What follows belongs to an exercise in optimizing a design on an open flow for small area, a short achievable clock period and few clock cycles; a production flow would make more cautious choices. Function was checked by simulation only, so behaviour that the tests miss may differ from the original. The series may have gaps, and a smaller design here may also do less where the tests do not look. Power is estimated from default activity; no workload was simulated.

`design/flow/run.sh`:
```
#!/bin/bash
# synth_recipe.tcl (not shown) runs the flow's synth.tcl, then flattens the netlist and writes it again
# the make line also repeats each setting of config.mk as NAME=value (left out here)
make -C /OpenROAD-flow-scripts/flow DESIGN_CONFIG=/design/flow/config.mk WORK_HOME=/design/flow/orfs CLKGATE_MAP_FILE= SYNTH_SCRIPT=/design/flow/synth_recipe.tcl finish
```
`design/flow/config.mk`:
```
export PLATFORM = sky130hd
export DESIGN_NAME = CPU_6507
export DESIGN_NICKNAME = CPU_6507
export VERILOG_FILES = /design/flow/design.v
export SDC_FILE = /design/flow/constraint.sdc
export NUM_CORES = 4
export LEC_CHECK = 0
export CAP_MARGIN = 20
export CORE_MARGIN = 2
export CORE_UTILIZATION = 40
export SLEW_MARGIN = 20
```
`design/flow/constraint.sdc`:
```
create_clock -name core_clock -period 9.0 [get_ports {clk}]
set_input_delay 1.8000 -clock core_clock [delete_from_list [all_inputs] [get_ports {clk}]]
set_output_delay 1.8000 -clock core_clock [all_outputs]
set_load 0.01 [all_outputs]
```
`design/flow/design.v`:
```
module CPU_6507(
	output [12:0] addr_bus,
	output reg [7:0] d_out,
	input [7:0] d_in,
	output reg wenb,
	input clk,
	input rstb,
	input rdy
);
reg [7:0] A;
reg [7:0] X;
reg [7:0] Y;
reg carry;
reg intr_disable;
reg overflow;
reg decimal;
reg [7:0] stack_ptr;
reg negative;
reg zero;
reg [15:0] PC;
reg [15:0] full_addr;
assign addr_bus = full_addr[12:0];
reg [7:0] addr_in_buff;
reg [7:0] I;
reg is_reset;
reg [3:0] phase;
wire [7:0] instr = phase == 1 ? d_in : I;
wire isNOP = instr == 8'hEA;
wire isLoadOrStore = instr[7:6] == 2'b10 && !isNOP && !(
		instr == 8'h90 ||
		instr == 8'hB0 ||
		instr[3:0] == 4'h8 ||
		instr[3:0] == 4'hA
	);
wire isLoad = isLoadOrStore && instr[5];
wire isStore = isLoadOrStore && !instr[5];
wire isJSR = instr == 8'h20;
wire isRTS = instr == 8'h60;
wire isRTI = instr == 8'h40;
wire isTransfer = instr == 8'h98 || instr == 8'hA8 || (instr[3:0] == 4'hA && instr[7:6] == 2'b10);
wire isBranch = instr[4:0] == 5'h10;
wire isJump = instr == 8'h4C || instr == 8'h6C;
wire isStack = ~instr[7] && instr[4:0] == 5'h08;
wire pull = instr[5];
wire isSpecial = (~instr[7] && instr[4:0] == 5'h18) || instr == 8'hB8 || instr == 8'hD8 || instr == 8'hF8;
wire isArith = !isLoadOrStore && !isNOP && !isTransfer && !isBranch && !isJump && !isTransfer && !isStack && !isSpecial;
wire isBreak = instr == 8'h00;
wire isImplied = instr[3:0] == 4'hA || instr[3:0] == 4'h8;
wire isImmediate = instr[4:0] == 5'h09 || instr[3:0] == 4'h02 || (instr[7] && ~instr[4] && instr[3:0] == 0); 
wire isIndexed = instr[4];
wire indexedByY = instr[3:0] == 4'h1 || instr[3:0] == 4'h9 || instr == 8'h96 || instr == 8'hB6 || instr == 8'hBE;
wire indexedIndirect = instr[4:0] == 5'h01;
wire indirectIndexed = instr[4:0] == 5'h11;
wire zeropage = (indexedIndirect || indirectIndexed || instr[3:2] == 2'b01) && !isImplied;
wire addr16 = !isImmediate && (instr[3:0] == 4'h9 || instr[3:2] == 2'b11 || instr == 8'h20) && !isImplied;
wire isCompare = (instr[7:5] == 3'b110 && instr[1:0] == 2'b01) || instr[3:0] == 4'h4 || instr[3:0] == 4'h0 || instr[3:0] == 4'hC;
wire isBit = instr == 8'h2C || instr == 8'h24;
wire [7:0] ALU_in1 = ~instr[0] && instr[3:0] != 4'hA && ~instr[7] ? d_in : (  
		instr[7] && instr[1:0] == 2'b00 ? (instr[5] ? X : Y) : (
		instr[7] && instr[1:0] == 2'b01 ? A : (
		(instr[7] && instr[1:0] == 2'b10 && instr != 8'hCA) || isBit ? d_in : (
		instr == 8'hCA ? X : (instr == 8'h88 ? Y : A)
	))));
wire [7:0] ALU_in2 = d_in;
wire [7:0] ALU_nin2 = ~d_in;
reg [8:0] ALU_res;
wire [7:0] ALU_sub = ALU_in1 - ALU_in2;
wire [7:0] ALU_sbc = ALU_sub - !carry;
wire [3:0] ALU_opsel = {instr[0], instr[7:5]};
wire [8:0] CMP_res = {1'b0, ALU_in1} + {1'b0, ALU_nin2} + 9'd1;
always @(*) begin
	case(ALU_opsel)
		0: ALU_res <= {ALU_in1, 1'b0};
		1: ALU_res <= {ALU_in1, carry};
		2: ALU_res <= {ALU_in1[0], 1'b0, ALU_in1[7:1]};
		3: ALU_res <= {ALU_in1[0], carry, ALU_in1[7:1]};
		4: ALU_res <= {carry, ALU_in1 - 1'b1};
		5: ALU_res <= {carry, ALU_in1};
		6: ALU_res <= instr == 8'hC8 ? {carry, ALU_in1 + 1'b1} : {carry, ALU_in1 - 1'b1};
		7: ALU_res <= {carry, ALU_in1 + 1'b1};
		8: ALU_res <= {carry, ALU_in1 | ALU_in2};
		9: ALU_res <= {carry, ALU_in1 & ALU_in2};
		10: ALU_res <= {carry, ALU_in1 ^ ALU_in2};
		11: ALU_res <= ALU_in1 + ALU_in2 + carry;
		12: ALU_res <= {carry, ALU_in1};
		13: ALU_res <= {carry, ALU_in1};
		14: ALU_res <= ALU_in1 + ALU_nin2 + 1'b1;
		15: ALU_res <= ALU_in1 + ALU_nin2 + carry;
	endcase
end
wire toA = !isLoadOrStore && !isCompare && (
		instr[3:0] == 4'h1 ||
		instr[3:0] == 4'h5 ||
		instr[3:0] == 4'h9 ||
		(instr[3:0] == 4'hA && ~instr[7]) ||
		instr[3:0] == 4'hD
	);
wire toY = instr == 8'hC8 || instr == 8'h88;
wire toX = instr == 8'hE8 || instr == 8'hCA;
wire toMem = (instr[3:0] == 4'hE || instr[3:0] == 4'h6) && !isLoadOrStore;
wire loadstoreTargetA = instr[1:0] == 2'b01;
wire loadstoreTargetX = instr[1:0] == 2'b10;
wire loadstoreTargetY = instr[1:0] == 2'b00;
wire [7:0] status_word = {negative, overflow, 1'b0, 1'b0, decimal, intr_disable, zero, carry};
reg should_branch;
always @(*) begin
	case(instr[7:5])
		0: should_branch <= negative == 1'b0;
		1: should_branch <= negative == 1'b1;
		2: should_branch <= overflow == 1'b0;
		3: should_branch <= overflow == 1'b1;
		4: should_branch <= carry == 1'b0;
		5: should_branch <= carry == 1'b1;
		6: should_branch <= zero == 1'b0;
		7: should_branch <= zero == 1'b1;
	endcase
end
wire [2:0] transfer_idx = {instr[1], instr[5:4]};
reg [7:0] transfer_source;
always @(*) begin
	case(transfer_idx)
		1: transfer_source <= Y;
		2: transfer_source <= A;
		4: transfer_source <= X;
		5: transfer_source <= X;
		6: transfer_source <= A;
		7: transfer_source <= stack_ptr;
		default: transfer_source <= A;
	endcase
end
always @(posedge clk) begin
	if(!rstb) begin
		d_out <= 8'h00;
		full_addr <= 16'h0000;
		phase <= 2;
		is_reset <= 1'b1;
		I <= 8'h00;  
		wenb <= 1'b1;
		carry <= 1'b0;
		addr_in_buff <= 8'h00;
		intr_disable <= 1'b1;
		overflow <= 1'b0;
		decimal <= 1'b0;
		stack_ptr <= 8'h00;
		negative <= 1'b0;
		A <= 8'h00;
		X <= 8'h00;
		Y <= 8'h00;
		zero <= 1'b1;
	end else if(rdy) begin
		phase <= phase + 1;
		if(phase == 0) begin
			wenb <= 1'b1;
			full_addr <= PC;
			PC <= PC + 1;
		end else if(phase == 1) begin
			I <= d_in;
			if(isNOP) begin
				phase <= 0;
			end else if(isStack) begin
				if(pull) begin
					full_addr <= {8'h01, stack_ptr + 1'b1};
					stack_ptr <= stack_ptr + 1'b1;
					wenb <= 1'b1;
					phase <= 4;
				end else begin
					full_addr <= {8'h01, stack_ptr};
					stack_ptr <= stack_ptr - 1'b1;
					wenb <= 1'b0;
					d_out <= instr[6] ? A : status_word;
					phase <= 0;
				end
			end else if(isSpecial) begin
				case(instr[7:5])
					0: carry <= 1'b0;
					1: carry <= 1'b1;
					2: intr_disable <= 1'b0;
					3: intr_disable <= 1'b1;
					5: overflow <= 1'b0;
					6: decimal <= 1'b0;
					7: decimal <= 1'b1;
				endcase
				phase <= 0;
			end else if(isRTS || isRTI) begin
				phase <= isRTS ? 14 : 13;
				full_addr <= {8'h01, stack_ptr + 1'b1};
				stack_ptr <= stack_ptr + 1;
				wenb <= 1'b1;
			end else if(isTransfer) begin
				case(transfer_idx)
					1: A <= transfer_source;
					2: Y <= transfer_source;
					4: A <= transfer_source;
					5: stack_ptr <= transfer_source;
					6: X <= transfer_source;
					7: X <= transfer_source;
				endcase
				if(transfer_idx != 5) begin
					negative <= transfer_source[7];
					zero <= transfer_source == 8'h00;
				end
				phase <= 0;
			end else begin
				if(isImmediate || isBranch) begin
					full_addr <= PC;
					PC <= PC + 1;
					phase <= 4;
				end
				if(zeropage || addr16 || isJump || isJSR) begin
					full_addr <= PC;
					PC <= PC + 1;
				end
			end
		end else if(phase == 2) begin
			if(isBreak) begin
				full_addr <= 16'hFFFC | (~is_reset << 1);
			end else begin
				if(zeropage) begin
					if(indexedIndirect) begin
						full_addr <= {8'h00, d_in + X};
						phase <= 8;
					end else if(indirectIndexed) begin
						full_addr <= {8'h00, d_in};
						phase <= 8;
					end else if(isIndexed) begin
						full_addr <= {8'h00, d_in + (indexedByY ? Y : X)};
						phase <= 4;
					end else begin
						full_addr <= {8'h00, d_in};
						phase <= 4;
					end
				end
				if(addr16 || isJump || isJSR) begin
					addr_in_buff <= d_in;
					full_addr <= PC;
					PC <= PC + 1;
					if(isJSR) begin
						phase <= 10;
					end
				end
			end
		end else if(phase == 3) begin
			if(isBreak) begin
				addr_in_buff <= d_in;
				full_addr <= full_addr | 1;
			end else if(addr16 || isJump) begin
				if(instr == 8'h6C) begin
					full_addr <= {d_in, addr_in_buff};
					phase <= 8;
				end else if(isIndexed) begin
					full_addr <= {d_in, addr_in_buff} + (indexedByY ? Y : X);
				end else begin
					full_addr <= {d_in, addr_in_buff};
				end
			end
		end else if(phase == 4) begin
			phase <= 0;
			if(isBreak) begin
				if(is_reset) begin
					PC <= {d_in, addr_in_buff};
				end else begin
					phase <= 10;
				end
				is_reset <= 1'b0;
			end else if(isStack) begin
				if(instr[6]) begin
					A <= d_in;
					negative <= d_in[7];
					zero <= d_in == 8'h00;
				end else begin
					negative <= d_in[7];
					overflow <= d_in[6];
					decimal <= d_in[3];
					intr_disable <= d_in[2];
					zero <= d_in[1];
					carry <= d_in[0];
				end
			end else if(isJump) begin
				PC <= full_addr;
			end else if(isBranch) begin
				if(should_branch) begin
					PC <= PC + {d_in[7], d_in[7], d_in[7], d_in[7], d_in[7], d_in[7], d_in[7], d_in[7], d_in};
				end
			end else if(isBit) begin
				negative <= ALU_in1[7];
				overflow <= ALU_in1[6];
				zero <= (A & d_in) == 8'h00;
			end else if(isLoadOrStore) begin
				if(isLoad) begin
					if(loadstoreTargetA) begin
						A <= d_in;
					end else if(loadstoreTargetX) begin
						X <= d_in;
					end else if(loadstoreTargetY) begin
						Y <= d_in;
					end
					negative <= d_in[7];
					zero <= d_in == 8'h00;
				end else if(isStore) begin
					if(loadstoreTargetA) begin
						d_out <= A;
					end else if(loadstoreTargetX) begin
						d_out <= X;
					end else if(loadstoreTargetY) begin
						d_out <= Y;
					end
					wenb <= 1'b0;
				end
			end else if(toMem) begin
				d_out <= ALU_res[7:0];
				wenb <= 1'b0;
				negative <= ALU_res[7];
				zero <= ALU_res[7:0] == 0;
				if(~instr[7]) begin
					carry <= ALU_res[8];
				end
			end else if(toA) begin
				A <= ALU_res[7:0];
				carry <= ALU_res[8];
				zero <= ALU_res[7:0] == 0;
				negative <= ALU_res[7];
				if(ALU_opsel == 4'd11 || ALU_opsel == 4'd15) begin
					overflow <= (ALU_in1[7] == (ALU_opsel == 4'd11 ? ALU_in2[7] : ALU_nin2[7])) && (ALU_res[7] != ALU_in1[7]);
				end
			end else if(toX) begin
				X <= ALU_res[7:0];
				zero <= ALU_res[7:0] == 0;
				negative <= ALU_res[7];
			end else if(toY) begin
				Y <= ALU_res[7:0];
				zero <= ALU_res[7:0] == 0;
				negative <= ALU_res[7];
			end else if(isCompare) begin
				carry <= CMP_res[8];
				zero <= CMP_res[7:0] == 0;
				negative <= CMP_res[7];
			end
		end else if(phase == 8) begin
			addr_in_buff <= d_in;
			full_addr <= {full_addr[15:8], full_addr[7:0] + 1'b1};
			wenb <= 1'b1;
		end else if(phase == 9) begin
			if(indirectIndexed) begin
				full_addr <= {d_in, addr_in_buff} + Y;
			end else begin
				full_addr <= {d_in, addr_in_buff};
			end
			phase <= 4;
		end else if(phase == 10) begin
			full_addr <= {8'h01, stack_ptr};
			d_out <= PC[15:8];
			PC[15:8] <= d_in;
			wenb <= 1'b0;
			stack_ptr <= stack_ptr - 1;
		end else if(phase == 11) begin
			full_addr <= {8'h01, stack_ptr};
			d_out <= PC[7:0];
			PC[7:0] <= addr_in_buff;
			wenb <= 1'b0;
			stack_ptr <= stack_ptr - 1;
			if(!isBreak) begin
				phase <= 0;
			end
		end else if(phase == 12) begin
			full_addr <= {8'h01, stack_ptr};
			d_out <= status_word;
			wenb <= 1'b0;
			stack_ptr <= stack_ptr - 1;
			phase <= 0;
			intr_disable <= 1'b1;
		end else if(phase == 13) begin
			negative <= d_in[7];
			overflow <= d_in[6];
			decimal <= d_in[3];
			intr_disable <= d_in[2];
			zero <= d_in[1];
			carry <= d_in[0];
			full_addr <= {8'h01, stack_ptr + 1'b1};
			stack_ptr <= stack_ptr + 1;
			wenb <= 1'b1;
		end else if(phase == 14) begin
			PC[7:0] <= d_in;
			full_addr <= {8'h01, stack_ptr + 1'b1};
			stack_ptr <= stack_ptr + 1;
			wenb <= 1'b1;
		end else if(phase == 15) begin
			PC[15:8] <= d_in;
			full_addr <= {8'h01, stack_ptr + 1'b1};
			wenb <= 1'b1;
			phase <= 0;
		end else begin
			phase <= 0;
		end
	end
end
endmodule
```
**Run 1: M2 wires**

Cells faint in the background.
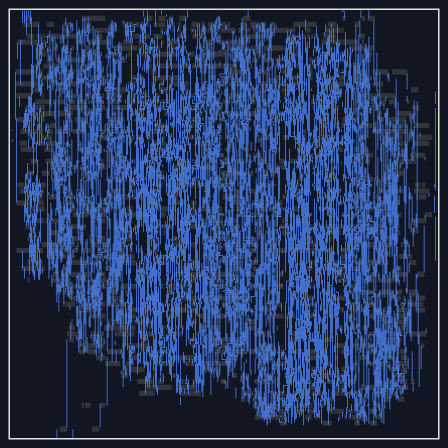
share of all routed wire: 41%
wire length on this layer: 30.4 mm
main direction: vertical
total via count after detailed routing: 17.8k
total wire length: 74000 um
GR Util met2: 56.2%

**Run 1: metal 4**

Scale bar: 50 um.
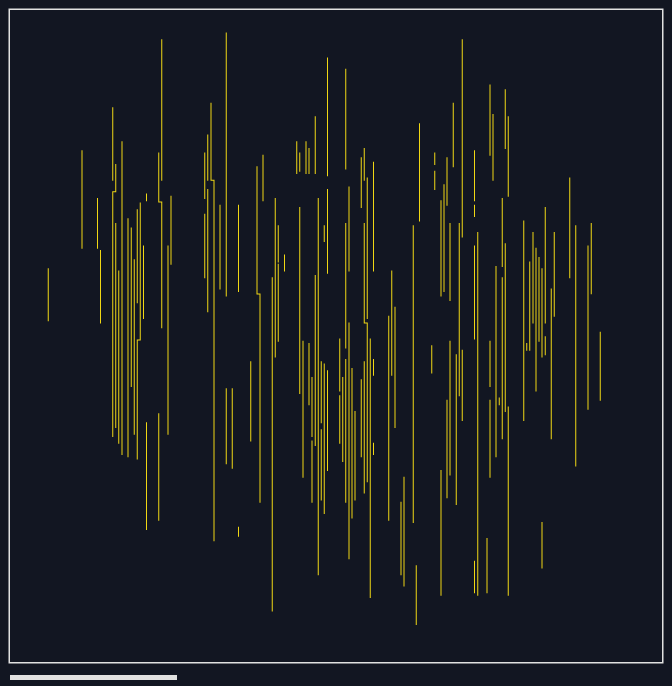
main direction: vertical
nets with wire on the layer: 111

==> qor.log, run 1 <==
INFO  sta            period_needed=8.00ns
INFO  sta            setup_repair_after_global_routing_missed_its_margin=no
INFO  yosys          syn_nets=2187
INFO  cts            cts.repair.resized=0
INFO  yosys          synth_top_cell_area_share=11.5%
INFO  place          post_dp_cell_area=0.0153sqmm
INFO  route          met1_length=29500um
INFO  worst_setup_path startpoint=d_in[2]
INFO  sta            number_of_endpoints_with_negative_hold_slack_in_the_final_report=0
INFO  pwr            power=2.87mW
INFO  yosys          library_cell_with_the_highest_instance_count_after_synthesis=sky130_fd_sc_hd__nand2_1
INFO  final_layout   reg_top3=PC x16, full_addr x16
INFO  final_layout   multiInputGateArea=0.0115sqmm
INFO  sta            achievable-frequency=125MHz
INFO  yosys          post_syn_area_per_cell=7.05squm
INFO  cts            clock-root-buffer=sky130_fd_sc_hd__clkbuf_16
INFO  place          hpwlAfterDp=55300um
INFO  worst_setup_path cp.buffers_inverters=2
INFO  cts            htreeDepth=3
INFO  cts            clockBufferDepth=2
INFO  die            dieArea=0.0383sqmm
INFO  job            maxCapViolCount=0
INFO  global_routing use_met1=50.8%
INFO  pwr            vdd_ir_drop_max=0.120mV
INFO  final_layout   n_antenna_cell=3
INFO  yosys          synthesized_area=0.0147sqmm
INFO  route          initial_detailed_routing_violation_count=2784
INFO  worst_setup_path peak_fanout_along_the_critical_path=22
INFO  worst_hold_path timing.hold.worst.start=d_out[0]
INFO  worst_setup_path setup.worst_path.end_class=flop
INFO  pwr            powerSeq=626uW
INFO  route          wl_met3=9450um
INFO  worst_setup_path worst-setup-path-type=in -> reg
INFO  worst_setup_path critical_path_required=9.29ns
INFO  global_routing grt_max_degree=57
INFO  pwr            clock_net_power=420uW
INFO  worst_hold_path timing.hold.worst_path_depth=2
INFO  yosys          synthesis.yosys.warnings=1
INFO  pwr            power_per_cell_area=184mW/mm^2
INFO  place          port-buffer-count=32
INFO  yosys          synth_top_area_cell=sky130_fd_sc_hd__dfxtp_1
INFO  status         outcome=no timing/DRC/antenna violations
INFO  pwr            power.share.sequential=21.8%
INFO  cts            cts_inserted_buffers=9
INFO  route          drt-wirelength-per-cell=29.6um
INFO  sta            worst_clock_skew=0.0144ns
INFO  die            tapcell.inserted=468
INFO  worst_setup_path regToRegStartpoint=phase[0]
INFO  final_layout   multi_input_area_share=73.9%
INFO  worst_setup_path cp_num_cells=19
INFO  yosys          synth.top_cells.by_count=sky130_fd_sc_hd__nand2_1 (217), sky130_fd_sc_hd__nor2_1 (202), sky130_fd_sc_hd__a21oi_1 (172)
INFO  cts            cts_tree=done
INFO  worst_setup_path worst_r2r_endpoint=Y[7]
INFO  pwr            combPwrFrac=63.6%
INFO  worst_setup_path r2r_slack=1.80ns
INFO  sta            finalMaxSlewViolations=0
INFO  route          wl_met2=30400um
INFO  final_layout   post_route_cells_drive_above_1_share=8.19%
INFO  final_layout   final_nets=2126
INFO  worst_setup_path timing.critical_path.arrival=8.29ns
INFO  route          drc_errors=0
INFO  yosys          synth_area_leaders=sky130_fd_sc_hd__dfxtp_1 (11%), sky130_fd_sc_hd__ha_1 (7.1%), sky130_fd_sc_hd__a21oi_1 (5.9%)
INFO  worst_setup_path cpLargestDelayFamily=compound AO/OA/AOI/OAI gates
INFO  yosys          synth_edf_count=16
INFO  sta            final_hold_slack=0.477ns
INFO  worst_hold_path min_path_type=reg -> reg
INFO  sta            layout_worst_path_cycle_share=88.9%
INFO  final_layout   layout.area.seq=0.00216sqmm
INFO  sta            max_slew_margin=23.6%
INFO  sta            timing.final.setup_violations=0
Testbench counts for the RTL of run 1, summed over its fixed seeds: cycles 295,555.
**Run 1: metal 3**

Scale bar: 50 um. Cells faint in the background.
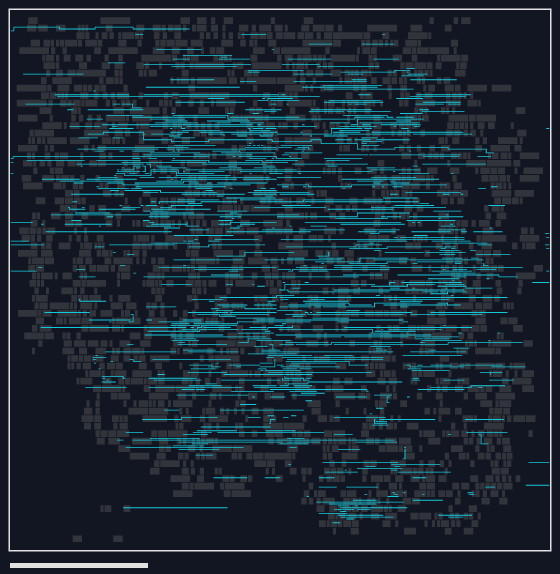
longest straight run: 94.8 um
nets with wire on the layer: 381
share of all routed wire: 13%
wire length on this layer: 9450 um
met3 usage in global routing: 9.02%

**Run 1: cell placement**

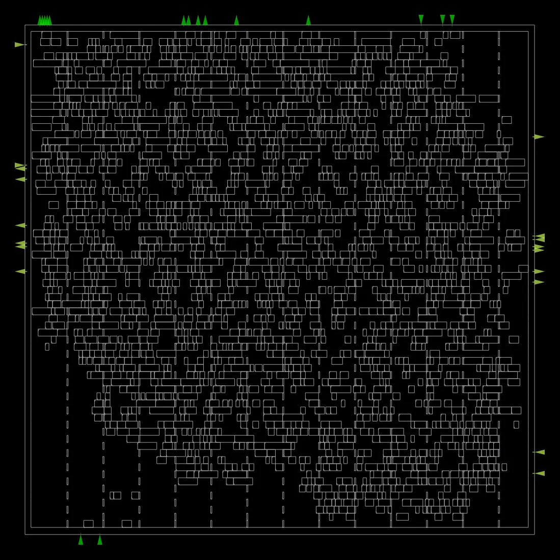
non-filler cells, final: 2499
core occupancy in the finished layout: 43.0%

==> run 1: cell families (layout without fill, tap and decap cells) <==
kind of cell             after synthesis  count (layout)  synth area share [%]
multiplexers                          65              65                  4.61
flip-flops                           100             100                  14.7
AO/OA/AOI/OAI                        760             760                  35.9
adder cells (fa/ha/maj)               92              92                  8.30
other                                  0               3                     0
XOR/XNOR                             102             102                  6.08
AND/OR/NAND/NOR                      726             726                  23.6
buffers and inverters                239             183                  6.80
==> run 1: cells in the final DEF (no fill, tap or decap), drive strengths merged, types with 25 or more instances in the layout <==
| cell type | n |
|---|---|
| nand3 | 73 |
| clkdlybuf4s50 | 28 |
| a31oi | 37 |
| buf | 67 |
| dfxtp | 84 |
| a21oi | 175 |
| ha | 83 |
| nor3 | 67 |
| o22ai | 38 |
| xor2 | 37 |
| o21ai | 138 |
| nand2 | 219 |
| a221oi | 30 |
| a211oi | 52 |
| o31ai | 32 |
| xnor2 | 65 |
| nor2 | 203 |
| inv | 73 |
| mux2i | 44 |
| o211ai | 37 |
| o221ai | 33 |
| and3 | 25 |
==> run 2: a larger rewrite; changed files in full <==
==> design/flow/design.v <==
module CPU_6507(
	output [12:0] addr_bus,
	output reg [7:0] d_out,
	input [7:0] d_in,
	output reg wenb,
	input clk,
	input rstb,
	input rdy
);
localparam T0 = 5'd0, T1 = 5'd1, ABS2 = 5'd2, IDX = 5'd3, BR = 5'd4, BRFIX = 5'd5;
localparam DATA = 5'd8, MOD = 5'd9, WR = 5'd10, PLO = 5'd11, PHI = 5'd12, PHIJ = 5'd13;
localparam PUSHH = 5'd16, PUSHL = 5'd17, PUSHR = 5'd18, SINC = 5'd19, PULLP = 5'd20, PULLL = 5'd21, PULLH = 5'd22, PULLA = 5'd23;
reg [7:0] A, X, Y, S;
reg N, V, D, I, Z, C;
reg [15:0] PC;
reg [7:0] IR, DL, ABL;
reg [4:0] ABH;
reg [4:0] st;
wire [7:0] P = {N, V, 2'b00, D, I, Z, C};
assign addr_bus = st[4] ? {5'b00001, S} : st[3] ? {ABH, ABL} : PC[12:0];
wire [2:0] aaa = IR[7:5];
wire [2:0] bbb = IR[4:2];
wire [1:0] cc = IR[1:0];
wire g1 = cc == 2'b01;
wire g2 = cc == 2'b10;
wire g0 = cc == 2'b00;
wire m_imm = (g1 & bbb == 3'b010) | (~g1 & bbb == 3'b000 & aaa[2]);
wire m_zp = bbb == 3'b001;
wire m_zpi = bbb == 3'b101;
wire m_izx = g1 & bbb == 3'b000;
wire m_izy = g1 & bbb == 3'b100;
wire m_absi = bbb == 3'b111 | (g1 & bbb == 3'b110);
wire use_y = (g1 & (bbb == 3'b110 | bbb == 3'b100)) | (g2 & aaa[2:1] == 2'b10);
wire is_store = aaa == 3'b100 & ~(g0 & ~bbb[0]) & ~(g2 & bbb[1:0] == 2'b10);
wire is_rmw = g2 & ~(aaa[2:1] == 2'b10) & bbb[0];
wire is_branch = g0 & bbb == 3'b100;
wire is_jmp = IR == 8'h4C;
wire is_jmpi = IR == 8'h6C;
wire is_jsr = IR == 8'h20;
wire is_brk = IR == 8'h00;
reg take;
always @(*) begin
	case (aaa[2:1])
		2'b00: take = N;
		2'b01: take = V;
		2'b10: take = C;
		default: take = Z;
	endcase
	take = take == aaa[0];
end
localparam R0 = 4'd0, RA = 4'd1, RX = 4'd2, RY = 4'd3, RS = 4'd4, RPL = 4'd5, RPH = 4'd6, RAL = 4'd7, RDL = 4'd8;
localparam OP_ADD = 3'd0, OP_AND = 3'd1, OP_OR = 3'd2, OP_EOR = 3'd3, OP_SHL = 3'd4, OP_SHR = 3'd5;
reg [3:0] rsel;
reg [1:0] msel;  
reg [2:0] op;
reg cin;
reg wA, wX, wY, wS, wNZ, wC, wV, bitop;
always @(*) begin
	rsel = R0; msel = 2'd2; op = OP_OR; cin = 1'b0;
	wA = 0; wX = 0; wY = 0; wS = 0; wNZ = 0; wC = 0; wV = 0; bitop = 0;
	case (st)
		T0: begin
			casez (IR)
				8'b000???01: begin rsel = RA; msel = 0; op = OP_OR; wA = 1; wNZ = 1; end
				8'b001???01: begin rsel = RA; msel = 0; op = OP_AND; wA = 1; wNZ = 1; end
				8'b010???01: begin rsel = RA; msel = 0; op = OP_EOR; wA = 1; wNZ = 1; end
				8'b011???01: begin rsel = RA; msel = 0; op = OP_ADD; cin = C; wA = 1; wNZ = 1; wC = 1; wV = 1; end
				8'b111???01: begin rsel = RA; msel = 1; op = OP_ADD; cin = C; wA = 1; wNZ = 1; wC = 1; wV = 1; end
				8'b101???01, 8'h68: begin msel = 0; wA = 1; wNZ = 1; end
				8'b110???01: begin rsel = RA; msel = 1; op = OP_ADD; cin = 1; wNZ = 1; wC = 1; end
				8'hA2, 8'hA6, 8'hAE, 8'hB6, 8'hBE: begin msel = 0; wX = 1; wNZ = 1; end
				8'hA0, 8'hA4, 8'hAC, 8'hB4, 8'hBC: begin msel = 0; wY = 1; wNZ = 1; end
				8'hE0, 8'hE4, 8'hEC: begin rsel = RX; msel = 1; op = OP_ADD; cin = 1; wNZ = 1; wC = 1; end
				8'hC0, 8'hC4, 8'hCC: begin rsel = RY; msel = 1; op = OP_ADD; cin = 1; wNZ = 1; wC = 1; end
				8'h24, 8'h2C: begin rsel = RA; msel = 0; op = OP_AND; wNZ = 1; bitop = 1; wV = 1; end
				8'hAA: begin rsel = RA; wX = 1; wNZ = 1; end
				8'hA8: begin rsel = RA; wY = 1; wNZ = 1; end
				8'h8A: begin rsel = RX; wA = 1; wNZ = 1; end
				8'h98: begin rsel = RY; wA = 1; wNZ = 1; end
				8'hBA: begin rsel = RS; wX = 1; wNZ = 1; end
				8'h9A: begin rsel = RX; wS = 1; end
				8'hE8: begin rsel = RX; op = OP_ADD; cin = 1; wX = 1; wNZ = 1; end
				8'hCA: begin rsel = RX; msel = 3; op = OP_ADD; wX = 1; wNZ = 1; end
				8'hC8: begin rsel = RY; op = OP_ADD; cin = 1; wY = 1; wNZ = 1; end
				8'h88: begin rsel = RY; msel = 3; op = OP_ADD; wY = 1; wNZ = 1; end
				8'h0A: begin rsel = RA; op = OP_SHL; cin = 0; wA = 1; wNZ = 1; wC = 1; end
				8'h2A: begin rsel = RA; op = OP_SHL; cin = C; wA = 1; wNZ = 1; wC = 1; end
				8'h4A: begin rsel = RA; op = OP_SHR; cin = 0; wA = 1; wNZ = 1; wC = 1; end
				8'h6A: begin rsel = RA; op = OP_SHR; cin = C; wA = 1; wNZ = 1; wC = 1; end
				default: ;
			endcase
		end
		MOD: begin
			rsel = RDL; wNZ = 1;
			case (aaa)
				3'b000: begin op = OP_SHL; cin = 0; wC = 1; end
				3'b001: begin op = OP_SHL; cin = C; wC = 1; end
				3'b010: begin op = OP_SHR; cin = 0; wC = 1; end
				3'b011: begin op = OP_SHR; cin = C; wC = 1; end
				3'b110: begin op = OP_ADD; msel = 3; end
				default: begin op = OP_ADD; cin = 1; end
			endcase
		end
		IDX: begin rsel = use_y ? RY : RX; msel = 0; op = OP_ADD; end
		ABS2: begin rsel = m_absi ? (use_y ? RY : RX) : R0; msel = 0; op = OP_ADD; end
		PHI: begin rsel = m_izy ? RY : R0; msel = 0; op = OP_ADD; end
		PLO: begin rsel = RAL; op = OP_ADD; cin = 1; end
		BR: begin rsel = RPL; msel = 0; op = OP_ADD; end
		BRFIX: begin rsel = RPH; msel = DL[7] ? 2'd3 : 2'd2; op = OP_ADD; cin = ~DL[7]; end
		PUSHH, PUSHL, PUSHR: begin rsel = RS; msel = 3; op = OP_ADD; wS = 1; end
		SINC, PULLL: begin rsel = RS; op = OP_ADD; cin = 1; wS = 1; end
		PULLP: begin rsel = RS; op = OP_ADD; cin = 1; wS = ~IR[3]; end
		default: ;
	endcase
end
reg [7:0] R;
always @(*) begin
	case (rsel)
		RA: R = A;
		RX: R = X;
		RY: R = Y;
		RS: R = S;
		RPL: R = PC[7:0];
		RPH: R = PC[15:8];
		RAL: R = ABL;
		RDL: R = DL;
		default: R = 8'h00;
	endcase
end
wire [7:0] M = msel == 2'd0 ? DL : msel == 2'd1 ? ~DL : msel == 2'd2 ? 8'h00 : 8'hFF;
wire [8:0] sum = {1'b0, R} + {1'b0, M} + {8'b0, cin};
reg [7:0] res;
reg cout;
always @(*) begin
	cout = sum[8];
	case (op)
		OP_ADD: res = sum[7:0];
		OP_AND: res = R & M;
		OP_OR: res = R | M;
		OP_EOR: res = R ^ M;
		OP_SHL: begin res = {R[6:0], cin}; cout = R[7]; end
		default: begin res = {cin, R[7:1]}; cout = R[0]; end
	endcase
end
wire ovf = (R[7] == M[7]) & (res[7] != R[7]);
reg [4:0] ns;
always @(*) begin
	ns = T0;
	case (st)
		T0: begin
			if ((d_in[3:0] == 4'h8 & (d_in[7] | d_in[4])) | (d_in[3:0] == 4'hA & (d_in[7] | ~d_in[4])))
				ns = T0;
			else if (d_in == 8'h08 || d_in == 8'h48) ns = PUSHR;
			else if (d_in == 8'h00) ns = PUSHH;
			else if (d_in == 8'h28 || d_in == 8'h68 || d_in == 8'h40 || d_in == 8'h60) ns = SINC;
			else ns = T1;
		end
		T1: begin
			if (m_imm) ns = T0;
			else if (is_branch) ns = take ? BR : T0;
			else if (m_zp) ns = DATA;
			else if (m_zpi | m_izx) ns = IDX;
			else if (m_izy) ns = PLO;
			else ns = ABS2;
		end
		IDX: ns = m_izx ? PLO : DATA;
		ABS2: ns = is_jmp ? T0 : is_jsr ? PUSHH : is_jmpi ? PLO : DATA;
		PLO: ns = (is_jmpi | is_brk) ? PHIJ : PHI;
		PHI: ns = DATA;
		PHIJ: ns = T0;
		DATA: ns = is_rmw ? MOD : T0;
		MOD: ns = WR;
		WR: ns = T0;
		BR: ns = (cout != DL[7]) ? BRFIX : T0;
		BRFIX: ns = T0;
		PUSHH: ns = PUSHL;
		PUSHL: ns = is_brk ? PUSHR : T0;
		PUSHR: ns = is_brk ? PLO : T0;
		SINC: ns = IR[3] ? (IR[6] ? PULLA : PULLP) : (IR[5] ? PULLL : PULLP);
		PULLP: ns = IR[3] ? T0 : PULLL;
		PULLL: ns = PULLH;
		PULLH: ns = T0;
		PULLA: ns = T0;
		default: ns = T0;
	endcase
end
always @(*) begin
	if (st[4]) begin
		case (st[1:0])
			2'b00: d_out = PC[15:8];
			2'b01: d_out = PC[7:0];
			default: d_out = IR[6] ? A : P;
		endcase
	end else if (st[1]) d_out = DL;
	else d_out = cc[0] ? A : cc[1] ? X : Y;
end
wire [15:0] PCinc = PC + 16'd1;
wire [4:0] ABHc = d_in[4:0] + {4'b0, cout};
always @(posedge clk) begin
	if (!rstb) begin
		st <= PLO;
		IR <= 8'h00;
		ABL <= 8'hFC;
		ABH <= 5'h1F;
		wenb <= 1'b1;
		A <= 0; X <= 0; Y <= 0; S <= 0;
		N <= 0; V <= 0; D <= 0; I <= 1; Z <= 1; C <= 0;
	end else if (rdy) begin
		st <= ns;
		wenb <= ~(ns == WR || ns == PUSHH || ns == PUSHL || ns == PUSHR || (ns == DATA && is_store));
		if (wA) A <= res;
		if (wX) X <= res;
		if (wY) Y <= res;
		if (wS) S <= res;
		if (wNZ) begin N <= bitop ? M[7] : res[7]; Z <= res == 8'h00; end
		if (wC) C <= cout;
		if (wV) V <= bitop ? M[6] : ovf;
		case (st)
			T0: begin
				IR <= d_in;
				PC <= PCinc;
				casez (IR)
					8'b00?11000: C <= IR[5];
					8'b01?11000: I <= IR[5];
					8'hB8: V <= 1'b0;
					8'b11?11000: D <= IR[5];
					default: ;
				endcase
			end
			T1: begin
				DL <= d_in;
				PC <= PCinc;
				ABL <= d_in;
				ABH <= 5'd0;
			end
			IDX: begin ABL <= res; ABH <= 5'd0; end
			ABS2: begin
				if (is_jmp) PC <= {d_in, DL};
				else PC <= PCinc;
				if (is_jsr) ABL <= d_in;
				else begin ABL <= res; ABH <= ABHc; end
			end
			PLO: begin DL <= d_in; ABL <= res; end
			PHI: begin ABL <= res; ABH <= ABHc; end
			PHIJ: PC <= {d_in, DL};
			DATA: DL <= d_in;
			MOD: DL <= res;
			BR: PC[7:0] <= res;
			BRFIX: PC[15:8] <= res;
			PUSHH: if (is_jsr) PC[15:8] <= ABL;
			PUSHL: if (is_jsr) PC[7:0] <= DL;
			PUSHR: if (is_brk) begin I <= 1'b1; ABL <= 8'hFE; ABH <= 5'h1F; end
			PULLP: begin N <= d_in[7]; V <= d_in[6]; D <= d_in[3]; I <= d_in[2]; Z <= d_in[1]; C <= d_in[0]; end
			PULLL: PC[7:0] <= d_in;
			PULLH: PC[15:8] <= d_in;
			PULLA: DL <= d_in;
			default: ;
		endcase
	end
end
endmodule
**Run 2: M2 wires**

Cells faint in the background.
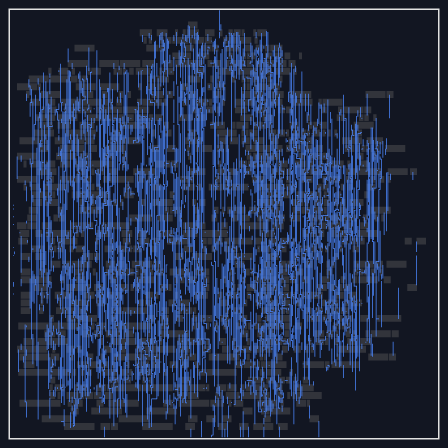
longest straight run: 80.2 um
main direction: vertical
total wire length: 35400 um
GR Util met2: 47.8%
total via count after detailed routing: 9208

==> run 2 against run 1 <==
Net effect:
- still clean
- core utilization increased by 1.5 points
- die area decreased by 41%
- synthesized cell count decreased by 46%
- power decreased by 50%
- register-to-register slack improved by 0.69 ns
- via count decreased by 48%
- routed wire length decreased by 52%
- largest cell class unchanged
- largest power group unchanged
==> qor.log, run 2 <==
INFO  status         outcome=no timing/DRC/antenna violations [unchanged]
INFO  pwr            power.switching=589uW [was 1.55 mW]
INFO  cts            clockBufferDepth=2 [unchanged]
INFO  pwr            internal_pwr_total=843uW [was 1.32 mW]
INFO  worst_setup_path setup.worst_path.end_class=flop [unchanged]
INFO  pwr            vdd_ir_drop_max=0.0977mV [was 0.120 mV]
INFO  yosys          synth.top_cells.by_count=sky130_fd_sc_hd__nand2_1 (123), sky130_fd_sc_hd__nor2_1 (115), sky130_fd_sc_hd__o21ai_0 (85) [was sky130_fd_sc_hd__nand2_1 (217), sky130_fd_sc_hd__nor2_1 (202), sky130_fd_sc_hd__a21oi_1 (172)]
INFO  place          port-buffer-count=32 [unchanged]
INFO  global_routing grt_max_degree=46 [was 57]
INFO  yosys          synthesis.yosys.warnings=1 [unchanged]
INFO  yosys          synth_xor_xnor_area_share=3.35% [was 6.08%]
INFO  worst_setup_path cp.buffers_inverters=2 [unchanged]
INFO  yosys          post_syn_area_per_cell=7.72squm [was 7.05 sq um]
INFO  worst_setup_path critical_path_required=9.25ns [was 9.29 ns]
INFO  worst_setup_path cp_slowest_stage_delay=1.09ns [was 0.84 ns]
INFO  yosys          asyncSetResetFlopFracSynth=0% [unchanged]
INFO  worst_setup_path rr_worst_depth=24 [was 21]
INFO  yosys          synthesized_area=0.00862sqmm [was 0.0147 sq mm]
INFO  cts            cts.repair.resized=0 [unchanged]
INFO  worst_setup_path worst_r2r_endpoint=ABH[4] [was Y[7]]
INFO  die            die_y=151um [was 196 um]
INFO  final_layout   final_cell_mix=sky130_fd_sc_hd__nand2_1 (123), sky130_fd_sc_hd__nor2_1 (115), sky130_fd_sc_hd__o21ai_0 (85), sky130_fd_sc_hd__a21oi_1 (70), sky130_fd_sc_hd__dfxtp_1 (64) [was sky130_fd_sc_hd__nand2_1 (217), sky130_fd_sc_hd__nor2_1 (202), sky130_fd_sc_hd__a21oi_1 (171), sky130_fd_sc_hd__o21ai_0 (133), sky130_fd_sc_hd__dfxtp_1 (84)]
INFO  route          drt-pass1-iter-count=5 [was 8]
INFO  pwr            power.switching_fraction=41.1% [was 54.0%]
INFO  worst_hold_path whs_endpoint=I [was d_out[0]]
INFO  pwr            clock_net_power=442uW [was 420 uW]
INFO  yosys          ys.flop_type=sky130_fd_sc_hd__dfxtp_1 [unchanged]
INFO  yosys          library_cell_with_the_highest_instance_count_after_synthesis=sky130_fd_sc_hd__nand2_1 [unchanged]
INFO  worst_hold_path timing.hold.worst.start=I [was d_out[0]]
INFO  place          post-place-ws=2.76ns [was 0.844 ns]
INFO  cts            clock_latency=0.38ns [was 0.40 ns]
INFO  cts            cts_tree=done [unchanged]
INFO  final_layout   fill_cells=2188 [was 3795]
INFO  worst_hold_path min_path_type=reg -> reg [unchanged]
INFO  final_layout   max_flop_register=PC
INFO  place          numPlacedInstances=1363 [was 2480]
INFO  yosys          syn_nets=1149 [was 2187]
INFO  final_layout   post_route_cells_drive_above_1_share=9.33% [was 8.19%]
INFO  pwr            combPwrFrac=37.6% [was 63.6%]
INFO  cts            clk_pin_slew=0.08ns [about the same]
INFO  sta            period_needed=6.51ns [was 8.00 ns]
INFO  cts            clkSinkCount=89 [was 100]
INFO  yosys          yosys_register_bits=89 [was 100]
INFO  final_layout   final_nets=1131 [was 2126]
INFO  sta            layout_worst_path_cycle_share=72.3% [was 88.9%]
INFO  worst_setup_path r2r_slack=2.49ns [was 1.80 ns]
INFO  route          drc_errors=0 [unchanged]
INFO  cts            htreeDepth=3 [unchanged]
INFO  pwr            powerSeq=452uW [was 626 uW]
INFO  route          detail_route.vias_per_cell=6.68 [was 7.14]
INFO  sta            fin_ws=2.49ns [was 1.00 ns]
INFO  yosys          synth_fa_ha_area_share=3.34% [was 8.30%]
INFO  pwr            power=1.43mW [was 2.87 mW]
INFO  yosys          synth_top_cell_area_share=15.1% [was 11.5%]
INFO  worst_setup_path regToRegStartpoint=IR[0] [was phase[0]]
INFO  sta            achievable-frequency=154MHz [was 125 MHz]
INFO  pwr            share_clk_of_total_power=30.8% [was 14.6%]
INFO  route          initial_detailed_routing_violation_count=1341 [was 2784]
INFO  cts            cts_inserted_buffers=9 [unchanged]
INFO  place          place_congestion=1.00 [was 1.05]
INFO  yosys          synth_area_leaders=sky130_fd_sc_hd__dfxtp_1 (15%), sky130_fd_sc_hd__edfxtp_1 (8.4%), sky130_fd_sc_hd__mux2i_1 (6.5%) [was sky130_fd_sc_hd__dfxtp_1 (11%), sky130_fd_sc_hd__ha_1 (7.1%), sky130_fd_sc_hd__a21oi_1 (5.9%)]
INFO  cts            clock-root-buffer=sky130_fd_sc_hd__clkbuf_16 [unchanged]
INFO  pwr            power_per_cell_area=153mW/mm^2 [was 184 mW/mm^2]
INFO  final_layout   design_area=0.00939sqmm [was 0.0156 sq mm]
INFO  yosys          synthesized_area_fraction_occupied_by_ao_oa_aoi_and_oai_cells=29.9% [was 35.9%]
INFO  final_layout   most_common_library_cell_in_the_layout_ignoring_fill_and_taps=sky130_fd_sc_hd__nand2_1 [unchanged]
INFO  yosys          postSynthCellCount=1117 [was 2084]
INFO  die            dieWidth=151um [was 196 um]
INFO  place          post_dp_cell_area=0.00907sqmm [was 0.0153 sq mm]
INFO  sta            timing.final.setup_violations=0 [unchanged]
INFO  worst_setup_path peak_fanout_along_the_critical_path=34 [was 22]
INFO  yosys          synth_edf_count=24 [was 16]
INFO  place          hpwlAfterDp=25700um [was 55300 um]
INFO  die            core=0.0211sqmm [was 0.0363 sq mm]
INFO  yosys          share_of_synthesized_cell_area_in_and_or_nand_and_nor_gates=22.6% [was 23.6%]
INFO  global_routing number_of_global_route_vias_before_repair=8562 [was 16.4k]
INFO  die            dieArea=0.0227sqmm [was 0.0383 sq mm]
INFO  yosys          muxShareOfSynthArea=11.0% [was 4.61%]
INFO  job            maxCapViolCount=0 [unchanged]
INFO  pwr            pg_comb=538uW [was 1.82 mW]
INFO  pwr            power_leader=combinational logic [unchanged]
INFO  yosys          synthDistinctLibCells=102 [was 109]
INFO  global_routing globalRouteOverflowTotal=0 [unchanged]
INFO  sta            final_hold_slack=0.510ns [was 0.477 ns]
INFO  route          antenna_left=0 [unchanged]
INFO  worst_setup_path worst-setup-path-type=reg -> reg [was in -> reg]
INFO  final_layout   largest_reg_flops=16
INFO  pwr            power.share.sequential=31.6% [was 21.8%]
INFO  worst_hold_path timing.hold.worst_path_depth=1 [was 2]
INFO  worst_setup_path critical-path-slowest-cell=sky130_fd_sc_hd__dfxtp_1 [was sky130_fd_sc_hd__o31ai_2]
INFO  global_routing grt.total_usage=31.2% [was 37.9%]
INFO  worst_setup_path start_kind=flop [was input pin]
INFO  worst_setup_path cpLargestDelayFamily=compound AO/OA/AOI/OAI gates [unchanged]
INFO  global_routing global_route_wire_length_before_repair=53100um [was 109000 um]
INFO  final_layout   layout_overhead_on_the_synthesized_area=8.91% [was 6.47%]
INFO  worst_setup_path startpoint=IR[0] [was d_in[2]]
INFO  yosys          ys_seq_area_share=23.5% [was 14.7%]
INFO  sta            number_of_endpoints_with_negative_hold_slack_in_the_final_report=0 [unchanged]
INFO  final_layout   n_antenna_cell=0 [was 3]
INFO  sta            setup_repair_after_global_routing_missed_its_margin=no [unchanged]
INFO  worst_setup_path timing.critical_path.arrival=6.76ns [was 8.29 ns]
INFO  sta            worst_clock_skew=0.0154ns [was 0.0144 ns]
INFO  sta            setup_tns=0ns [unchanged]
INFO  sta            tightest_slew=1.15ns [about the same]
INFO  sta            max_slew_margin=23.0% [was 23.6%]
INFO  cts            cts_setup_buffers=0 [unchanged]
INFO  global_routing antenna_found_initial=0 [was 2]
INFO  yosys          synth_top_area_cell=sky130_fd_sc_hd__dfxtp_1 [unchanged]
INFO  cts            cts_hold_buf=0 [unchanged]
INFO  yosys          largest_family_of_logic_cells_by_synthesized_area=compound AO/OA/AOI/OAI gates [unchanged]
INFO  route          drt-wirelength-per-cell=25.7um [was 29.6 um]
INFO  die            ioPinCount=33 [unchanged]
INFO  final_layout   multiInputGateArea=0.00607sqmm [was 0.0115 sq mm]
INFO  worst_setup_path crit_chain=nand4bb_1, nor3_1, o31ai_1, a21oi_1, a22o_1, a221o_1, fa_1, inv_1, fa_1, nor2b_1, o31a_1, o21a_1, o21a_1, o21ai_0, nand2_1, o221ai_2, inv_1, ha_1, ha_1, nand3_1, xnor2_1, o211ai_1, o21ai_0, nand2_1 [was clkdlybuf4s50_1, buf_4, nor2b_1, nand4_1, a32oi_1, a21oi_1, o31ai_2, ha_1, o21bai_1, a21oi_1, o31ai_1, a221o_1, xor2_1, nor2_1, o32a_1, a211oi_1, and2_1, a211oi_1, o311a_1]
INFO  die            start_util=40.9% [was 40.4%]
INFO  pwr            power_leakage=3.14nW [was 5.72 nW]
INFO  sta            finalMaxSlewViolations=0 [unchanged]
INFO  final_layout   layout.area.seq=0.00202sqmm [was 0.00216 sq mm]
Testbench counts for the RTL of run 2, summed over its fixed seeds: cycles 244,174.
**Run 2: finished layout with every layer on**

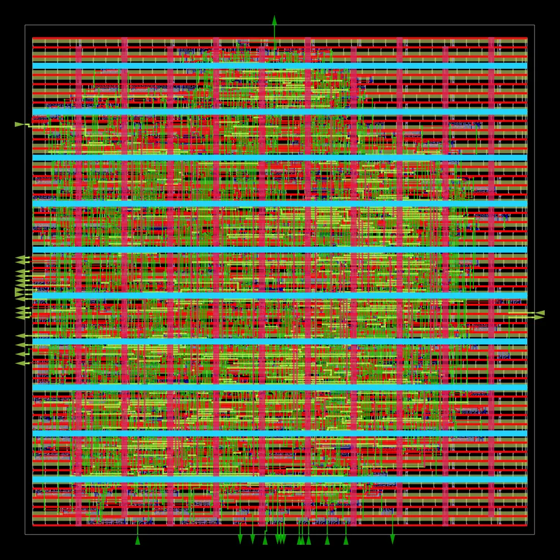
non-filler cells, final: 1379
Rows: 53
core occupancy in the finished layout: 44.5%

[run 2: area by class of cell]
| cell class | instances | area share [%] |
|---|---|---|
| flip-flops and latches | 89 | 21.6 |
| multi-input cells | 905 | 64.7 |
| well taps | 275 | 3.67 |
| clock inverters | 7 | 0.960 |
| repair buffers | 53 | 5.09 |
| inverters | 41 | 1.64 |
| clock buffers | 9 | 2.40 |
[run 2: routing by layer]
layer	vias up	global-route usage, %	wire [um]
met1	4360	42.9	14800
met3	92	5.84	3670
met5	-	0	0
li1	4123	-	-
met2	633	47.8	15500
met4	0	13.2	1430
[run 2: worst max-delay path by stage]
stage / endpoint / slack (ns) / cells after the start
floorplan: ABH[4] / 4.18 / 27
global placement: ABH[4] / 2.78 / 24
detailed placement: ABH[4] / 2.76 / 24
CTS: ABH[4] / 2.71 / 24
global route: ABH[4] / 2.01 / 24
finish: ABH[4] / 2.49 / 24
[run 2: cells by family after synthesis]
| group | Yosys count |
|---|---|
| AOI/OAI and AO/OA | 361 |
| adders and majority gates | 22 |
| DFF | 89 |
| xor gates and xnor gates | 33 |
| buffers and inverters | 123 |
| and+or+nand+nor | 406 |
| muxes | 83 |
==> run 3: a larger rewrite; changed files in full <==
==> design/flow/design.v <==
module CPU_6507(
	output [12:0] addr_bus,
	output reg [7:0] d_out,
	input [7:0] d_in,
	output reg wenb,
	input clk,
	input rstb,
	input rdy
);
localparam T0 = 5'd0, T1 = 5'd1, ABS2 = 5'd2, IDX = 5'd3, BR = 5'd4, BRFIX = 5'd5;
localparam DATA = 5'd8, MOD = 5'd9, WR = 5'd10, PLO = 5'd11, PHI = 5'd12, PHIJ = 5'd13;
localparam PUSHH = 5'd16, PUSHL = 5'd17, PUSHR = 5'd18, SINC = 5'd19, PULLP = 5'd20, PULLL = 5'd21, PULLH = 5'd22, PULLA = 5'd23;
reg [7:0] A, X, Y, S;
reg N, V, D, I, Z, C;
reg [15:0] PC;
reg [7:0] IR, DL, ABL;
reg [4:0] ABH;
reg [4:0] st;
wire [7:0] P = {N, V, 2'b00, D, I, Z, C};
assign addr_bus = st[4] ? {5'b00001, S} : st[3] ? {ABH, ABL} : PC[12:0];
wire [2:0] aaa = IR[7:5];
wire [2:0] bbb = IR[4:2];
wire [1:0] cc = IR[1:0];
wire g1 = cc == 2'b01;
wire g2 = cc == 2'b10;
wire g0 = cc == 2'b00;
wire m_imm = (g1 & bbb == 3'b010) | (~g1 & bbb == 3'b000 & aaa[2]);
wire m_zp = bbb == 3'b001;
wire m_zpi = bbb == 3'b101;
wire m_izx = g1 & bbb == 3'b000;
wire m_izy = g1 & bbb == 3'b100;
wire m_absi = bbb == 3'b111 | (g1 & bbb == 3'b110);
wire use_y = (g1 & (bbb == 3'b110 | bbb == 3'b100)) | (g2 & aaa[2:1] == 2'b10);
wire is_store = aaa == 3'b100 & ~(g0 & ~bbb[0]) & ~(g2 & bbb[1:0] == 2'b10);
wire is_rmw = g2 & ~(aaa[2:1] == 2'b10) & bbb[0];
wire is_branch = g0 & bbb == 3'b100;
wire is_jmp = IR == 8'h4C;
wire is_jmpi = IR == 8'h6C;
wire is_jsr = IR == 8'h20;
wire is_brk = IR == 8'h00;
reg take;
always @(*) begin
	case (aaa[2:1])
		2'b00: take = N;
		2'b01: take = V;
		2'b10: take = C;
		default: take = Z;
	endcase
	take = take == aaa[0];
end
localparam OP_ADD = 3'd0, OP_AND = 3'd1, OP_OR = 3'd2, OP_EOR = 3'd3, OP_SHL = 3'd4, OP_SHR = 3'd5;
localparam [7:0] SA = 8'h80, SX = 8'h40, SY = 8'h20, SS = 8'h10, SPL = 8'h08, SPH = 8'h04, SAL = 8'h02, SDL = 8'h01, S0 = 8'h00;
localparam [1:0] MDL = 2'b10, MNDL = 2'b11, M00 = 2'b00, MFF = 2'b01;
localparam [1:0] C0 = 2'b00, C1 = 2'b10, CC = 2'b01;
function [14:0] cw;
	input [7:0] r; input [1:0] m; input [1:0] c; input [2:0] o;
	cw = {r, m, c, o};
endfunction
localparam [14:0] CW_NONE = 15'd0;
localparam [14:0] CW_SDEC = {SS, MFF, C0, OP_ADD};
localparam [14:0] CW_SINC = {SS, M00, C1, OP_ADD};
localparam [14:0] CW_ALINC = {SAL, M00, C1, OP_ADD};
reg [14:0] cw_exec;
always @(*) begin
	casez (IR)
		8'b000???01: cw_exec = {SA, MDL, C0, OP_OR};
		8'b001???01: cw_exec = {SA, MDL, C0, OP_AND};
		8'b010???01: cw_exec = {SA, MDL, C0, OP_EOR};
		8'b011???01: cw_exec = {SA, MDL, CC, OP_ADD};
		8'b111???01: cw_exec = {SA, MNDL, CC, OP_ADD};
		8'b110???01: cw_exec = {SA, MNDL, C1, OP_ADD};
		8'b111???00: cw_exec = {SX, MNDL, C1, OP_ADD};
		8'b110???00: cw_exec = {SY, MNDL, C1, OP_ADD};
		8'b001???00: cw_exec = {SA, MDL, C0, OP_AND};
		default: cw_exec = {S0, MDL, C0, OP_OR};    
	endcase
end
reg [14:0] cw_mod;
always @(*) begin
	case (aaa)
		3'b000: cw_mod = {SDL, M00, C0, OP_SHL};
		3'b001: cw_mod = {SDL, M00, CC, OP_SHL};
		3'b010: cw_mod = {SDL, M00, C0, OP_SHR};
		3'b011: cw_mod = {SDL, M00, CC, OP_SHR};
		3'b110: cw_mod = {SDL, MFF, C0, OP_ADD};
		default: cw_mod = {SDL, M00, C1, OP_ADD};
	endcase
end
wire [7:0] idxsel = use_y ? SY : SX;
reg [14:0] cw_op;
always @(*) begin
	casez (d_in)
		8'b00?0_1010: cw_op = {SA, M00, C0, OP_SHL} | {8'h0, 2'b0, 1'b0, d_in[5], 3'b0};
		8'b01?0_1010: cw_op = {SA, M00, C0, OP_SHR} | {8'h0, 2'b0, 1'b0, d_in[5], 3'b0};
		8'h8A, 8'h9A: cw_op = {SX, M00, C0, OP_OR};
		8'hAA, 8'hA8: cw_op = {SA, M00, C0, OP_OR};
		8'hBA: cw_op = {SS, M00, C0, OP_OR};
		8'h98: cw_op = {SY, M00, C0, OP_OR};
		8'hE8: cw_op = {SX, M00, C1, OP_ADD};
		8'hCA: cw_op = {SX, MFF, C0, OP_ADD};
		8'hC8: cw_op = {SY, M00, C1, OP_ADD};
		8'h88: cw_op = {SY, MFF, C0, OP_ADD};
		8'h08, 8'h48, 8'h00: cw_op = CW_SDEC;
		default: cw_op = CW_SINC;
	endcase
end
reg [14:0] cw_nx;
always @(*) begin
	case (st)
		T0: cw_nx = cw_op;
		T1: begin
			if (m_imm) cw_nx = cw_exec;
			else if (is_branch) cw_nx = {SPL, MDL, C0, OP_ADD};
			else if (m_izy) cw_nx = CW_ALINC;
			else if (m_zpi | m_izx) cw_nx = {idxsel, MDL, C0, OP_ADD};
			else cw_nx = {m_absi ? idxsel : S0, MDL, C0, OP_ADD};
		end
		IDX: cw_nx = CW_ALINC;
		ABS2: cw_nx = is_jsr ? CW_SDEC : CW_ALINC;
		PLO: cw_nx = {m_izy ? SY : S0, MDL, C0, OP_ADD};
		DATA: cw_nx = is_rmw ? cw_mod : cw_exec;
		BR: cw_nx = {SPH, 1'b0, DL[7], ~DL[7], 1'b0, OP_ADD};
		PUSHH, PUSHL: cw_nx = CW_SDEC;
		PUSHR: cw_nx = CW_ALINC;
		SINC, PULLP: cw_nx = CW_SINC;
		PULLA: cw_nx = cw_exec;
		default: cw_nx = CW_NONE;
	endcase
end
reg [14:0] cwr;
wire rA = cwr[14], rX = cwr[13], rY = cwr[12], rS = cwr[11], rPL = cwr[10], rPH = cwr[9], rAL = cwr[8], rDL = cwr[7];
wire mEn = cwr[6], mInv = cwr[5], cOne = cwr[4], cC = cwr[3];
wire [2:0] op = cwr[2:0];
wire [7:0] R = ({8{rA}} & A) | ({8{rX}} & X) | ({8{rY}} & Y) | ({8{rS}} & S) |
	({8{rPL}} & PC[7:0]) | ({8{rPH}} & PC[15:8]) | ({8{rAL}} & ABL) | ({8{rDL}} & DL);
wire [7:0] M = ({8{mEn}} & DL) ^ {8{mInv}};
wire cin = cOne | (cC & C);
wire [8:0] sum = {1'b0, R} + {1'b0, M} + {8'b0, cin};
reg [7:0] res;
reg cout;
always @(*) begin
	cout = sum[8];
	case (op)
		OP_ADD: res = sum[7:0];
		OP_AND: res = R & M;
		OP_OR: res = R | M;
		OP_EOR: res = R ^ M;
		OP_SHL: begin res = {R[6:0], cin}; cout = R[7]; end
		default: begin res = {cin, R[7:1]}; cout = R[0]; end
	endcase
end
wire ovf = (R[7] == M[7]) & (res[7] != R[7]);
reg wA, wX, wY, wS, wNZ, wC, wV, bitop;
always @(*) begin
	wA = 0; wX = 0; wY = 0; wS = 0; wNZ = 0; wC = 0; wV = 0; bitop = 0;
	case (st)
		T0: begin
			casez (IR)
				8'b0?0???01, 8'b001???01: begin wA = 1; wNZ = 1; end
				8'b101???01, 8'h68: begin wA = 1; wNZ = 1; end
				8'b011???01, 8'b111???01: begin wA = 1; wNZ = 1; wC = 1; wV = 1; end
				8'b110???01, 8'hE0, 8'hE4, 8'hEC, 8'hC0, 8'hC4, 8'hCC: begin wNZ = 1; wC = 1; end
				8'hA2, 8'hA6, 8'hAE, 8'hB6, 8'hBE: begin wX = 1; wNZ = 1; end
				8'hA0, 8'hA4, 8'hAC, 8'hB4, 8'hBC: begin wY = 1; wNZ = 1; end
				8'h24, 8'h2C: begin wNZ = 1; bitop = 1; wV = 1; end
				8'hAA, 8'hBA, 8'hE8, 8'hCA: begin wX = 1; wNZ = 1; end
				8'hA8, 8'hC8, 8'h88: begin wY = 1; wNZ = 1; end
				8'h8A, 8'h98: begin wA = 1; wNZ = 1; end
				8'h9A: wS = 1;
				8'h0A, 8'h2A, 8'h4A, 8'h6A: begin wA = 1; wNZ = 1; wC = 1; end
				default: ;
			endcase
		end
		MOD: begin wNZ = 1; wC = ~aaa[2]; end
		PUSHH, PUSHL, PUSHR, SINC, PULLL: wS = 1;
		PULLP: wS = ~IR[3];
		default: ;
	endcase
end
reg [4:0] ns;
always @(*) begin
	ns = T0;
	case (st)
		T0: begin
			if ((d_in[3:0] == 4'h8 & (d_in[7] | d_in[4])) | (d_in[3:0] == 4'hA & (d_in[7] | ~d_in[4])))
				ns = T0;
			else if (d_in == 8'h08 || d_in == 8'h48) ns = PUSHR;
			else if (d_in == 8'h00) ns = PUSHH;
			else if (d_in == 8'h28 || d_in == 8'h68 || d_in == 8'h40 || d_in == 8'h60) ns = SINC;
			else ns = T1;
		end
		T1: begin
			if (m_imm) ns = T0;
			else if (is_branch) ns = take ? BR : T0;
			else if (m_zp) ns = DATA;
			else if (m_zpi | m_izx) ns = IDX;
			else if (m_izy) ns = PLO;
			else ns = ABS2;
		end
		IDX: ns = m_izx ? PLO : DATA;
		ABS2: ns = is_jmp ? T0 : is_jsr ? PUSHH : is_jmpi ? PLO : DATA;
		PLO: ns = (is_jmpi | is_brk) ? PHIJ : PHI;
		PHI: ns = DATA;
		PHIJ: ns = T0;
		DATA: ns = is_rmw ? MOD : T0;
		MOD: ns = WR;
		WR: ns = T0;
		BR: ns = (cout != DL[7]) ? BRFIX : T0;
		BRFIX: ns = T0;
		PUSHH: ns = PUSHL;
		PUSHL: ns = is_brk ? PUSHR : T0;
		PUSHR: ns = is_brk ? PLO : T0;
		SINC: ns = IR[3] ? (IR[6] ? PULLA : PULLP) : (IR[5] ? PULLL : PULLP);
		PULLP: ns = IR[3] ? T0 : PULLL;
		PULLL: ns = PULLH;
		PULLH: ns = T0;
		PULLA: ns = T0;
		default: ns = T0;
	endcase
end
always @(*) begin
	if (st[4]) begin
		case (st[1:0])
			2'b00: d_out = PC[15:8];
			2'b01: d_out = PC[7:0];
			default: d_out = IR[6] ? A : P;
		endcase
	end else if (st[1]) d_out = DL;
	else d_out = cc[0] ? A : cc[1] ? X : Y;
end
wire [15:0] PCinc = PC + 16'd1;
wire [4:0] dinc = d_in[4:0] + 5'd1;
wire [4:0] ABHc = cout ? dinc : d_in[4:0];
always @(posedge clk) begin
	if (!rstb) begin
		st <= PLO;
		IR <= 8'h00;
		ABL <= 8'hFC;
		ABH <= 5'h1F;
		wenb <= 1'b1;
		cwr <= CW_ALINC;
		A <= 0; X <= 0; Y <= 0; S <= 0;
		N <= 0; V <= 0; D <= 0; I <= 1; Z <= 1; C <= 0;
	end else if (rdy) begin
		st <= ns;
		cwr <= cw_nx;
		wenb <= ~(ns == WR || ns == PUSHH || ns == PUSHL || ns == PUSHR || (ns == DATA && is_store));
		if (wA) A <= res;
		if (wX) X <= res;
		if (wY) Y <= res;
		if (wS) S <= res;
		if (wNZ) begin N <= bitop ? M[7] : res[7]; Z <= res == 8'h00; end
		if (wC) C <= cout;
		if (wV) V <= bitop ? M[6] : ovf;
		case (st)
			T0: begin
				IR <= d_in;
				PC <= PCinc;
				casez (IR)
					8'b00?11000: C <= IR[5];
					8'b01?11000: I <= IR[5];
					8'hB8: V <= 1'b0;
					8'b11?11000: D <= IR[5];
					default: ;
				endcase
			end
			T1: begin
				DL <= d_in;
				PC <= PCinc;
				ABL <= d_in;
				ABH <= 5'd0;
			end
			IDX: begin ABL <= res; ABH <= 5'd0; end
			ABS2: begin
				if (is_jmp) PC <= {d_in, DL};
				else PC <= PCinc;
				if (is_jsr) ABL <= d_in;
				else begin ABL <= res; ABH <= ABHc; end
			end
			PLO: begin DL <= d_in; ABL <= res; end
			PHI: begin ABL <= res; ABH <= ABHc; end
			PHIJ: PC <= {d_in, DL};
			DATA: DL <= d_in;
			MOD: DL <= res;
			BR: PC[7:0] <= res;
			BRFIX: PC[15:8] <= res;
			PUSHH: if (is_jsr) PC[15:8] <= ABL;
			PUSHL: if (is_jsr) PC[7:0] <= DL;
			PUSHR: if (is_brk) begin I <= 1'b1; ABL <= 8'hFE; ABH <= 5'h1F; end
			PULLP: begin N <= d_in[7]; V <= d_in[6]; D <= d_in[3]; I <= d_in[2]; Z <= d_in[1]; C <= d_in[0]; end
			PULLL: PC[7:0] <= d_in;
			PULLH: PC[15:8] <= d_in;
			PULLA: DL <= d_in;
			default: ;
		endcase
	end
end
endmodule
==> design/flow/config.mk <==
export PLATFORM = sky130hd
export DESIGN_NAME = CPU_6507
export DESIGN_NICKNAME = CPU_6507
export VERILOG_FILES = /design/flow/design.v
export SDC_FILE = /design/flow/constraint.sdc
export NUM_CORES = 4
export LEC_CHECK = 0
export ABC_AREA = 1
export CAP_MARGIN = 20
export CORE_MARGIN = 2
export CORE_UTILIZATION = 60
export SETUP_SLACK_MARGIN = 5
export SLEW_MARGIN = 20
**Run 3: cell placement**

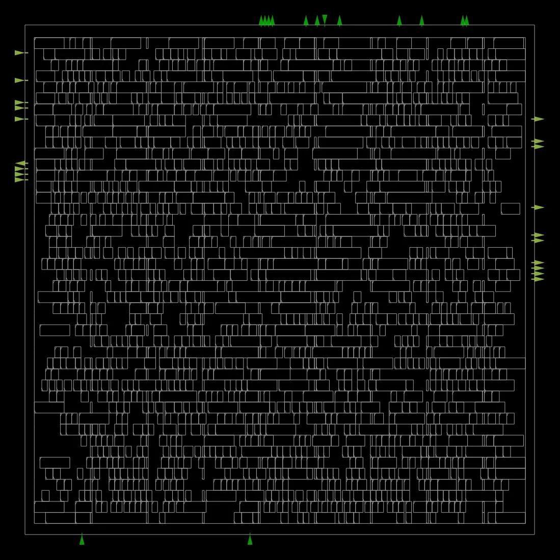
core occupancy in the finished layout: 66.6%
Rows: 44
area of the core: 0.0145 sq mm

==> run 3 against run 2 <==
Net effect:
- cell count up 19%
- highest routed layer unchanged
- register-to-register slack better by 2.6 ns
- area after synthesis up 2.8%
- power down 3.1%
- still clean
==> qor.log, run 3 <==
INFO  pwr            power_leader=sequential cells [was combinational logic]
INFO  global_routing grt_util_met3=11.4% [was 5.84%]
INFO  worst_setup_path r2r_slack=5.10ns [was 2.49 ns]
INFO  worst_setup_path rr_worst_depth=14 [was 24]
INFO  place          hpwlAfterDp=26600um [was 25700 um]
INFO  route          detail_route.vias_per_cell=6.53 [was 6.68]
INFO  final_layout   most_common_library_cell_in_the_layout_ignoring_fill_and_taps=sky130_fd_sc_hd__nand2_1 [unchanged]
INFO  global_routing grt_util_met2=67.1% [was 47.8%]
INFO  worst_hold_path whs_endpoint=ABH[1] [was I]
INFO  worst_hold_path timing.hold.worst.start=ABH[1] [was I]
INFO  pwr            power.switching=544uW [was 589 uW]
INFO  yosys          yosys_register_bits=104 [was 89]
INFO  worst_setup_path critical-path-slowest-cell=sky130_fd_sc_hd__clkdlybuf4s50_1 [was sky130_fd_sc_hd__dfxtp_1]
INFO  global_routing grt_max_degree=62 [was 46]
INFO  sta            fin_ws=5.02ns [was 2.49 ns]
INFO  cts            cts_inserted_buffers=9 [unchanged]
INFO  sta            tightest_slew=0.852ns [was 1.15 ns]
INFO  die            ioPinCount=33 [unchanged]
INFO  die            dieArea=0.0158sqmm [was 0.0227 sq mm]
INFO  route          drc_errors=0 [unchanged]
INFO  cts            cts_tree=done [unchanged]
INFO  cts            htreeDepth=3 [unchanged]
INFO  pwr            internal_pwr_total=843uW [about the same]
INFO  sta            number_of_endpoints_with_negative_hold_slack_in_the_final_report=0 [unchanged]
INFO  final_layout   largest_reg_flops=16 [unchanged]
INFO  sta            setup_repair_after_global_routing_missed_its_margin=yes [was no]
INFO  worst_setup_path worst-setup-path-type=in -> reg [was reg -> reg]
INFO  worst_setup_path peak_fanout_along_the_critical_path=7 [was 34]
INFO  worst_setup_path critical_path.most_common_cell=sky130_fd_sc_hd__nand2_1
INFO  sta            worst_clock_skew=0.0129ns [was 0.0154 ns]
INFO  sta            timing.final.setup_violations=0 [unchanged]
INFO  pwr            clock_net_power=400uW [was 442 uW]
INFO  yosys          ys_seq_area_share=26.2% [was 23.5%]
INFO  final_layout   n_antenna_cell=0 [unchanged]
INFO  worst_setup_path crit_chain=clkdlybuf4s50_1, inv_2, nand2_1, nor2_1, nand3_1, nand3_1, nor2_1, nand2_1, nand2_1, o22ai_1, nand2_1, o21ai_0 [was nand4bb_1, nor3_1, o31ai_1, a21oi_1, a22o_1, a221o_1, fa_1, inv_1, fa_1, nor2b_1, o31a_1, o21a_1, o21a_1, o21ai_0, nand2_1, o221ai_2, inv_1, ha_1, ha_1, nand3_1, xnor2_1, o211ai_1, o21ai_0, nand2_1]
INFO  yosys          synth_top_cell_area_share=18.1% [was 15.1%]
INFO  route          antenna_left=0 [unchanged]
INFO  global_routing global_route_wire_length_before_repair=54500um [was 53100 um]
INFO  global_routing antenna_found_initial=0 [unchanged]
INFO  yosys          synthesis.yosys.warnings=1 [unchanged]
INFO  sta            period_needed=3.98ns [was 6.51 ns]
INFO  cts            cts_hold_buf=0 [unchanged]
INFO  final_layout   final_cell_mix=sky130_fd_sc_hd__nand2_1 (385), sky130_fd_sc_hd__nor2_1 (143), sky130_fd_sc_hd__inv_1 (132), sky130_fd_sc_hd__a21oi_1 (126), sky130_fd_sc_hd__o21ai_0 (124) [was sky130_fd_sc_hd__nand2_1 (123), sky130_fd_sc_hd__nor2_1 (115), sky130_fd_sc_hd__o21ai_0 (85), sky130_fd_sc_hd__a21oi_1 (70), sky130_fd_sc_hd__dfxtp_1 (64)]
INFO  status         outcome=no timing/DRC/antenna violations [unchanged]
INFO  route          wl_met3=4990um [was 3670 um]
INFO  worst_hold_path min_path_type=reg -> reg [unchanged]
INFO  global_routing number_of_global_route_vias_before_repair=9838 [was 8562]
INFO  worst_setup_path critical_path_endpoint=cwr[1] [was ABH[4]]
INFO  worst_hold_path timing.hold.worst_path_depth=2 [was 1]
INFO  place          place_congestion=1.07 [was 1.00]
INFO  yosys          synth_edf_count=24 [unchanged]
INFO  route          drt-wirelength-per-cell=21.7um [was 25.7 um]
INFO  job            maxCapViolCount=0 [unchanged]
INFO  pwr            power.share.sequential=38.5% [was 31.6%]
INFO  pwr            combPwrFrac=32.7% [was 37.6%]
INFO  global_routing grt-busiest-layer=met2 [unchanged]
INFO  final_layout   design_area=0.00964sqmm [was 0.00939 sq mm]
INFO  worst_setup_path setup.worst_path.end_class=flop [unchanged]
INFO  route          met1_length=13000um [was 14800 um]
INFO  pwr            power.switching_fraction=39.2% [was 41.1%]
INFO  yosys          synthDistinctLibCells=54 [was 102]
INFO  yosys          synth_top_area_cell=sky130_fd_sc_hd__dfxtp_1 [unchanged]
INFO  yosys          asyncSetResetFlopFracSynth=0% [unchanged]
INFO  yosys          library_cell_with_the_highest_instance_count_after_synthesis=sky130_fd_sc_hd__nand2_1 [unchanged]
INFO  place          port-buffer-count=32 [unchanged]
INFO  sta            setup_tns=0ns [unchanged]
INFO  sta            max_slew_margin=43.2% [was 23.0%]
INFO  sta            layout_worst_path_cycle_share=44.2% [was 72.3%]
INFO  pwr            share_clk_of_total_power=28.8% [was 30.8%]
INFO  cts            clk_pin_slew=0.08ns [about the same]
INFO  yosys          ys.flop_type=sky130_fd_sc_hd__dfxtp_1 [unchanged]
INFO  worst_setup_path timing.critical_path.arrival=4.27ns [was 6.76 ns]
INFO  worst_setup_path worst_r2r_endpoint=PC[10] [was ABH[4]]
INFO  final_layout   reg_top3=PC x16, cwr x15
INFO  yosys          postSynthCellCount=1442 [was 1117]
INFO  final_layout   layout_overhead_on_the_synthesized_area=8.83% [was 8.91%]
INFO  cts            clockBufferDepth=2 [unchanged]
INFO  pwr            power=1.39mW [was 1.43 mW]
INFO  place          post-place-ws=4.44ns [was 2.76 ns]
INFO  global_routing use_met1=57.8% [was 42.9%]
INFO  route          wl_met2=15100um [was 15500 um]
INFO  sta            achievable-frequency=251MHz [was 154 MHz]
INFO  cts            clkSinkCount=104 [was 89]
INFO  die            dieWidth=126um [was 151 um]
INFO  die            start_util=61.2% [was 40.9%]
INFO  cts            clock_latency=0.36ns [was 0.38 ns]
INFO  pwr            power_per_cell_area=144mW/mm^2 [was 153 mW/mm^2]
INFO  yosys          synth.top_cells.by_count=sky130_fd_sc_hd__nand2_1 (386), sky130_fd_sc_hd__nor2_1 (144), sky130_fd_sc_hd__inv_1 (135) [was sky130_fd_sc_hd__nand2_1 (123), sky130_fd_sc_hd__nor2_1 (115), sky130_fd_sc_hd__o21ai_0 (85)]
INFO  yosys          syn_nets=1475 [was 1149]
INFO  final_layout   max_flop_register=PC [unchanged]
INFO  worst_setup_path startpoint=d_in[6] [was IR[0]]
INFO  global_routing globalRouteOverflowTotal=0 [unchanged]
INFO  place          post_dp_cell_area=0.00919sqmm [was 0.00907 sq mm]
INFO  final_layout   final_nets=1485 [was 1131]
INFO  pwr            powerSeq=534uW [was 452 uW]
INFO  sta            finalMaxSlewViolations=0 [unchanged]
INFO  final_layout   non_filler_cells_final=1641 [was 1379]
INFO  worst_setup_path regToRegStartpoint=cwr[11] [was IR[0]]
INFO  yosys          synthesized_area=0.00886sqmm [was 0.00862 sq mm]
INFO  worst_setup_path start_kind=input pin [was flop]
INFO  cts            clock-root-buffer=sky130_fd_sc_hd__clkbuf_16 [unchanged]
INFO  final_layout   post_route_cells_drive_above_1_share=9.40% [was 9.33%]
INFO  route          initial_detailed_routing_violation_count=1654 [was 1341]
INFO  yosys          post_syn_area_per_cell=6.14squm [was 7.72 sq um]
INFO  place          numPlacedInstances=1615 [was 1363]
INFO  pwr            pg_comb=453uW [was 538 uW]
INFO  pwr            power_leakage=4.43nW [was 3.14 nW]
INFO  worst_setup_path critical_path_required=9.29ns [was 9.25 ns]
INFO  worst_setup_path cp_slowest_stage_delay=0.77ns [was 1.09 ns]
INFO  sta            final_hold_slack=0.472ns [was 0.510 ns]
INFO  yosys          synth_area_leaders=sky130_fd_sc_hd__dfxtp_1 (18%), sky130_fd_sc_hd__nand2_1 (16%), sky130_fd_sc_hd__edfxtp_1 (8.1%) [was sky130_fd_sc_hd__dfxtp_1 (15%), sky130_fd_sc_hd__edfxtp_1 (8.4%), sky130_fd_sc_hd__mux2i_1 (6.5%)]
INFO  global_routing grt.total_usage=44.6% [was 31.2%]
INFO  route          topRoutingLayerUsed=met4 [unchanged]
INFO  pwr            vdd_ir_drop_max=0.0859mV [was 0.0977 mV]
INFO  die            die_y=126um [was 151 um]
INFO  route          drt-pass1-iter-count=9 [was 5]
Testbench counts for the RTL of run 3, summed over its fixed seeds: cycles 244,174.
**Run 3: metal 4**

Scale bar: 50 um.
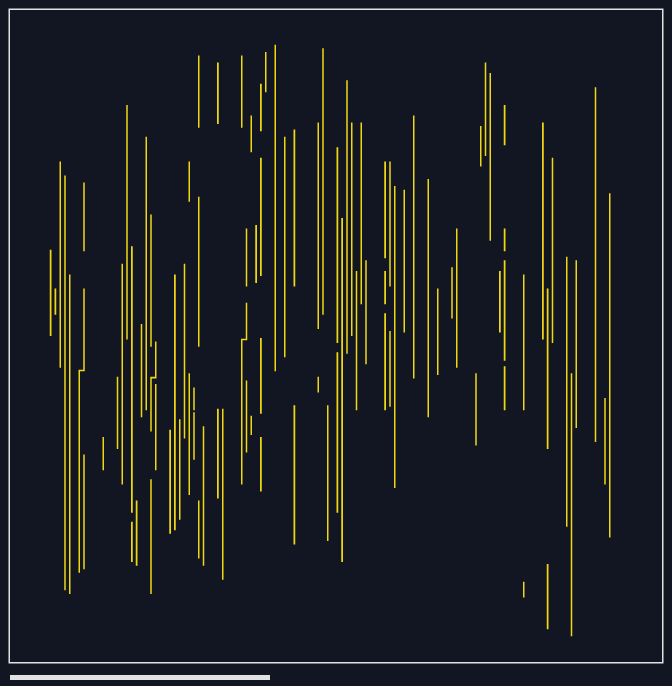
main direction: vertical
longest straight run: 79.6 um
share of all routed wire: 7.1%
wire length on this layer: 2540 um
total wire length: 35700 um
total via count after detailed routing: 10.7k

-- run 3: cell count changes after synthesis, sizes merged, moves of 22 or more --
cell and delta:
a21oi +56, o21ai +69, nand2b -22, clkbuf -32, nand2 +279, nor2 +50
nand3 +53, inv +132, mux2i -56
-- run 3: critical path: cells and delay by family --
family / cells / cell delay, ns
simple gates: 8 / 0.99
buf+inv: 2 / 1.15
compound gates: 2 / 0.31
-- run 3: logic make-up (layout without fill, tap and decap cells) --
logic type / Yosys count / in the layout / synth area share [%]
DFF: 104 / 104 / 26.2
buffers and inverters: 225 / 240 / 10.5
AOI/OAI and AO/OA: 362 / 362 / 23.1
adders and majority gates: 22 / 22 / 3.28
and+or+nand+nor: 711 / 711 / 35.1
xor gates and xnor gates: 18 / 18 / 1.78
-- run 3: repair_timing --
| action | in CTS | in global routing |
|---|---|---|
| buffers inserted | 5 | 5 |
| endpoints found under the setup margin | 8 | 41 |
| resized for setup | 18 | 20 |
| cloned | 0 | 0 |
| pin swaps | 1 | 1 |
-- run 3: area by class of cell --
class,instances,area (sq um)
clock buffers,12,256
clock inverters,4,30.0
fillers,1346,4840
inverters,175,683
multi-input cells,1113,5630
flip-flops and latches,104,2330
well taps,184,230
repair buffers,49,483
--- run 4 (diff from run 3) ---
--- a/design/flow/config.mk
+++ b/design/flow/config.mk
@@ -9,5 +9,4 @@
 export CAP_MARGIN = 20
 export CORE_MARGIN = 2
 export CORE_UTILIZATION = 60
-export SETUP_SLACK_MARGIN = 5
 export SLEW_MARGIN = 20
**Run 4: M1 wires**

Cells faint in the background.
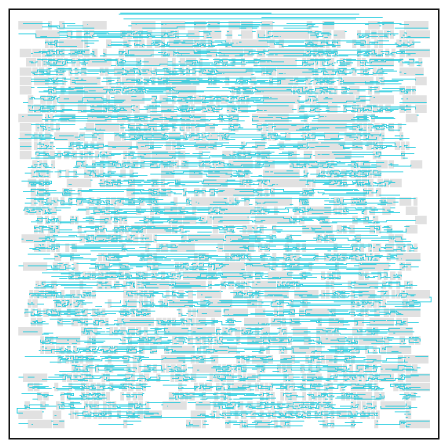
longest straight run: 70.4 um
share of all routed wire: 37%
total via count after detailed routing: 10.6k
met1 usage in global routing: 56.9%

==> run 4 against run 3 <==
Net effect:
- still clean on timing, DRC and antenna
- synthesized cell count is the same
- first-iteration DRC count decreased by 1.9%
- routed wire length is 0.92% lower
- count of clock-buffer cells in the layout unchanged
- sequential share of layout area increased by 0.32 points
- flip-flop and latch count did not move
- critical path type is now reg -> out
==> qor.log, run 4 <==
INFO  worst_hold_path whs_endpoint=ABH[1] [unchanged]
INFO  die            core=0.0145sqmm [unchanged]
INFO  final_layout   layout_overhead_on_the_synthesized_area=6.96% [was 8.83%]
INFO  worst_setup_path startpoint=st[1] [was d_in[6]]
INFO  die            dieWidth=126um [unchanged]
INFO  place          numPlacedInstances=1615 [unchanged]
INFO  final_layout   final_cell_mix=sky130_fd_sc_hd__nand2_1 (386), sky130_fd_sc_hd__nor2_1 (144), sky130_fd_sc_hd__inv_1 (135), sky130_fd_sc_hd__o21ai_0 (127), sky130_fd_sc_hd__a21oi_1 (126) [was sky130_fd_sc_hd__nand2_1 (385), sky130_fd_sc_hd__nor2_1 (143), sky130_fd_sc_hd__inv_1 (132), sky130_fd_sc_hd__a21oi_1 (126), sky130_fd_sc_hd__o21ai_0 (124)]
INFO  cts            clk_pin_slew=0.08ns [about the same]
INFO  global_routing grt_util_met2=66.7% [was 67.1%]
INFO  sta            setup_repair_after_global_routing_missed_its_margin=no [was yes]
INFO  sta            achievable-frequency=194MHz [was 251 MHz]
INFO  yosys          synthDistinctLibCells=54 [unchanged]
INFO  sta            layout_worst_path_cycle_share=57.3% [was 44.2%]
INFO  route          drc_errors=0 [unchanged]
INFO  worst_setup_path critical_path.most_common_cell=sky130_fd_sc_hd__o21ai_0 [was sky130_fd_sc_hd__nand2_1]
INFO  final_layout   most_common_library_cell_in_the_layout_ignoring_fill_and_taps=sky130_fd_sc_hd__nand2_1 [unchanged]
INFO  sta            timing.final.setup_violations=0 [unchanged]
INFO  route          detail_route.vias_per_cell=6.49 [was 6.53]
INFO  yosys          synth.top_cells.by_count=sky130_fd_sc_hd__nand2_1 (386), sky130_fd_sc_hd__nor2_1 (144), sky130_fd_sc_hd__inv_1 (135) [unchanged]
INFO  pwr            combPwrFrac=32.3% [was 32.7%]
INFO  cts            cts.repair.resized=0 [was 18]
INFO  worst_setup_path r2r_slack=5.09ns [was 5.10 ns]
INFO  pwr            vdd_ir_drop_max=0.0869mV [was 0.0859 mV]
INFO  worst_setup_path critical_path_required=7.20ns [was 9.29 ns]
INFO  die            dieArea=0.0158sqmm [unchanged]
INFO  yosys          library_cell_with_the_highest_instance_count_after_synthesis=sky130_fd_sc_hd__nand2_1 [unchanged]
INFO  worst_setup_path cp.buffers_inverters=2 [unchanged]
INFO  worst_setup_path peak_fanout_along_the_critical_path=17 [was 7]
INFO  yosys          synth_area_leaders=sky130_fd_sc_hd__dfxtp_1 (18%), sky130_fd_sc_hd__nand2_1 (16%), sky130_fd_sc_hd__edfxtp_1 (8.1%) [unchanged]
INFO  yosys          post_syn_area_per_cell=6.14squm [unchanged]
INFO  final_layout   non_filler_cells_final=1632 [was 1641]
INFO  yosys          muxShareOfSynthArea=0% [unchanged]
INFO  yosys          yosys_register_bits=104 [unchanged]
INFO  yosys          synth_fa_ha_area_share=3.28% [unchanged]
INFO  yosys          synthesis.yosys.warnings=1 [unchanged]
INFO  place          port-buffer-count=32 [unchanged]
INFO  route          antenna_left=0 [unchanged]
INFO  yosys          synth_edf_count=24 [unchanged]
INFO  yosys          postSynthCellCount=1442 [unchanged]
INFO  worst_setup_path crit_chain=clkinv_1, a21oi_1, o21ai_0, o21ai_0, a21oi_1, o21ai_0, clkdlybuf4s50_1 [was clkdlybuf4s50_1, inv_2, nand2_1, nor2_1, nand3_1, nand3_1, nor2_1, nand2_1, nand2_1, o22ai_1, nand2_1, o21ai_0]
INFO  worst_setup_path critical-path-slowest-cell=sky130_fd_sc_hd__dfxtp_1 [was sky130_fd_sc_hd__clkdlybuf4s50_1]
INFO  place          place_congestion=1.07 [unchanged]
INFO  cts            cts_inserted_buffers=9 [unchanged]
INFO  global_routing globalRouteOverflowTotal=0 [unchanged]
INFO  pwr            power.switching_fraction=39.0% [was 39.2%]
INFO  pwr            share_clk_of_total_power=28.8% [about the same]
INFO  sta            period_needed=5.16ns [was 3.98 ns]
INFO  yosys          synthesized_area=0.00886sqmm [unchanged]
INFO  worst_setup_path cpLargestDelayFamily=buffers and inverters [unchanged]
INFO  yosys          synth_top_cell_area_share=18.1% [unchanged]
INFO  yosys          asyncSetResetFlopFracSynth=0% [unchanged]
INFO  global_routing grt-busiest-layer=met2 [unchanged]
INFO  global_routing grt_max_degree=62 [unchanged]
INFO  sta            setup_tns=0ns [unchanged]
INFO  global_routing grt_util_met3=11.6% [was 11.4%]
INFO  worst_hold_path timing.hold.worst_path_depth=2 [unchanged]
INFO  worst_setup_path cp_slowest_stage_delay=0.84ns [was 0.77 ns]
INFO  global_routing global_route_wire_length_before_repair=54200um [was 54500 um]
INFO  cts            cts_setup_buffers=0 [was 5]
INFO  yosys          syn_nets=1475 [unchanged]
INFO  pwr            power_leakage=4.25nW [was 4.43 nW]
INFO  worst_setup_path regToRegStartpoint=cwr[11] [unchanged]
INFO  worst_setup_path timing.critical_path.arrival=3.36ns [was 4.27 ns]
INFO  pwr            power.share.sequential=38.8% [was 38.5%]
INFO  final_layout   fill_cells=1366 [was 1346]
INFO  worst_setup_path worst_r2r_endpoint=Z [was PC[10]]
INFO  global_routing antenna_found_initial=0 [unchanged]
INFO  yosys          share_of_synthesized_cell_area_in_and_or_nand_and_nor_gates=35.1% [unchanged]
INFO  status         outcome=no timing/DRC/antenna violations [unchanged]
INFO  pwr            internal_pwr_total=841uW [was 843 uW]
INFO  worst_hold_path min_path_type=reg -> reg [unchanged]
INFO  job            maxCapViolCount=0 [unchanged]
INFO  route          drt-wirelength-per-cell=21.7um [about the same]
INFO  cts            clock_latency=0.36ns [about the same]
INFO  sta            tightest_slew=1.04ns [was 0.852 ns]
INFO  final_layout   post_route_cells_drive_above_1_share=8.02% [was 9.40%]
INFO  cts            cts_tree=done [unchanged]
INFO  worst_setup_path cp_num_cells=7 [was 12]
INFO  final_layout   reg_top3=PC x16, cwr x15 [unchanged]
INFO  route          drt-pass1-iter-count=6 [was 9]
INFO  worst_setup_path worst-setup-path-type=reg -> out [was in -> reg]
INFO  final_layout   largest_reg_flops=16 [unchanged]
INFO  sta            number_of_endpoints_with_negative_hold_slack_in_the_final_report=0 [unchanged]
INFO  worst_setup_path start_kind=flop [was input pin]
INFO  sta            worst_clock_skew=0.00984ns [was 0.0129 ns]
INFO  worst_setup_path critical_path_endpoint=d_out[0] [was cwr[1]]
INFO  yosys          synthesized_area_fraction_occupied_by_ao_oa_aoi_and_oai_cells=23.1% [unchanged]
INFO  die            start_util=61.2% [unchanged]
INFO  yosys          synth_xor_xnor_area_share=1.78% [unchanged]
INFO  final_layout   max_flop_register=PC [unchanged]
INFO  sta            finalMaxSlewViolations=0 [unchanged]
INFO  cts            clkSinkCount=104 [unchanged]
INFO  final_layout   final_nets=1475 [was 1485]
INFO  cts            cts_hold_buf=0 [unchanged]
INFO  place          hpwlAfterDp=26600um [unchanged]
INFO  pwr            power.switching=538uW [was 544 uW]
INFO  cts            clockBufferDepth=2 [unchanged]
INFO  yosys          ys.flop_type=sky130_fd_sc_hd__dfxtp_1 [unchanged]
INFO  global_routing grt.total_usage=44.3% [was 44.6%]
INFO  yosys          largest_family_of_logic_cells_by_synthesized_area=simple AND/OR/NAND/NOR gates [unchanged]
INFO  die            row_count=44 [unchanged]
INFO  worst_setup_path rr_worst_depth=20 [was 14]
INFO  route          initial_detailed_routing_violation_count=1622 [was 1654]
**Run 4: finished layout with every layer on**

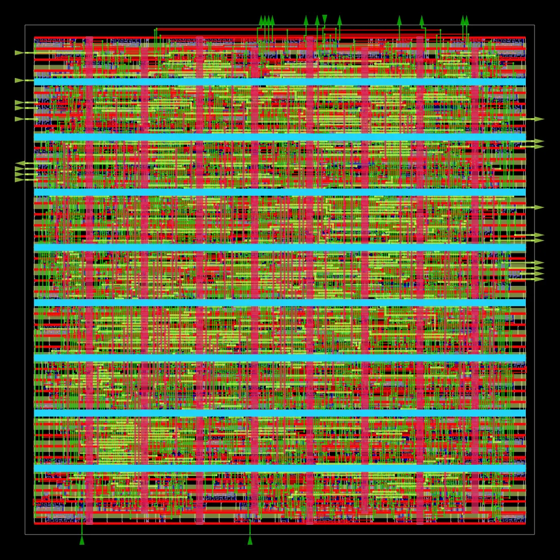
core occupancy in the finished layout: 65.5%
height of the die: 126 um
total wire length: 35400 um
final instance area: 0.00948 sq mm
I/O pins: 33

-- run 4: cell counts after synthesis --
Identical to the previous run, type by type.
-- run 4: per-layer routing --
metal	wire, um	up-vias
met5	0	-
met4	2290	0
met3	4820	170
met2	15200	838
met1	13100	4763
li1	-	4813
-- run 4: cell type report --
type	count	area, sq um	share of cell area (%)
well taps	184	230	2.43
flip-flops and latches	104	2320	24.5
clock inverters	4	30.0	0.317
clock buffers	12	256	2.71
diodes	1	2.50	0.0264
repair buffers	39	363	3.83
inverters	175	664	7.01
multi-input cells	1113	5610	59.2
-- run 4: stage by stage --
step / worst slack (ns) / hold WS [ns] / cell area, sq um
2_1_floorplan: 5.52 / 0.435 / 8860
3_3_place_gp: 4.52 / 0.451 / 9180
3_5_place_dp: 4.44 / 0.455 / 9190
4_1_cts: 4.01 / 0.474 / 9470
5_1_grt: 3.73 / 0.514 / 9470
6_report: 3.84 / 0.473 / 9480
-- run 4: power by group through the flow --
stage	registers [mW]	clock network [mW]	logic [mW]
after global placement	0.543	0	0.419
after CTS	0.532	0.391	0.427
after global routing	0.535	0.408	0.476
after floorplan	0.525	0	0.278
final	0.535	0.397	0.446
after detailed placement	0.543	0	0.424
--- run 5 (diff from run 4) ---
--- a/design/flow/config.mk
+++ b/design/flow/config.mk
@@ -5,8 +5,7 @@
 export SDC_FILE = /design/flow/constraint.sdc
 export NUM_CORES = 4
 export LEC_CHECK = 0
-export ABC_AREA = 1
 export CAP_MARGIN = 20
 export CORE_MARGIN = 2
-export CORE_UTILIZATION = 60
+export CORE_UTILIZATION = 40
 export SLEW_MARGIN = 20
**Run 5: M2 wires**

Cells faint in the background.
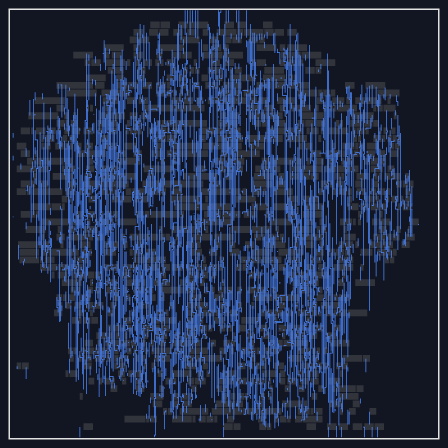
longest straight run: 55.4 um
wire length on this layer: 14600 um
main direction: vertical
total via count after detailed routing: 9273
total wire length: 33900 um
GR Util met2: 42.4%

==> run 5 against run 4 <==
Net effect:
- flip-flop and latch count did not move
- register-to-register slack got worse by 0.34 ns
- clock power rose by 3%
- combinational power fell by 17%
- hold slack improved by 0.037 ns
- largest power group unchanged
- cell count fell by 14%
- synthesized cell count fell by 20%
- critical path depth rose by 3
- count of clock-buffer cells in the layout fell by 3
==> qor.log, run 5 <==
INFO  status         outcome=no timing/DRC/antenna violations [unchanged]
INFO  final_layout   seqAreaFraction=23.9% [was 24.5%]
INFO  worst_setup_path worst-setup-path-type=in -> reg [was reg -> out]
INFO  final_layout   layout.area.top_class=multi-input combinational cells [unchanged]
INFO  yosys          library_cell_with_the_highest_instance_count_after_synthesis=sky130_fd_sc_hd__nand2_1 [unchanged]
INFO  route          initial_detailed_routing_violation_count=1319 [was 1622]
INFO  yosys          synth.top_cells.by_count=sky130_fd_sc_hd__nand2_1 (130), sky130_fd_sc_hd__dfxtp_1 (80), sky130_fd_sc_hd__nor2_1 (80) [was sky130_fd_sc_hd__nand2_1 (386), sky130_fd_sc_hd__nor2_1 (144), sky130_fd_sc_hd__inv_1 (135)]
INFO  final_layout   n_antenna_cell=0 [was 1]
INFO  yosys          ys_seq_area_share=26.0% [was 26.2%]
INFO  cts            clock_latency=0.38ns [was 0.36 ns]
INFO  route          drt-wirelength-per-cell=24.1um [was 21.7 um]
INFO  yosys          synth_fa_ha_area_share=3.25% [was 3.28%]
INFO  cts            clkSinkCount=104 [unchanged]
INFO  cts            cts.repair.resized=0 [unchanged]
INFO  yosys          synth_area_leaders=sky130_fd_sc_hd__dfxtp_1 (18%), sky130_fd_sc_hd__edfxtp_1 (8.1%), sky130_fd_sc_hd__mux2i_1 (6.4%) [was sky130_fd_sc_hd__dfxtp_1 (18%), sky130_fd_sc_hd__nand2_1 (16%), sky130_fd_sc_hd__edfxtp_1 (8.1%)]
INFO  worst_hold_path timing.hold.worst_path_depth=2 [unchanged]
INFO  worst_setup_path peak_fanout_along_the_critical_path=9 [was 17]
INFO  worst_setup_path start_kind=input pin [was flop]
INFO  final_layout   layout.area.seq=0.00232sqmm [about the same]
INFO  place          post_dp_cell_area=0.00943sqmm [was 0.00919 sq mm]
INFO  yosys          muxShareOfSynthArea=10.8% [was 0%]
INFO  place          port-buffer-count=32 [unchanged]
INFO  pwr            vdd_ir_drop_max=0.0834mV [was 0.0869 mV]
INFO  worst_setup_path critical_path_endpoint=st[0] [was d_out[0]]
INFO  worst_hold_path timing.hold.worst.start=ABH[0] [was ABH[1]]
INFO  final_layout   multiInputGateArea=0.00609sqmm [was 0.00561 sq mm]
INFO  worst_setup_path r2r_slack=4.75ns [was 5.09 ns]
INFO  yosys          synth_xor_xnor_area_share=3.33% [was 1.78%]
INFO  worst_setup_path rr_worst_depth=12 [was 20]
INFO  sta            final_hold_slack=0.510ns [was 0.473 ns]
INFO  final_layout   non_filler_cells_final=1411 [was 1632]
INFO  route          drt-pass1-iter-count=6 [unchanged]
INFO  yosys          synthDistinctLibCells=86 [was 54]
INFO  place          place_congestion=0.939 [was 1.07]
INFO  final_layout   largest_reg_flops=16 [unchanged]
INFO  final_layout   multi_input_area_share=62.7% [was 59.2%]
INFO  place          post-place-ws=3.97ns [was 4.44 ns]
INFO  yosys          largest_family_of_logic_cells_by_synthesized_area=compound AO/OA/AOI/OAI gates [was simple AND/OR/NAND/NOR gates]
INFO  sta            timing.final.setup_violations=0 [unchanged]
INFO  worst_hold_path whs_endpoint=ABH[0] [was ABH[1]]
INFO  sta            layout_worst_path_cycle_share=52.4% [was 57.3%]
INFO  cts            clock-root-buffer=sky130_fd_sc_hd__clkbuf_16 [unchanged]
INFO  route          topRoutingLayerUsed=met4 [unchanged]
INFO  final_layout   num-clock-buffers=9 [was 12]
INFO  die            die_y=154um [was 126 um]
INFO  sta            period_needed=4.71ns [was 5.16 ns]
INFO  final_layout   post_route_cells_drive_above_1_share=8.05% [was 8.02%]
INFO  sta            setup_repair_after_global_routing_missed_its_margin=no [unchanged]
INFO  final_layout   fill_cells=2242 [was 1366]
INFO  route          antenna_left=0 [unchanged]
INFO  route          detail_route.vias_per_cell=6.57 [was 6.49]
INFO  yosys          yosys_register_bits=104 [unchanged]
INFO  sta            tightest_slew=1.14ns [was 1.04 ns]
INFO  final_layout   layout_inverter_count_without_the_clock_tree=38 [was 175]
INFO  final_layout   flops_and_latches=104 [unchanged]
INFO  yosys          post_syn_area_per_cell=7.76squm [was 6.14 sq um]
INFO  cts            cts_setup_buffers=0 [unchanged]
INFO  final_layout   final-nonclk-buf-share=5.33% [was 3.83%]
INFO  global_routing global_route_wire_length_before_repair=52100um [was 54200 um]
INFO  global_routing grt_max_degree=83 [was 62]
INFO  cts            cts_inserted_buffers=9 [unchanged]
INFO  worst_hold_path min_path_type=reg -> reg [unchanged]
INFO  final_layout   final_cell_mix=sky130_fd_sc_hd__nand2_1 (130), sky130_fd_sc_hd__nor2_1 (80), sky130_fd_sc_hd__dfxtp_1 (78), sky130_fd_sc_hd__o21ai_0 (67), sky130_fd_sc_hd__a21oi_1 (61) [was sky130_fd_sc_hd__nand2_1 (386), sky130_fd_sc_hd__nor2_1 (144), sky130_fd_sc_hd__inv_1 (135), sky130_fd_sc_hd__o21ai_0 (127), sky130_fd_sc_hd__a21oi_1 (126)]
INFO  final_layout   reg_top3=PC x16, cwr x15 [unchanged]
INFO  yosys          synth_top_area_cell=sky130_fd_sc_hd__dfxtp_1 [unchanged]
INFO  worst_setup_path startpoint=d_in[0] [was st[1]]
INFO  sta            achievable-frequency=212MHz [was 194 MHz]
INFO  worst_setup_path setup.worst_path.end_class=flop [was primary output]
INFO  global_routing number_of_global_route_vias_before_repair=8379 [was 9794]
INFO  pwr            power_per_cell_area=133mW/mm^2 [was 145 mW/mm^2]
INFO  die            tapcell.inserted=280 [was 184]
INFO  cts            clockBufferDepth=2 [unchanged]
INFO  route          met1_length=15300um [was 13100 um]
INFO  place          numPlacedInstances=1395 [was 1615]
INFO  yosys          share_of_synthesized_cell_area_in_and_or_nand_and_nor_gates=24.6% [was 35.1%]
INFO  global_routing grt-busiest-layer=met2 [unchanged]
INFO  route          wl_met2=14600um [was 15200 um]
INFO  sta            setup_tns=0ns [unchanged]
INFO  worst_setup_path regToRegStartpoint=cwr[11] [unchanged]
INFO  yosys          synthesized_area=0.00894sqmm [was 0.00886 sq mm]
INFO  worst_setup_path timing.critical_path.arrival=4.95ns [was 3.36 ns]
INFO  final_layout   fin_util=44.4% [was 65.5%]
INFO  cts            htreeDepth=3 [unchanged]
INFO  die            dieWidth=154um [was 126 um]
INFO  sta            fin_ws=4.29ns [was 3.84 ns]
INFO  sta            number_of_endpoints_with_negative_hold_slack_in_the_final_report=0 [unchanged]
INFO  sta            worst_clock_skew=0.0139ns [was 0.00984 ns]
INFO  worst_setup_path critical_path_required=9.23ns [was 7.20 ns]
INFO  yosys          postSynthCellCount=1153 [was 1442]
INFO  final_layout   layout_overhead_on_the_synthesized_area=8.66% [was 6.96%]
INFO  yosys          synthesized_area_fraction_occupied_by_ao_oa_aoi_and_oai_cells=26.1% [was 23.1%]
INFO  yosys          synth_edf_count=24 [unchanged]
**Run 5: M1 wires**

Cells faint in the background.
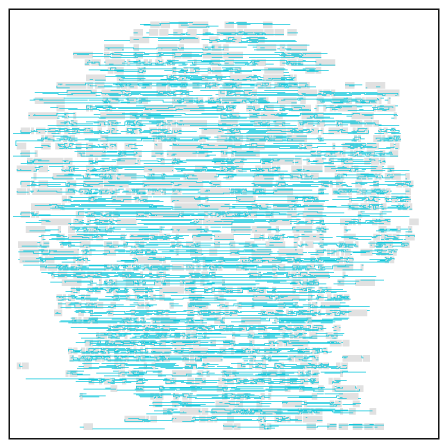
wire length on this layer: 15300 um
main direction: horizontal
longest straight run: 61.2 um
met1 usage in global routing: 41.5%

==> run 5: cell count changes after synthesis, sizes merged, moves of 48 or more <==
| cell | before | now |
|---|---|---|
| nand2 | 402 | 130 |
| inv | 172 | 38 |
| nor2 | 170 | 80 |
| o21ai | 163 | 74 |
| a21oi | 128 | 64 |
| mux2i | 0 | 57 |
| clkbuf | 16 | 71 |
| nand3 | 96 | 43 |
| nor2b | 0 | 48 |
==> run 5: where the power goes <==
group / switching [mW] / internal (mW) / leakage (nW)
Sequential: 0.0221 / 0.495 / 0.866
Clock: 0.215 / 0.194 / 0.139
Combinational: 0.233 / 0.137 / 2.35
==> run 5: critical path, stage by stage <==
cell	delay (ns)
sky130_fd_sc_hd__clkdlybuf4s50_1	0.62
sky130_fd_sc_hd__inv_1	0.26
sky130_fd_sc_hd__ha_1	0.35
sky130_fd_sc_hd__or4b_4	0.53
sky130_fd_sc_hd__or3_1	0.33
sky130_fd_sc_hd__a21oi_2	0.15
sky130_fd_sc_hd__o21ai_1	0.09
sky130_fd_sc_hd__or4_1	0.49
sky130_fd_sc_hd__a211oi_2	0.20
sky130_fd_sc_hd__a22oi_1	0.12
--- run 6 (changed files replaced; the others as in run 5) ---
removed: design/flow/run.sh
==> design/flow/design.v <==
module CPU_6507(
	output [12:0] addr_bus,
	output [7:0] d_out,
	input [7:0] d_in,
	output reg wenb,
	input clk,
	input rstb,
	input rdy
);
localparam T0 = 5'd0, T1 = 5'd1, ABS2 = 5'd2, IDX = 5'd3, BR = 5'd4, BRFIX = 5'd5;
localparam DATA = 5'd8, MOD = 5'd9, WR = 5'd10, PLO = 5'd11, PHI = 5'd12, PHIJ = 5'd13;
localparam PUSH = 5'd16, SINC = 5'd17, PUSHL = 5'd18, PUSHP = 5'd19, PULLP = 5'd20, PULLL = 5'd21, PULLH = 5'd22, PULLA = 5'd23;
reg [7:0] A, X, Y, S;
reg N, V, D, I, Z, C;
reg [15:0] PC;
reg [7:0] IR, DL, ABL;
reg [4:0] ABH;
reg [4:0] st;
wire [7:0] P = {N, V, 2'b00, D, I, Z, C};
assign addr_bus = st[4] ? {5'b00001, S} : st[3] ? {ABH, ABL} : PC[12:0];
wire [2:0] aaa = IR[7:5];
wire [2:0] bbb = IR[4:2];
wire [1:0] cc = IR[1:0];
wire g1 = cc == 2'b01;
wire g2 = cc == 2'b10;
wire g0 = cc == 2'b00;
wire m_imm = (g1 & bbb == 3'b010) | (~g1 & bbb == 3'b000 & aaa[2]);
wire m_zp = bbb == 3'b001;
wire m_zpi = bbb == 3'b101;
wire m_izx = g1 & bbb == 3'b000;
wire m_izy = g1 & bbb == 3'b100;
wire m_absi = bbb == 3'b111 | (g1 & bbb == 3'b110);
wire use_y = (g1 & (bbb == 3'b110 | bbb == 3'b100)) | (g2 & aaa[2:1] == 2'b10);
wire is_store = aaa == 3'b100 & ~(g0 & ~bbb[0]) & ~(g2 & bbb[1:0] == 2'b10);
wire is_rmw = g2 & ~(aaa[2:1] == 2'b10) & bbb[0];
wire is_branch = g0 & bbb == 3'b100;
wire is_jmp = IR == 8'h4C;
wire is_jmpi = IR == 8'h6C;
wire is_jsr = IR == 8'h20;
wire is_brk = IR == 8'h00;
reg take;
always @(*) begin
	case (aaa[2:1])
		2'b00: take = N;
		2'b01: take = V;
		2'b10: take = C;
		default: take = Z;
	endcase
	take = take == aaa[0];
end
localparam OP_ADD = 3'd0, OP_AND = 3'd1, OP_OR = 3'd2, OP_EOR = 3'd3, OP_SHL = 3'd4, OP_SHR = 3'd5;
localparam [8:0] SA = 9'h100, SX = 9'h080, SY = 9'h040, SS = 9'h020, SPL = 9'h010, SPH = 9'h008, SAL = 9'h004, SDL = 9'h002, SP = 9'h001, S0 = 9'h000;
localparam [1:0] MDL = 2'b10, MNDL = 2'b11, M00 = 2'b00, MFF = 2'b01;
localparam [1:0] C0 = 2'b00, C1 = 2'b10, CC = 2'b01;
localparam [15:0] CW_NONE = 16'd0;
localparam [15:0] CW_ALINC = {SAL, M00, C1, OP_ADD};
reg [15:0] cw_exec;
always @(*) begin
	casez (IR)
		8'b000???01: cw_exec = {SA, MDL, C0, OP_OR};
		8'b001???01: cw_exec = {SA, MDL, C0, OP_AND};
		8'b010???01: cw_exec = {SA, MDL, C0, OP_EOR};
		8'b011???01: cw_exec = {SA, MDL, CC, OP_ADD};
		8'b111???01: cw_exec = {SA, MNDL, CC, OP_ADD};
		8'b110???01: cw_exec = {SA, MNDL, C1, OP_ADD};
		8'b111???00: cw_exec = {SX, MNDL, C1, OP_ADD};
		8'b110???00: cw_exec = {SY, MNDL, C1, OP_ADD};
		8'b001???00: cw_exec = {SA, MDL, C0, OP_AND};
		default: cw_exec = {S0, MDL, C0, OP_OR};    
	endcase
end
reg [15:0] cw_mod;
always @(*) begin
	case (aaa)
		3'b000: cw_mod = {SDL, M00, C0, OP_SHL};
		3'b001: cw_mod = {SDL, M00, CC, OP_SHL};
		3'b010: cw_mod = {SDL, M00, C0, OP_SHR};
		3'b011: cw_mod = {SDL, M00, CC, OP_SHR};
		3'b110: cw_mod = {SDL, MFF, C0, OP_ADD};
		default: cw_mod = {SDL, M00, C1, OP_ADD};
	endcase
end
wire [8:0] idxsel = use_y ? SY : SX;
wire [8:0] stsel = cc[0] ? SA : cc[1] ? SX : SY;
wire [15:0] CW_STORE = {stsel, M00, C0, OP_OR};
reg [15:0] cw_op;
always @(*) begin
	casez (d_in)
		8'b00?0_1010: cw_op = {SA, M00, C0, OP_SHL} | {9'h0, 2'b0, 1'b0, d_in[5], 3'b0};
		8'b01?0_1010: cw_op = {SA, M00, C0, OP_SHR} | {9'h0, 2'b0, 1'b0, d_in[5], 3'b0};
		8'h8A, 8'h9A: cw_op = {SX, M00, C0, OP_OR};
		8'hAA, 8'hA8, 8'h48: cw_op = {SA, M00, C0, OP_OR};
		8'hBA: cw_op = {SS, M00, C0, OP_OR};
		8'h98: cw_op = {SY, M00, C0, OP_OR};
		8'hE8: cw_op = {SX, M00, C1, OP_ADD};
		8'hCA: cw_op = {SX, MFF, C0, OP_ADD};
		8'hC8: cw_op = {SY, M00, C1, OP_ADD};
		8'h88: cw_op = {SY, MFF, C0, OP_ADD};
		8'h00: cw_op = {SPH, M00, C0, OP_OR};
		default: cw_op = {SP, M00, C0, OP_OR};
	endcase
end
reg [15:0] cw_nx;
always @(*) begin
	case (st)
		T0: cw_nx = cw_op;
		T1: begin
			if (m_imm) cw_nx = cw_exec;
			else if (is_branch) cw_nx = {SPL, MDL, C0, OP_ADD};
			else if (m_zp) cw_nx = CW_STORE;
			else if (m_izy) cw_nx = CW_ALINC;
			else if (m_zpi | m_izx) cw_nx = {idxsel, MDL, C0, OP_ADD};
			else cw_nx = {m_absi ? idxsel : S0, MDL, C0, OP_ADD};
		end
		IDX: cw_nx = m_izx ? CW_ALINC : CW_STORE;
		ABS2: cw_nx = is_jsr ? {SPH, M00, C0, OP_OR} : is_jmpi ? CW_ALINC : CW_STORE;
		PLO: cw_nx = {m_izy ? SY : S0, MDL, C0, OP_ADD};
		PHI: cw_nx = CW_STORE;
		DATA: cw_nx = is_rmw ? cw_mod : cw_exec;
		MOD: cw_nx = {SDL, M00, C0, OP_OR};
		BR: cw_nx = {SPH, 1'b0, DL[7], ~DL[7], 1'b0, OP_ADD};
		PUSH: cw_nx = {SPL, M00, C0, OP_OR};
		PUSHL: cw_nx = {SP, M00, C0, OP_OR};
		PUSHP: cw_nx = CW_ALINC;
		PULLA: cw_nx = cw_exec;
		default: cw_nx = CW_NONE;
	endcase
end
reg [15:0] cwr;
wire rA = cwr[15], rX = cwr[14], rY = cwr[13], rS = cwr[12], rPL = cwr[11], rPH = cwr[10], rAL = cwr[9], rDL = cwr[8], rP = cwr[7];
wire mEn = cwr[6], mInv = cwr[5], cOne = cwr[4], cC = cwr[3];
wire [2:0] op = cwr[2:0];
wire [7:0] R = ({8{rA}} & A) | ({8{rX}} & X) | ({8{rY}} & Y) | ({8{rS}} & S) |
	({8{rPL}} & PC[7:0]) | ({8{rPH}} & PC[15:8]) | ({8{rAL}} & ABL) | ({8{rDL}} & DL) | ({8{rP}} & P);
assign d_out = R;
wire [7:0] M = ({8{mEn}} & DL) ^ {8{mInv}};
wire cin = cOne | (cC & C);
wire [8:0] sum = {1'b0, R} + {1'b0, M} + {8'b0, cin};
reg [7:0] res;
reg cout;
always @(*) begin
	cout = sum[8];
	case (op)
		OP_ADD: res = sum[7:0];
		OP_AND: res = R & M;
		OP_OR: res = R | M;
		OP_EOR: res = R ^ M;
		OP_SHL: begin res = {R[6:0], cin}; cout = R[7]; end
		default: begin res = {cin, R[7:1]}; cout = R[0]; end
	endcase
end
wire ovf = (R[7] == M[7]) & (res[7] != R[7]);
reg wA, wX, wY, wS, wNZ, wC, wV, bitop;
always @(*) begin
	wA = 0; wX = 0; wY = 0; wS = 0; wNZ = 0; wC = 0; wV = 0; bitop = 0;
	case (st)
		T0: begin
			casez (IR)
				8'b0?0???01, 8'b001???01: begin wA = 1; wNZ = 1; end
				8'b101???01, 8'h68: begin wA = 1; wNZ = 1; end
				8'b011???01, 8'b111???01: begin wA = 1; wNZ = 1; wC = 1; wV = 1; end
				8'b110???01, 8'hE0, 8'hE4, 8'hEC, 8'hC0, 8'hC4, 8'hCC: begin wNZ = 1; wC = 1; end
				8'hA2, 8'hA6, 8'hAE, 8'hB6, 8'hBE: begin wX = 1; wNZ = 1; end
				8'hA0, 8'hA4, 8'hAC, 8'hB4, 8'hBC: begin wY = 1; wNZ = 1; end
				8'h24, 8'h2C: begin wNZ = 1; bitop = 1; wV = 1; end
				8'hAA, 8'hBA, 8'hE8, 8'hCA: begin wX = 1; wNZ = 1; end
				8'hA8, 8'hC8, 8'h88: begin wY = 1; wNZ = 1; end
				8'h8A, 8'h98: begin wA = 1; wNZ = 1; end
				8'h9A: wS = 1;
				8'h0A, 8'h2A, 8'h4A, 8'h6A: begin wA = 1; wNZ = 1; wC = 1; end
				default: ;
			endcase
		end
		MOD: begin wNZ = 1; wC = ~aaa[2]; end
		default: ;
	endcase
end
wire sdec = st == PUSH || st == PUSHL || st == PUSHP;
wire sinc = st == SINC || st == PULLL || (st == PULLP && ~IR[3]);
wire d_stk = ~d_in[7] & ~d_in[4] & ~d_in[2] & ~d_in[1] & ~d_in[0] & (d_in[3] | ~(d_in[5] & ~d_in[6]));
wire d_push = d_stk & ~d_in[5] & (d_in[3] | ~d_in[6]);
wire d_impl = (d_in[3:0] == 4'h8 & (d_in[7] | d_in[4])) | (d_in[3:0] == 4'hA & (d_in[7] | ~d_in[4]));
reg [4:0] ns;
reg wr_n;
always @(*) begin
	ns = T0;
	wr_n = 1'b0;
	case (st)
		T0: begin
			ns = {d_stk, 3'b000, ~d_impl & ~d_push};
			wr_n = d_push;
		end
		T1: begin
			if (m_imm) ns = T0;
			else if (is_branch) ns = take ? BR : T0;
			else if (m_zp) ns = DATA;
			else if (m_zpi | m_izx) ns = IDX;
			else if (m_izy) ns = PLO;
			else ns = ABS2;
			wr_n = m_zp & is_store;
		end
		IDX: begin ns = m_izx ? PLO : DATA; wr_n = ~m_izx & is_store; end
		ABS2: begin
			ns = is_jmp ? T0 : is_jsr ? PUSH : is_jmpi ? PLO : DATA;
			wr_n = is_jsr | (is_store & ~is_jmp & ~is_jmpi);
		end
		PLO: ns = (is_jmpi | is_brk) ? PHIJ : PHI;
		PHI: begin ns = DATA; wr_n = is_store; end
		PHIJ: ns = T0;
		DATA: ns = is_rmw ? MOD : T0;
		MOD: begin ns = WR; wr_n = 1'b1; end
		WR: ns = T0;
		BR: ns = (cout != DL[7]) ? BRFIX : T0;
		BRFIX: ns = T0;
		PUSH: begin ns = (is_brk | is_jsr) ? PUSHL : T0; wr_n = is_brk | is_jsr; end
		PUSHL: begin ns = is_brk ? PUSHP : T0; wr_n = is_brk; end
		PUSHP: ns = PLO;
		SINC: ns = IR[3] ? (IR[6] ? PULLA : PULLP) : (IR[5] ? PULLL : PULLP);
		PULLP: ns = IR[3] ? T0 : PULLL;
		PULLL: ns = PULLH;
		PULLH: ns = T0;
		PULLA: ns = T0;
		default: ns = T0;
	endcase
end
wire [15:0] PCinc = PC + 16'd1;
wire [7:0] sx = S ^ {8{sdec}};
wire [6:0] st_t = {&sx[6:0], &sx[5:0], &sx[4:0], &sx[3:0], &sx[2:0], &sx[1:0], sx[0]};
wire [4:0] dinc = d_in[4:0] + 5'd1;
wire [4:0] ABHc = cout ? dinc : d_in[4:0];
always @(posedge clk) begin
	if (!rstb) begin
		st <= PLO;
		IR <= 8'h00;
		ABL <= 8'hFC;
		ABH <= 5'h1F;
		wenb <= 1'b1;
		cwr <= CW_ALINC;
		A <= 0; X <= 0; Y <= 0; S <= 0;
		N <= 0; V <= 0; D <= 0; I <= 1; Z <= 1; C <= 0;
	end else if (rdy) begin
		st <= ns;
		cwr <= cw_nx;
		wenb <= ~wr_n;
		if (wA) A <= res;
		if (wX) X <= res;
		if (wY) Y <= res;
		if (wS) S <= res;
		else if (sdec | sinc) S <= S ^ {st_t, 1'b1};
		if (wNZ) begin N <= bitop ? M[7] : res[7]; Z <= res == 8'h00; end
		if (wC) C <= cout;
		if (wV) V <= bitop ? M[6] : ovf;
		case (st)
			T0: begin
				IR <= d_in;
				PC <= PCinc;
				casez (IR)
					8'b00?11000: C <= IR[5];
					8'b01?11000: I <= IR[5];
					8'hB8: V <= 1'b0;
					8'b11?11000: D <= IR[5];
					default: ;
				endcase
			end
			T1: begin
				DL <= d_in;
				PC <= PCinc;
				ABL <= d_in;
				ABH <= 5'd0;
			end
			IDX: begin ABL <= res; ABH <= 5'd0; end
			ABS2: begin
				if (is_jmp) PC <= {d_in, DL};
				else PC <= PCinc;
				if (is_jsr) ABL <= d_in;
				else begin ABL <= res; ABH <= ABHc; end
			end
			PLO: begin DL <= d_in; ABL <= res; end
			PHI: begin ABL <= res; ABH <= ABHc; end
			PHIJ, PULLH: PC <= {d_in, DL};
			DATA: DL <= d_in;
			MOD: DL <= res;
			BR: PC[7:0] <= res;
			BRFIX: PC[15:8] <= res;
			PUSH: if (is_jsr) PC[15:8] <= ABL;
			PUSHL: if (is_jsr) PC[7:0] <= DL;
			PUSHP: begin I <= 1'b1; ABL <= 8'hFE; ABH <= 5'h1F; end
			PULLP: begin N <= d_in[7]; V <= d_in[6]; D <= d_in[3]; I <= d_in[2]; Z <= d_in[1]; C <= d_in[0]; end
			PULLL, PULLA: DL <= d_in;
			default: ;
		endcase
	end
end
endmodule
==> design/flow/flow/run.sh <==
#!/bin/bash
set -euo pipefail
bash standard.sh SETUP_SLACK_MARGIN=6.0 finish > flow_make.log 2>&1
==> design/flow/standard.sh <==
#!/bin/bash
# synth_recipe.tcl (not shown) runs the flow's synth.tcl, then flattens the netlist and writes it again
# the make line also repeats each setting of config.mk as NAME=value (left out here)
make -C /OpenROAD-flow-scripts/flow DESIGN_CONFIG=/design/flow/config.mk WORK_HOME=/design/flow/orfs CLKGATE_MAP_FILE= SYNTH_SCRIPT=/design/flow/synth_recipe.tcl "${@:-finish}"
==> design/flow/config.mk <==
export PLATFORM = sky130hd
export DESIGN_NAME = CPU_6507
export DESIGN_NICKNAME = CPU_6507
export VERILOG_FILES = /design/flow/design.v
export SDC_FILE = /design/flow/constraint.sdc
export NUM_CORES = 4
export LEC_CHECK = 0
export ABC_AREA = 1
export CAP_MARGIN = 20
export CORE_MARGIN = 2
export CORE_UTILIZATION = 60
export SLEW_MARGIN = 20
**Run 6: M2 wires**

Cells faint in the background.
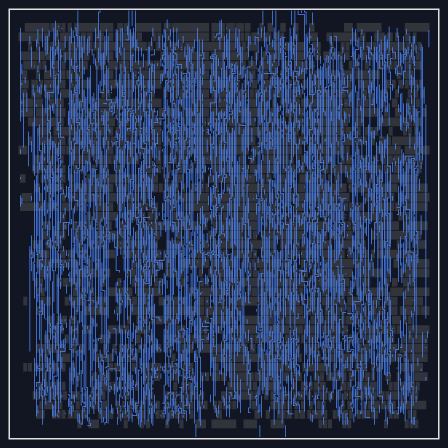
nets with wire on the layer: 1249
wire length on this layer: 14900 um
longest straight run: 61.5 um
share of all routed wire: 43%
main direction: vertical
total via count after detailed routing: 10.9k
GR Util met2: 68.8%
total wire length: 34900 um

==> run 6 against run 5 <==
Net effect:
- synthesized cell count increased by 21%
- via count rose by 17%
- largest cell class unchanged
- still clean
- hold slack got worse by 0.030 ns
- area after synthesis is 4.5% lower
==> qor.log, run 6 <==
INFO  status         outcome=no timing/DRC/antenna violations [unchanged]
INFO  die            row_count=43 [was 54]
INFO  route          wl_met3=4790um [was 3280 um]
INFO  die            die_y=123um [was 154 um]
INFO  worst_setup_path r2r_slack=5.94ns [was 4.75 ns]
INFO  final_layout   final_nets=1518 [was 1159]
INFO  pwr            power.switching_fraction=38.7% [was 36.3%]
INFO  route          wl_met2=14900um [was 14600 um]
INFO  pwr            power_leakage=4.82nW [was 3.35 nW]
INFO  worst_setup_path critical_path_required=7.20ns [was 9.23 ns]
INFO  pwr            clock_net_power=419uW [was 409 uW]
INFO  cts            clock_latency=0.37ns [was 0.38 ns]
INFO  cts            cts_setup_buffers=65 [was 0]
INFO  final_layout   post_route_cells_drive_above_1_share=19.7% [was 8.05%]
INFO  global_routing global_route_wire_length_before_repair=51700um [was 52100 um]
INFO  die            start_util=61.6% [was 40.9%]
INFO  global_routing grt.total_usage=44.7% [was 28.0%]
INFO  global_routing grt-busiest-layer=met2 [unchanged]
INFO  worst_setup_path cp_num_cells=5 [was 10]
INFO  job            maxCapViolCount=0 [unchanged]
INFO  yosys          synthDistinctLibCells=50 [was 86]
INFO  cts            clk_pin_slew=0.08ns [about the same]
INFO  yosys          synthesized_area=0.00855sqmm [was 0.00894 sq mm]
INFO  cts            clock-root-buffer=sky130_fd_sc_hd__clkbuf_16 [unchanged]
INFO  route          drt-pass1-iter-count=8 [was 6]
INFO  die            dieWidth=123um [was 154 um]
INFO  final_layout   layout_overhead_on_the_synthesized_area=23.3% [was 8.66%]
INFO  sta            setup_tns=0ns [unchanged]
INFO  cts            clockBufferDepth=2 [unchanged]
INFO  yosys          yosys_register_bits=105 [was 104]
INFO  sta            timing.final.setup_violations=0 [unchanged]
INFO  yosys          post_syn_area_per_cell=6.11squm [was 7.76 sq um]
INFO  cts            cts.repair.resized=214 [was 0]
INFO  global_routing antenna_found_initial=0 [unchanged]
INFO  worst_setup_path timing.critical_path.arrival=1.47ns [was 4.95 ns]
INFO  worst_setup_path rr_worst_depth=19 [was 12]
INFO  final_layout   layout.area.seq=0.00239sqmm [was 0.00232 sq mm]
INFO  global_routing grt_max_degree=40 [was 83]
INFO  worst_setup_path peak_fanout_along_the_critical_path=3 [was 9]
INFO  yosys          library_cell_with_the_highest_instance_count_after_synthesis=sky130_fd_sc_hd__nand2_1 [unchanged]
INFO  route          initial_detailed_routing_violation_count=1810 [was 1319]
INFO  cts            clkSinkCount=105 [was 104]
INFO  worst_setup_path start_kind=flop [was input pin]
INFO  die            ioPinCount=33 [unchanged]
INFO  place          hpwlAfterDp=23300um [was 24100 um]
INFO  worst_hold_path whs_endpoint=cwr[3] [was ABH[0]]
INFO  pwr            power_leader=sequential cells [unchanged]
INFO  worst_setup_path worst-setup-path-type=reg -> out [was in -> reg]
INFO  route          drc_errors=0 [unchanged]
INFO  worst_hold_path timing.hold.worst.start=cwr[3] [was ABH[0]]
INFO  cts            cts_hold_buf=0 [unchanged]
INFO  yosys          asyncSetResetFlopFracSynth=0% [unchanged]
INFO  pwr            power=1.44mW [was 1.30 mW]
INFO  sta            setup_repair_after_global_routing_missed_its_margin=yes [was no]
INFO  worst_setup_path critical-path-slowest-cell=sky130_fd_sc_hd__edfxtp_1 [was sky130_fd_sc_hd__clkdlybuf4s50_1]
INFO  place          place_congestion=0.988 [was 0.939]
INFO  yosys          synth_top_area_cell=sky130_fd_sc_hd__dfxtp_1 [unchanged]
INFO  final_layout   reg_top3=PC x16, cwr x16 [was PC x16, cwr x15]
INFO  worst_setup_path setup.worst_path.end_class=primary output [was flop]
INFO  pwr            powerSeq=536uW [was 517 uW]
INFO  route          detail_route.vias_per_cell=6.51 [was 6.57]
INFO  sta            tightest_slew=0.785ns [was 1.14 ns]
INFO  yosys          synth_edf_count=24 [unchanged]
INFO  place          numPlacedInstances=1565 [was 1395]
INFO  yosys          synthesis.yosys.warnings=1 [unchanged]
INFO  final_layout   fill_cells=1086 [was 2242]
INFO  sta            finalMaxSlewViolations=0 [unchanged]
INFO  global_routing globalRouteOverflowTotal=0 [unchanged]
INFO  cts            cts_tree=done [unchanged]
INFO  sta            max_slew_margin=46.3% [was 23.6%]
INFO  pwr            power.share.sequential=37.1% [was 39.9%]
INFO  worst_setup_path startpoint=PC[8] [was d_in[0]]
INFO  route          antenna_left=0 [unchanged]
INFO  yosys          ys_seq_area_share=27.4% [was 26.0%]
INFO  pwr            pg_comb=488uW [was 370 uW]
INFO  sta            worst_clock_skew=0.0114ns [was 0.0139 ns]
INFO  worst_setup_path regToRegStartpoint=PC[8] [was cwr[11]]
INFO  place          port-buffer-count=32 [unchanged]
INFO  global_routing number_of_global_route_vias_before_repair=9425 [was 8379]
INFO  pwr            share_clk_of_total_power=29.1% [was 31.6%]
INFO  sta            achievable-frequency=306MHz [was 212 MHz]
INFO  pwr            internal_pwr_total=885uW [was 826 uW]
Testbench counts for the RTL of run 6, summed over its fixed seeds: cycles 244,174.
**Run 6: M1 wires**

Cells faint in the background.
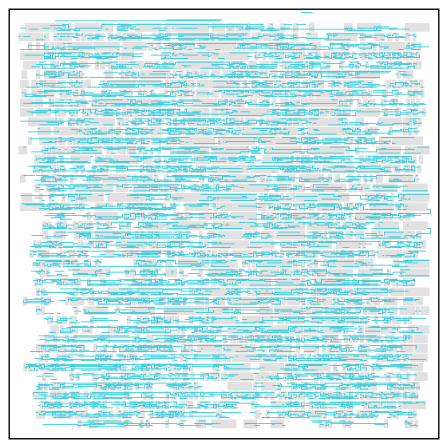
share of all routed wire: 36%
main direction: horizontal
nets with wire on the layer: 1424
met1 usage in global routing: 57.8%

-- run 6: kinds of logic (layout without fill, tap and decap cells) --
logic type,Yosys count,count (layout),share of synthesized area (%)
buffers and inverters,211,302,9.63
AND/OR/NAND/NOR,723,723,36.2
XOR/XNOR,22,22,2.25
other,0,1,0
adder cells (fa/ha/maj),22,22,3.40
AO/OA/AOI/OAI,316,316,21.1
flip-flops,105,105,27.4
-- run 6: layout make-up --
type | instances | share of cell area [%]
sequential | 105 | 22.7
timing repair inverter | 1 | 0.107
clock inverter | 6 | 0.487
antenna | 1 | 0.0237
tap | 180 | 2.14
inverter | 160 | 6.11
multi-input combinational | 1083 | 55.1
timing repair buffer | 125 | 11.0
clock buffer | 10 | 2.37
-- run 6: metrics by stage --
step | worst slack (ns) | util [%] | area (sq um) | hold WS, ns
2_1_floorplan | 5.76 | - | 8570 | 0.435
3_3_place_gp | 4.87 | 64.3 | 8930 | 0.448
3_5_place_dp | 4.75 | 64.3 | 8930 | 0.452
4_1_cts | 5.79 | 72.6 | 10100 | 0.475
5_1_grt | 5.72 | 75.9 | 10500 | 0.511
6_report | 5.73 | 75.9 | 10500 | 0.480

==> notes/layouts.md <==
Pictures saved along the way, in no particular order.

Metal 4.
picture 1
Scale bar: 50 um.
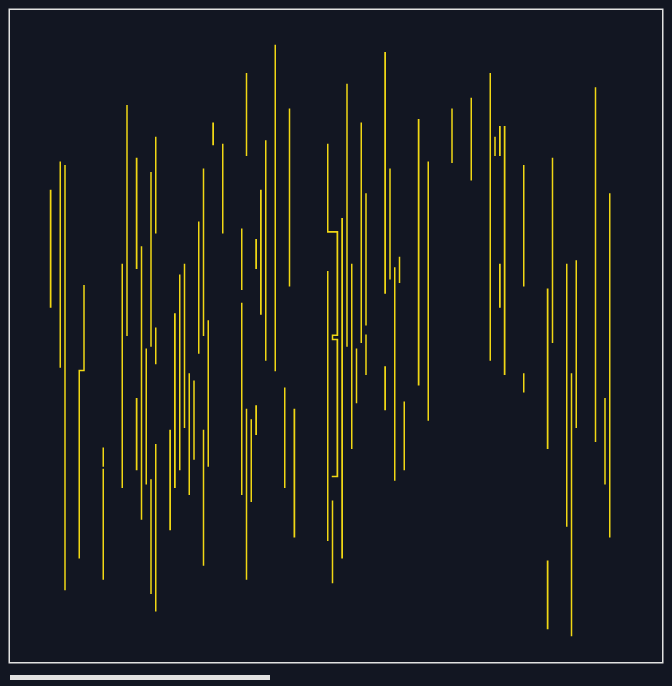
picture 2
Scale bar: 20 um.
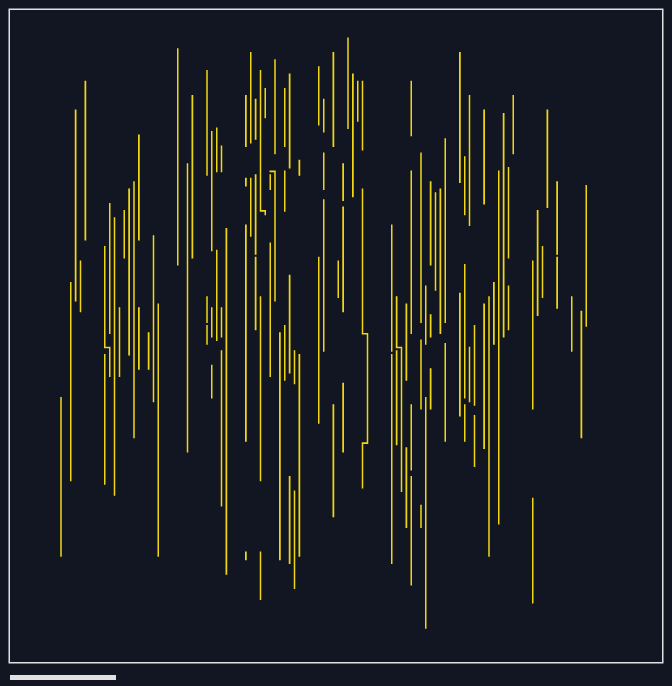
picture 3
Scale bar: 50 um.
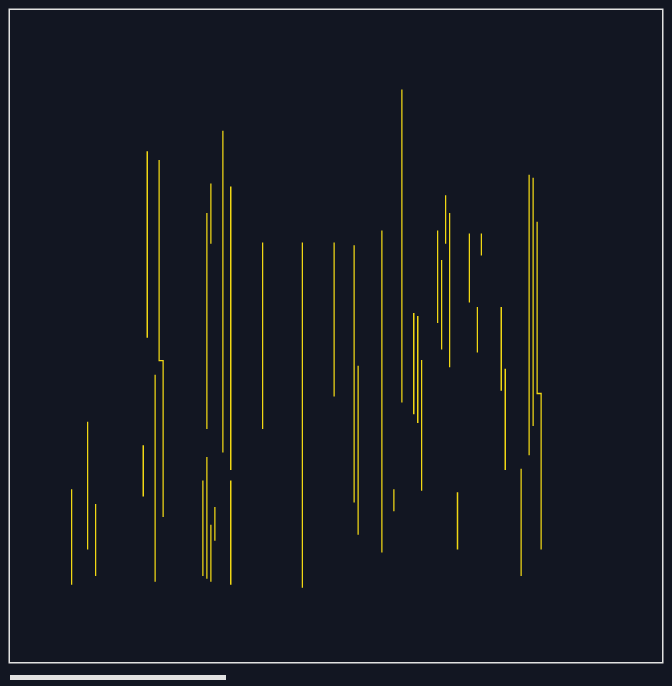
Of these, largest die: picture 3
picture 2 -> run 6
picture 3 -> run 2
picture 1 -> run 4


==> notes/layouts.md <==
Pictures saved along the way, in no particular order.

M1 wires.
Cells faint in the background.
panel A
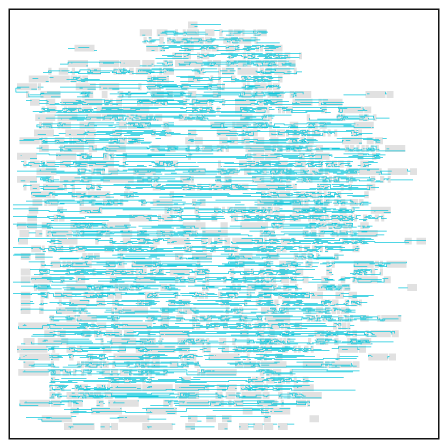
panel B
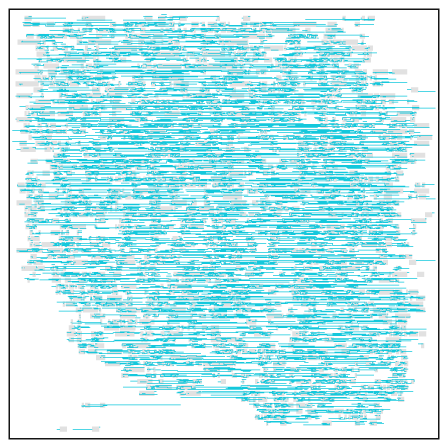
panel C
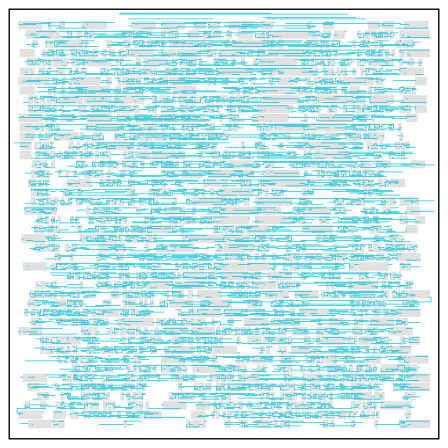
panel C -> run 3
panel B -> run 1
panel A -> run 2

-- re-timing with driven ports --
The results above use ideal ports. As a check the final layouts listed here were re-extracted and re-timed, cells and wires unchanged. Step 1 sets driving cells, clkbuf_16 on the clock port and buf_2 on the other inputs (assumed; they add their load-dependent delay and slew). Step 2 times the ports against the registers' clock, not the clock port: input delays grow and output delays shrink by t, the midpoint of the rising clock arrivals with the driver on. Three values: ideal, step 1, step 2; two values: the first two.
run | shift t [ns] | slack for setup (ns) | worst register clock-pin slew, ns | worst slew at a driven data input, ns
run 1 | 0.449 | 1.002 / 0.928 / 0.480 | 0.08 / 0.08 | 0.13
run 2 | 0.416 | 2.490 / 2.490 / 2.490 | 0.09 / 0.09 | 0.03
run 3 | 0.403 | 5.019 / 5.007 / 4.642 | 0.08 / 0.08 | 0.03
run 4 | 0.407 | 3.841 / 3.794 / 4.201 | 0.08 / 0.08 | 0.03
run 5 | 0.415 | 4.286 / 4.309 / 3.894 | 0.09 / 0.09 | 0.03
run 6 | 0.411 | 5.733 / 5.689 / 5.626 | 0.08 / 0.08 | 0.04
After both steps setup and hold are still met in every run listed. For run 1, which loses most, drivers alone change the setup slack by -0.074 ns; drivers and shift together by -0.522 ns.
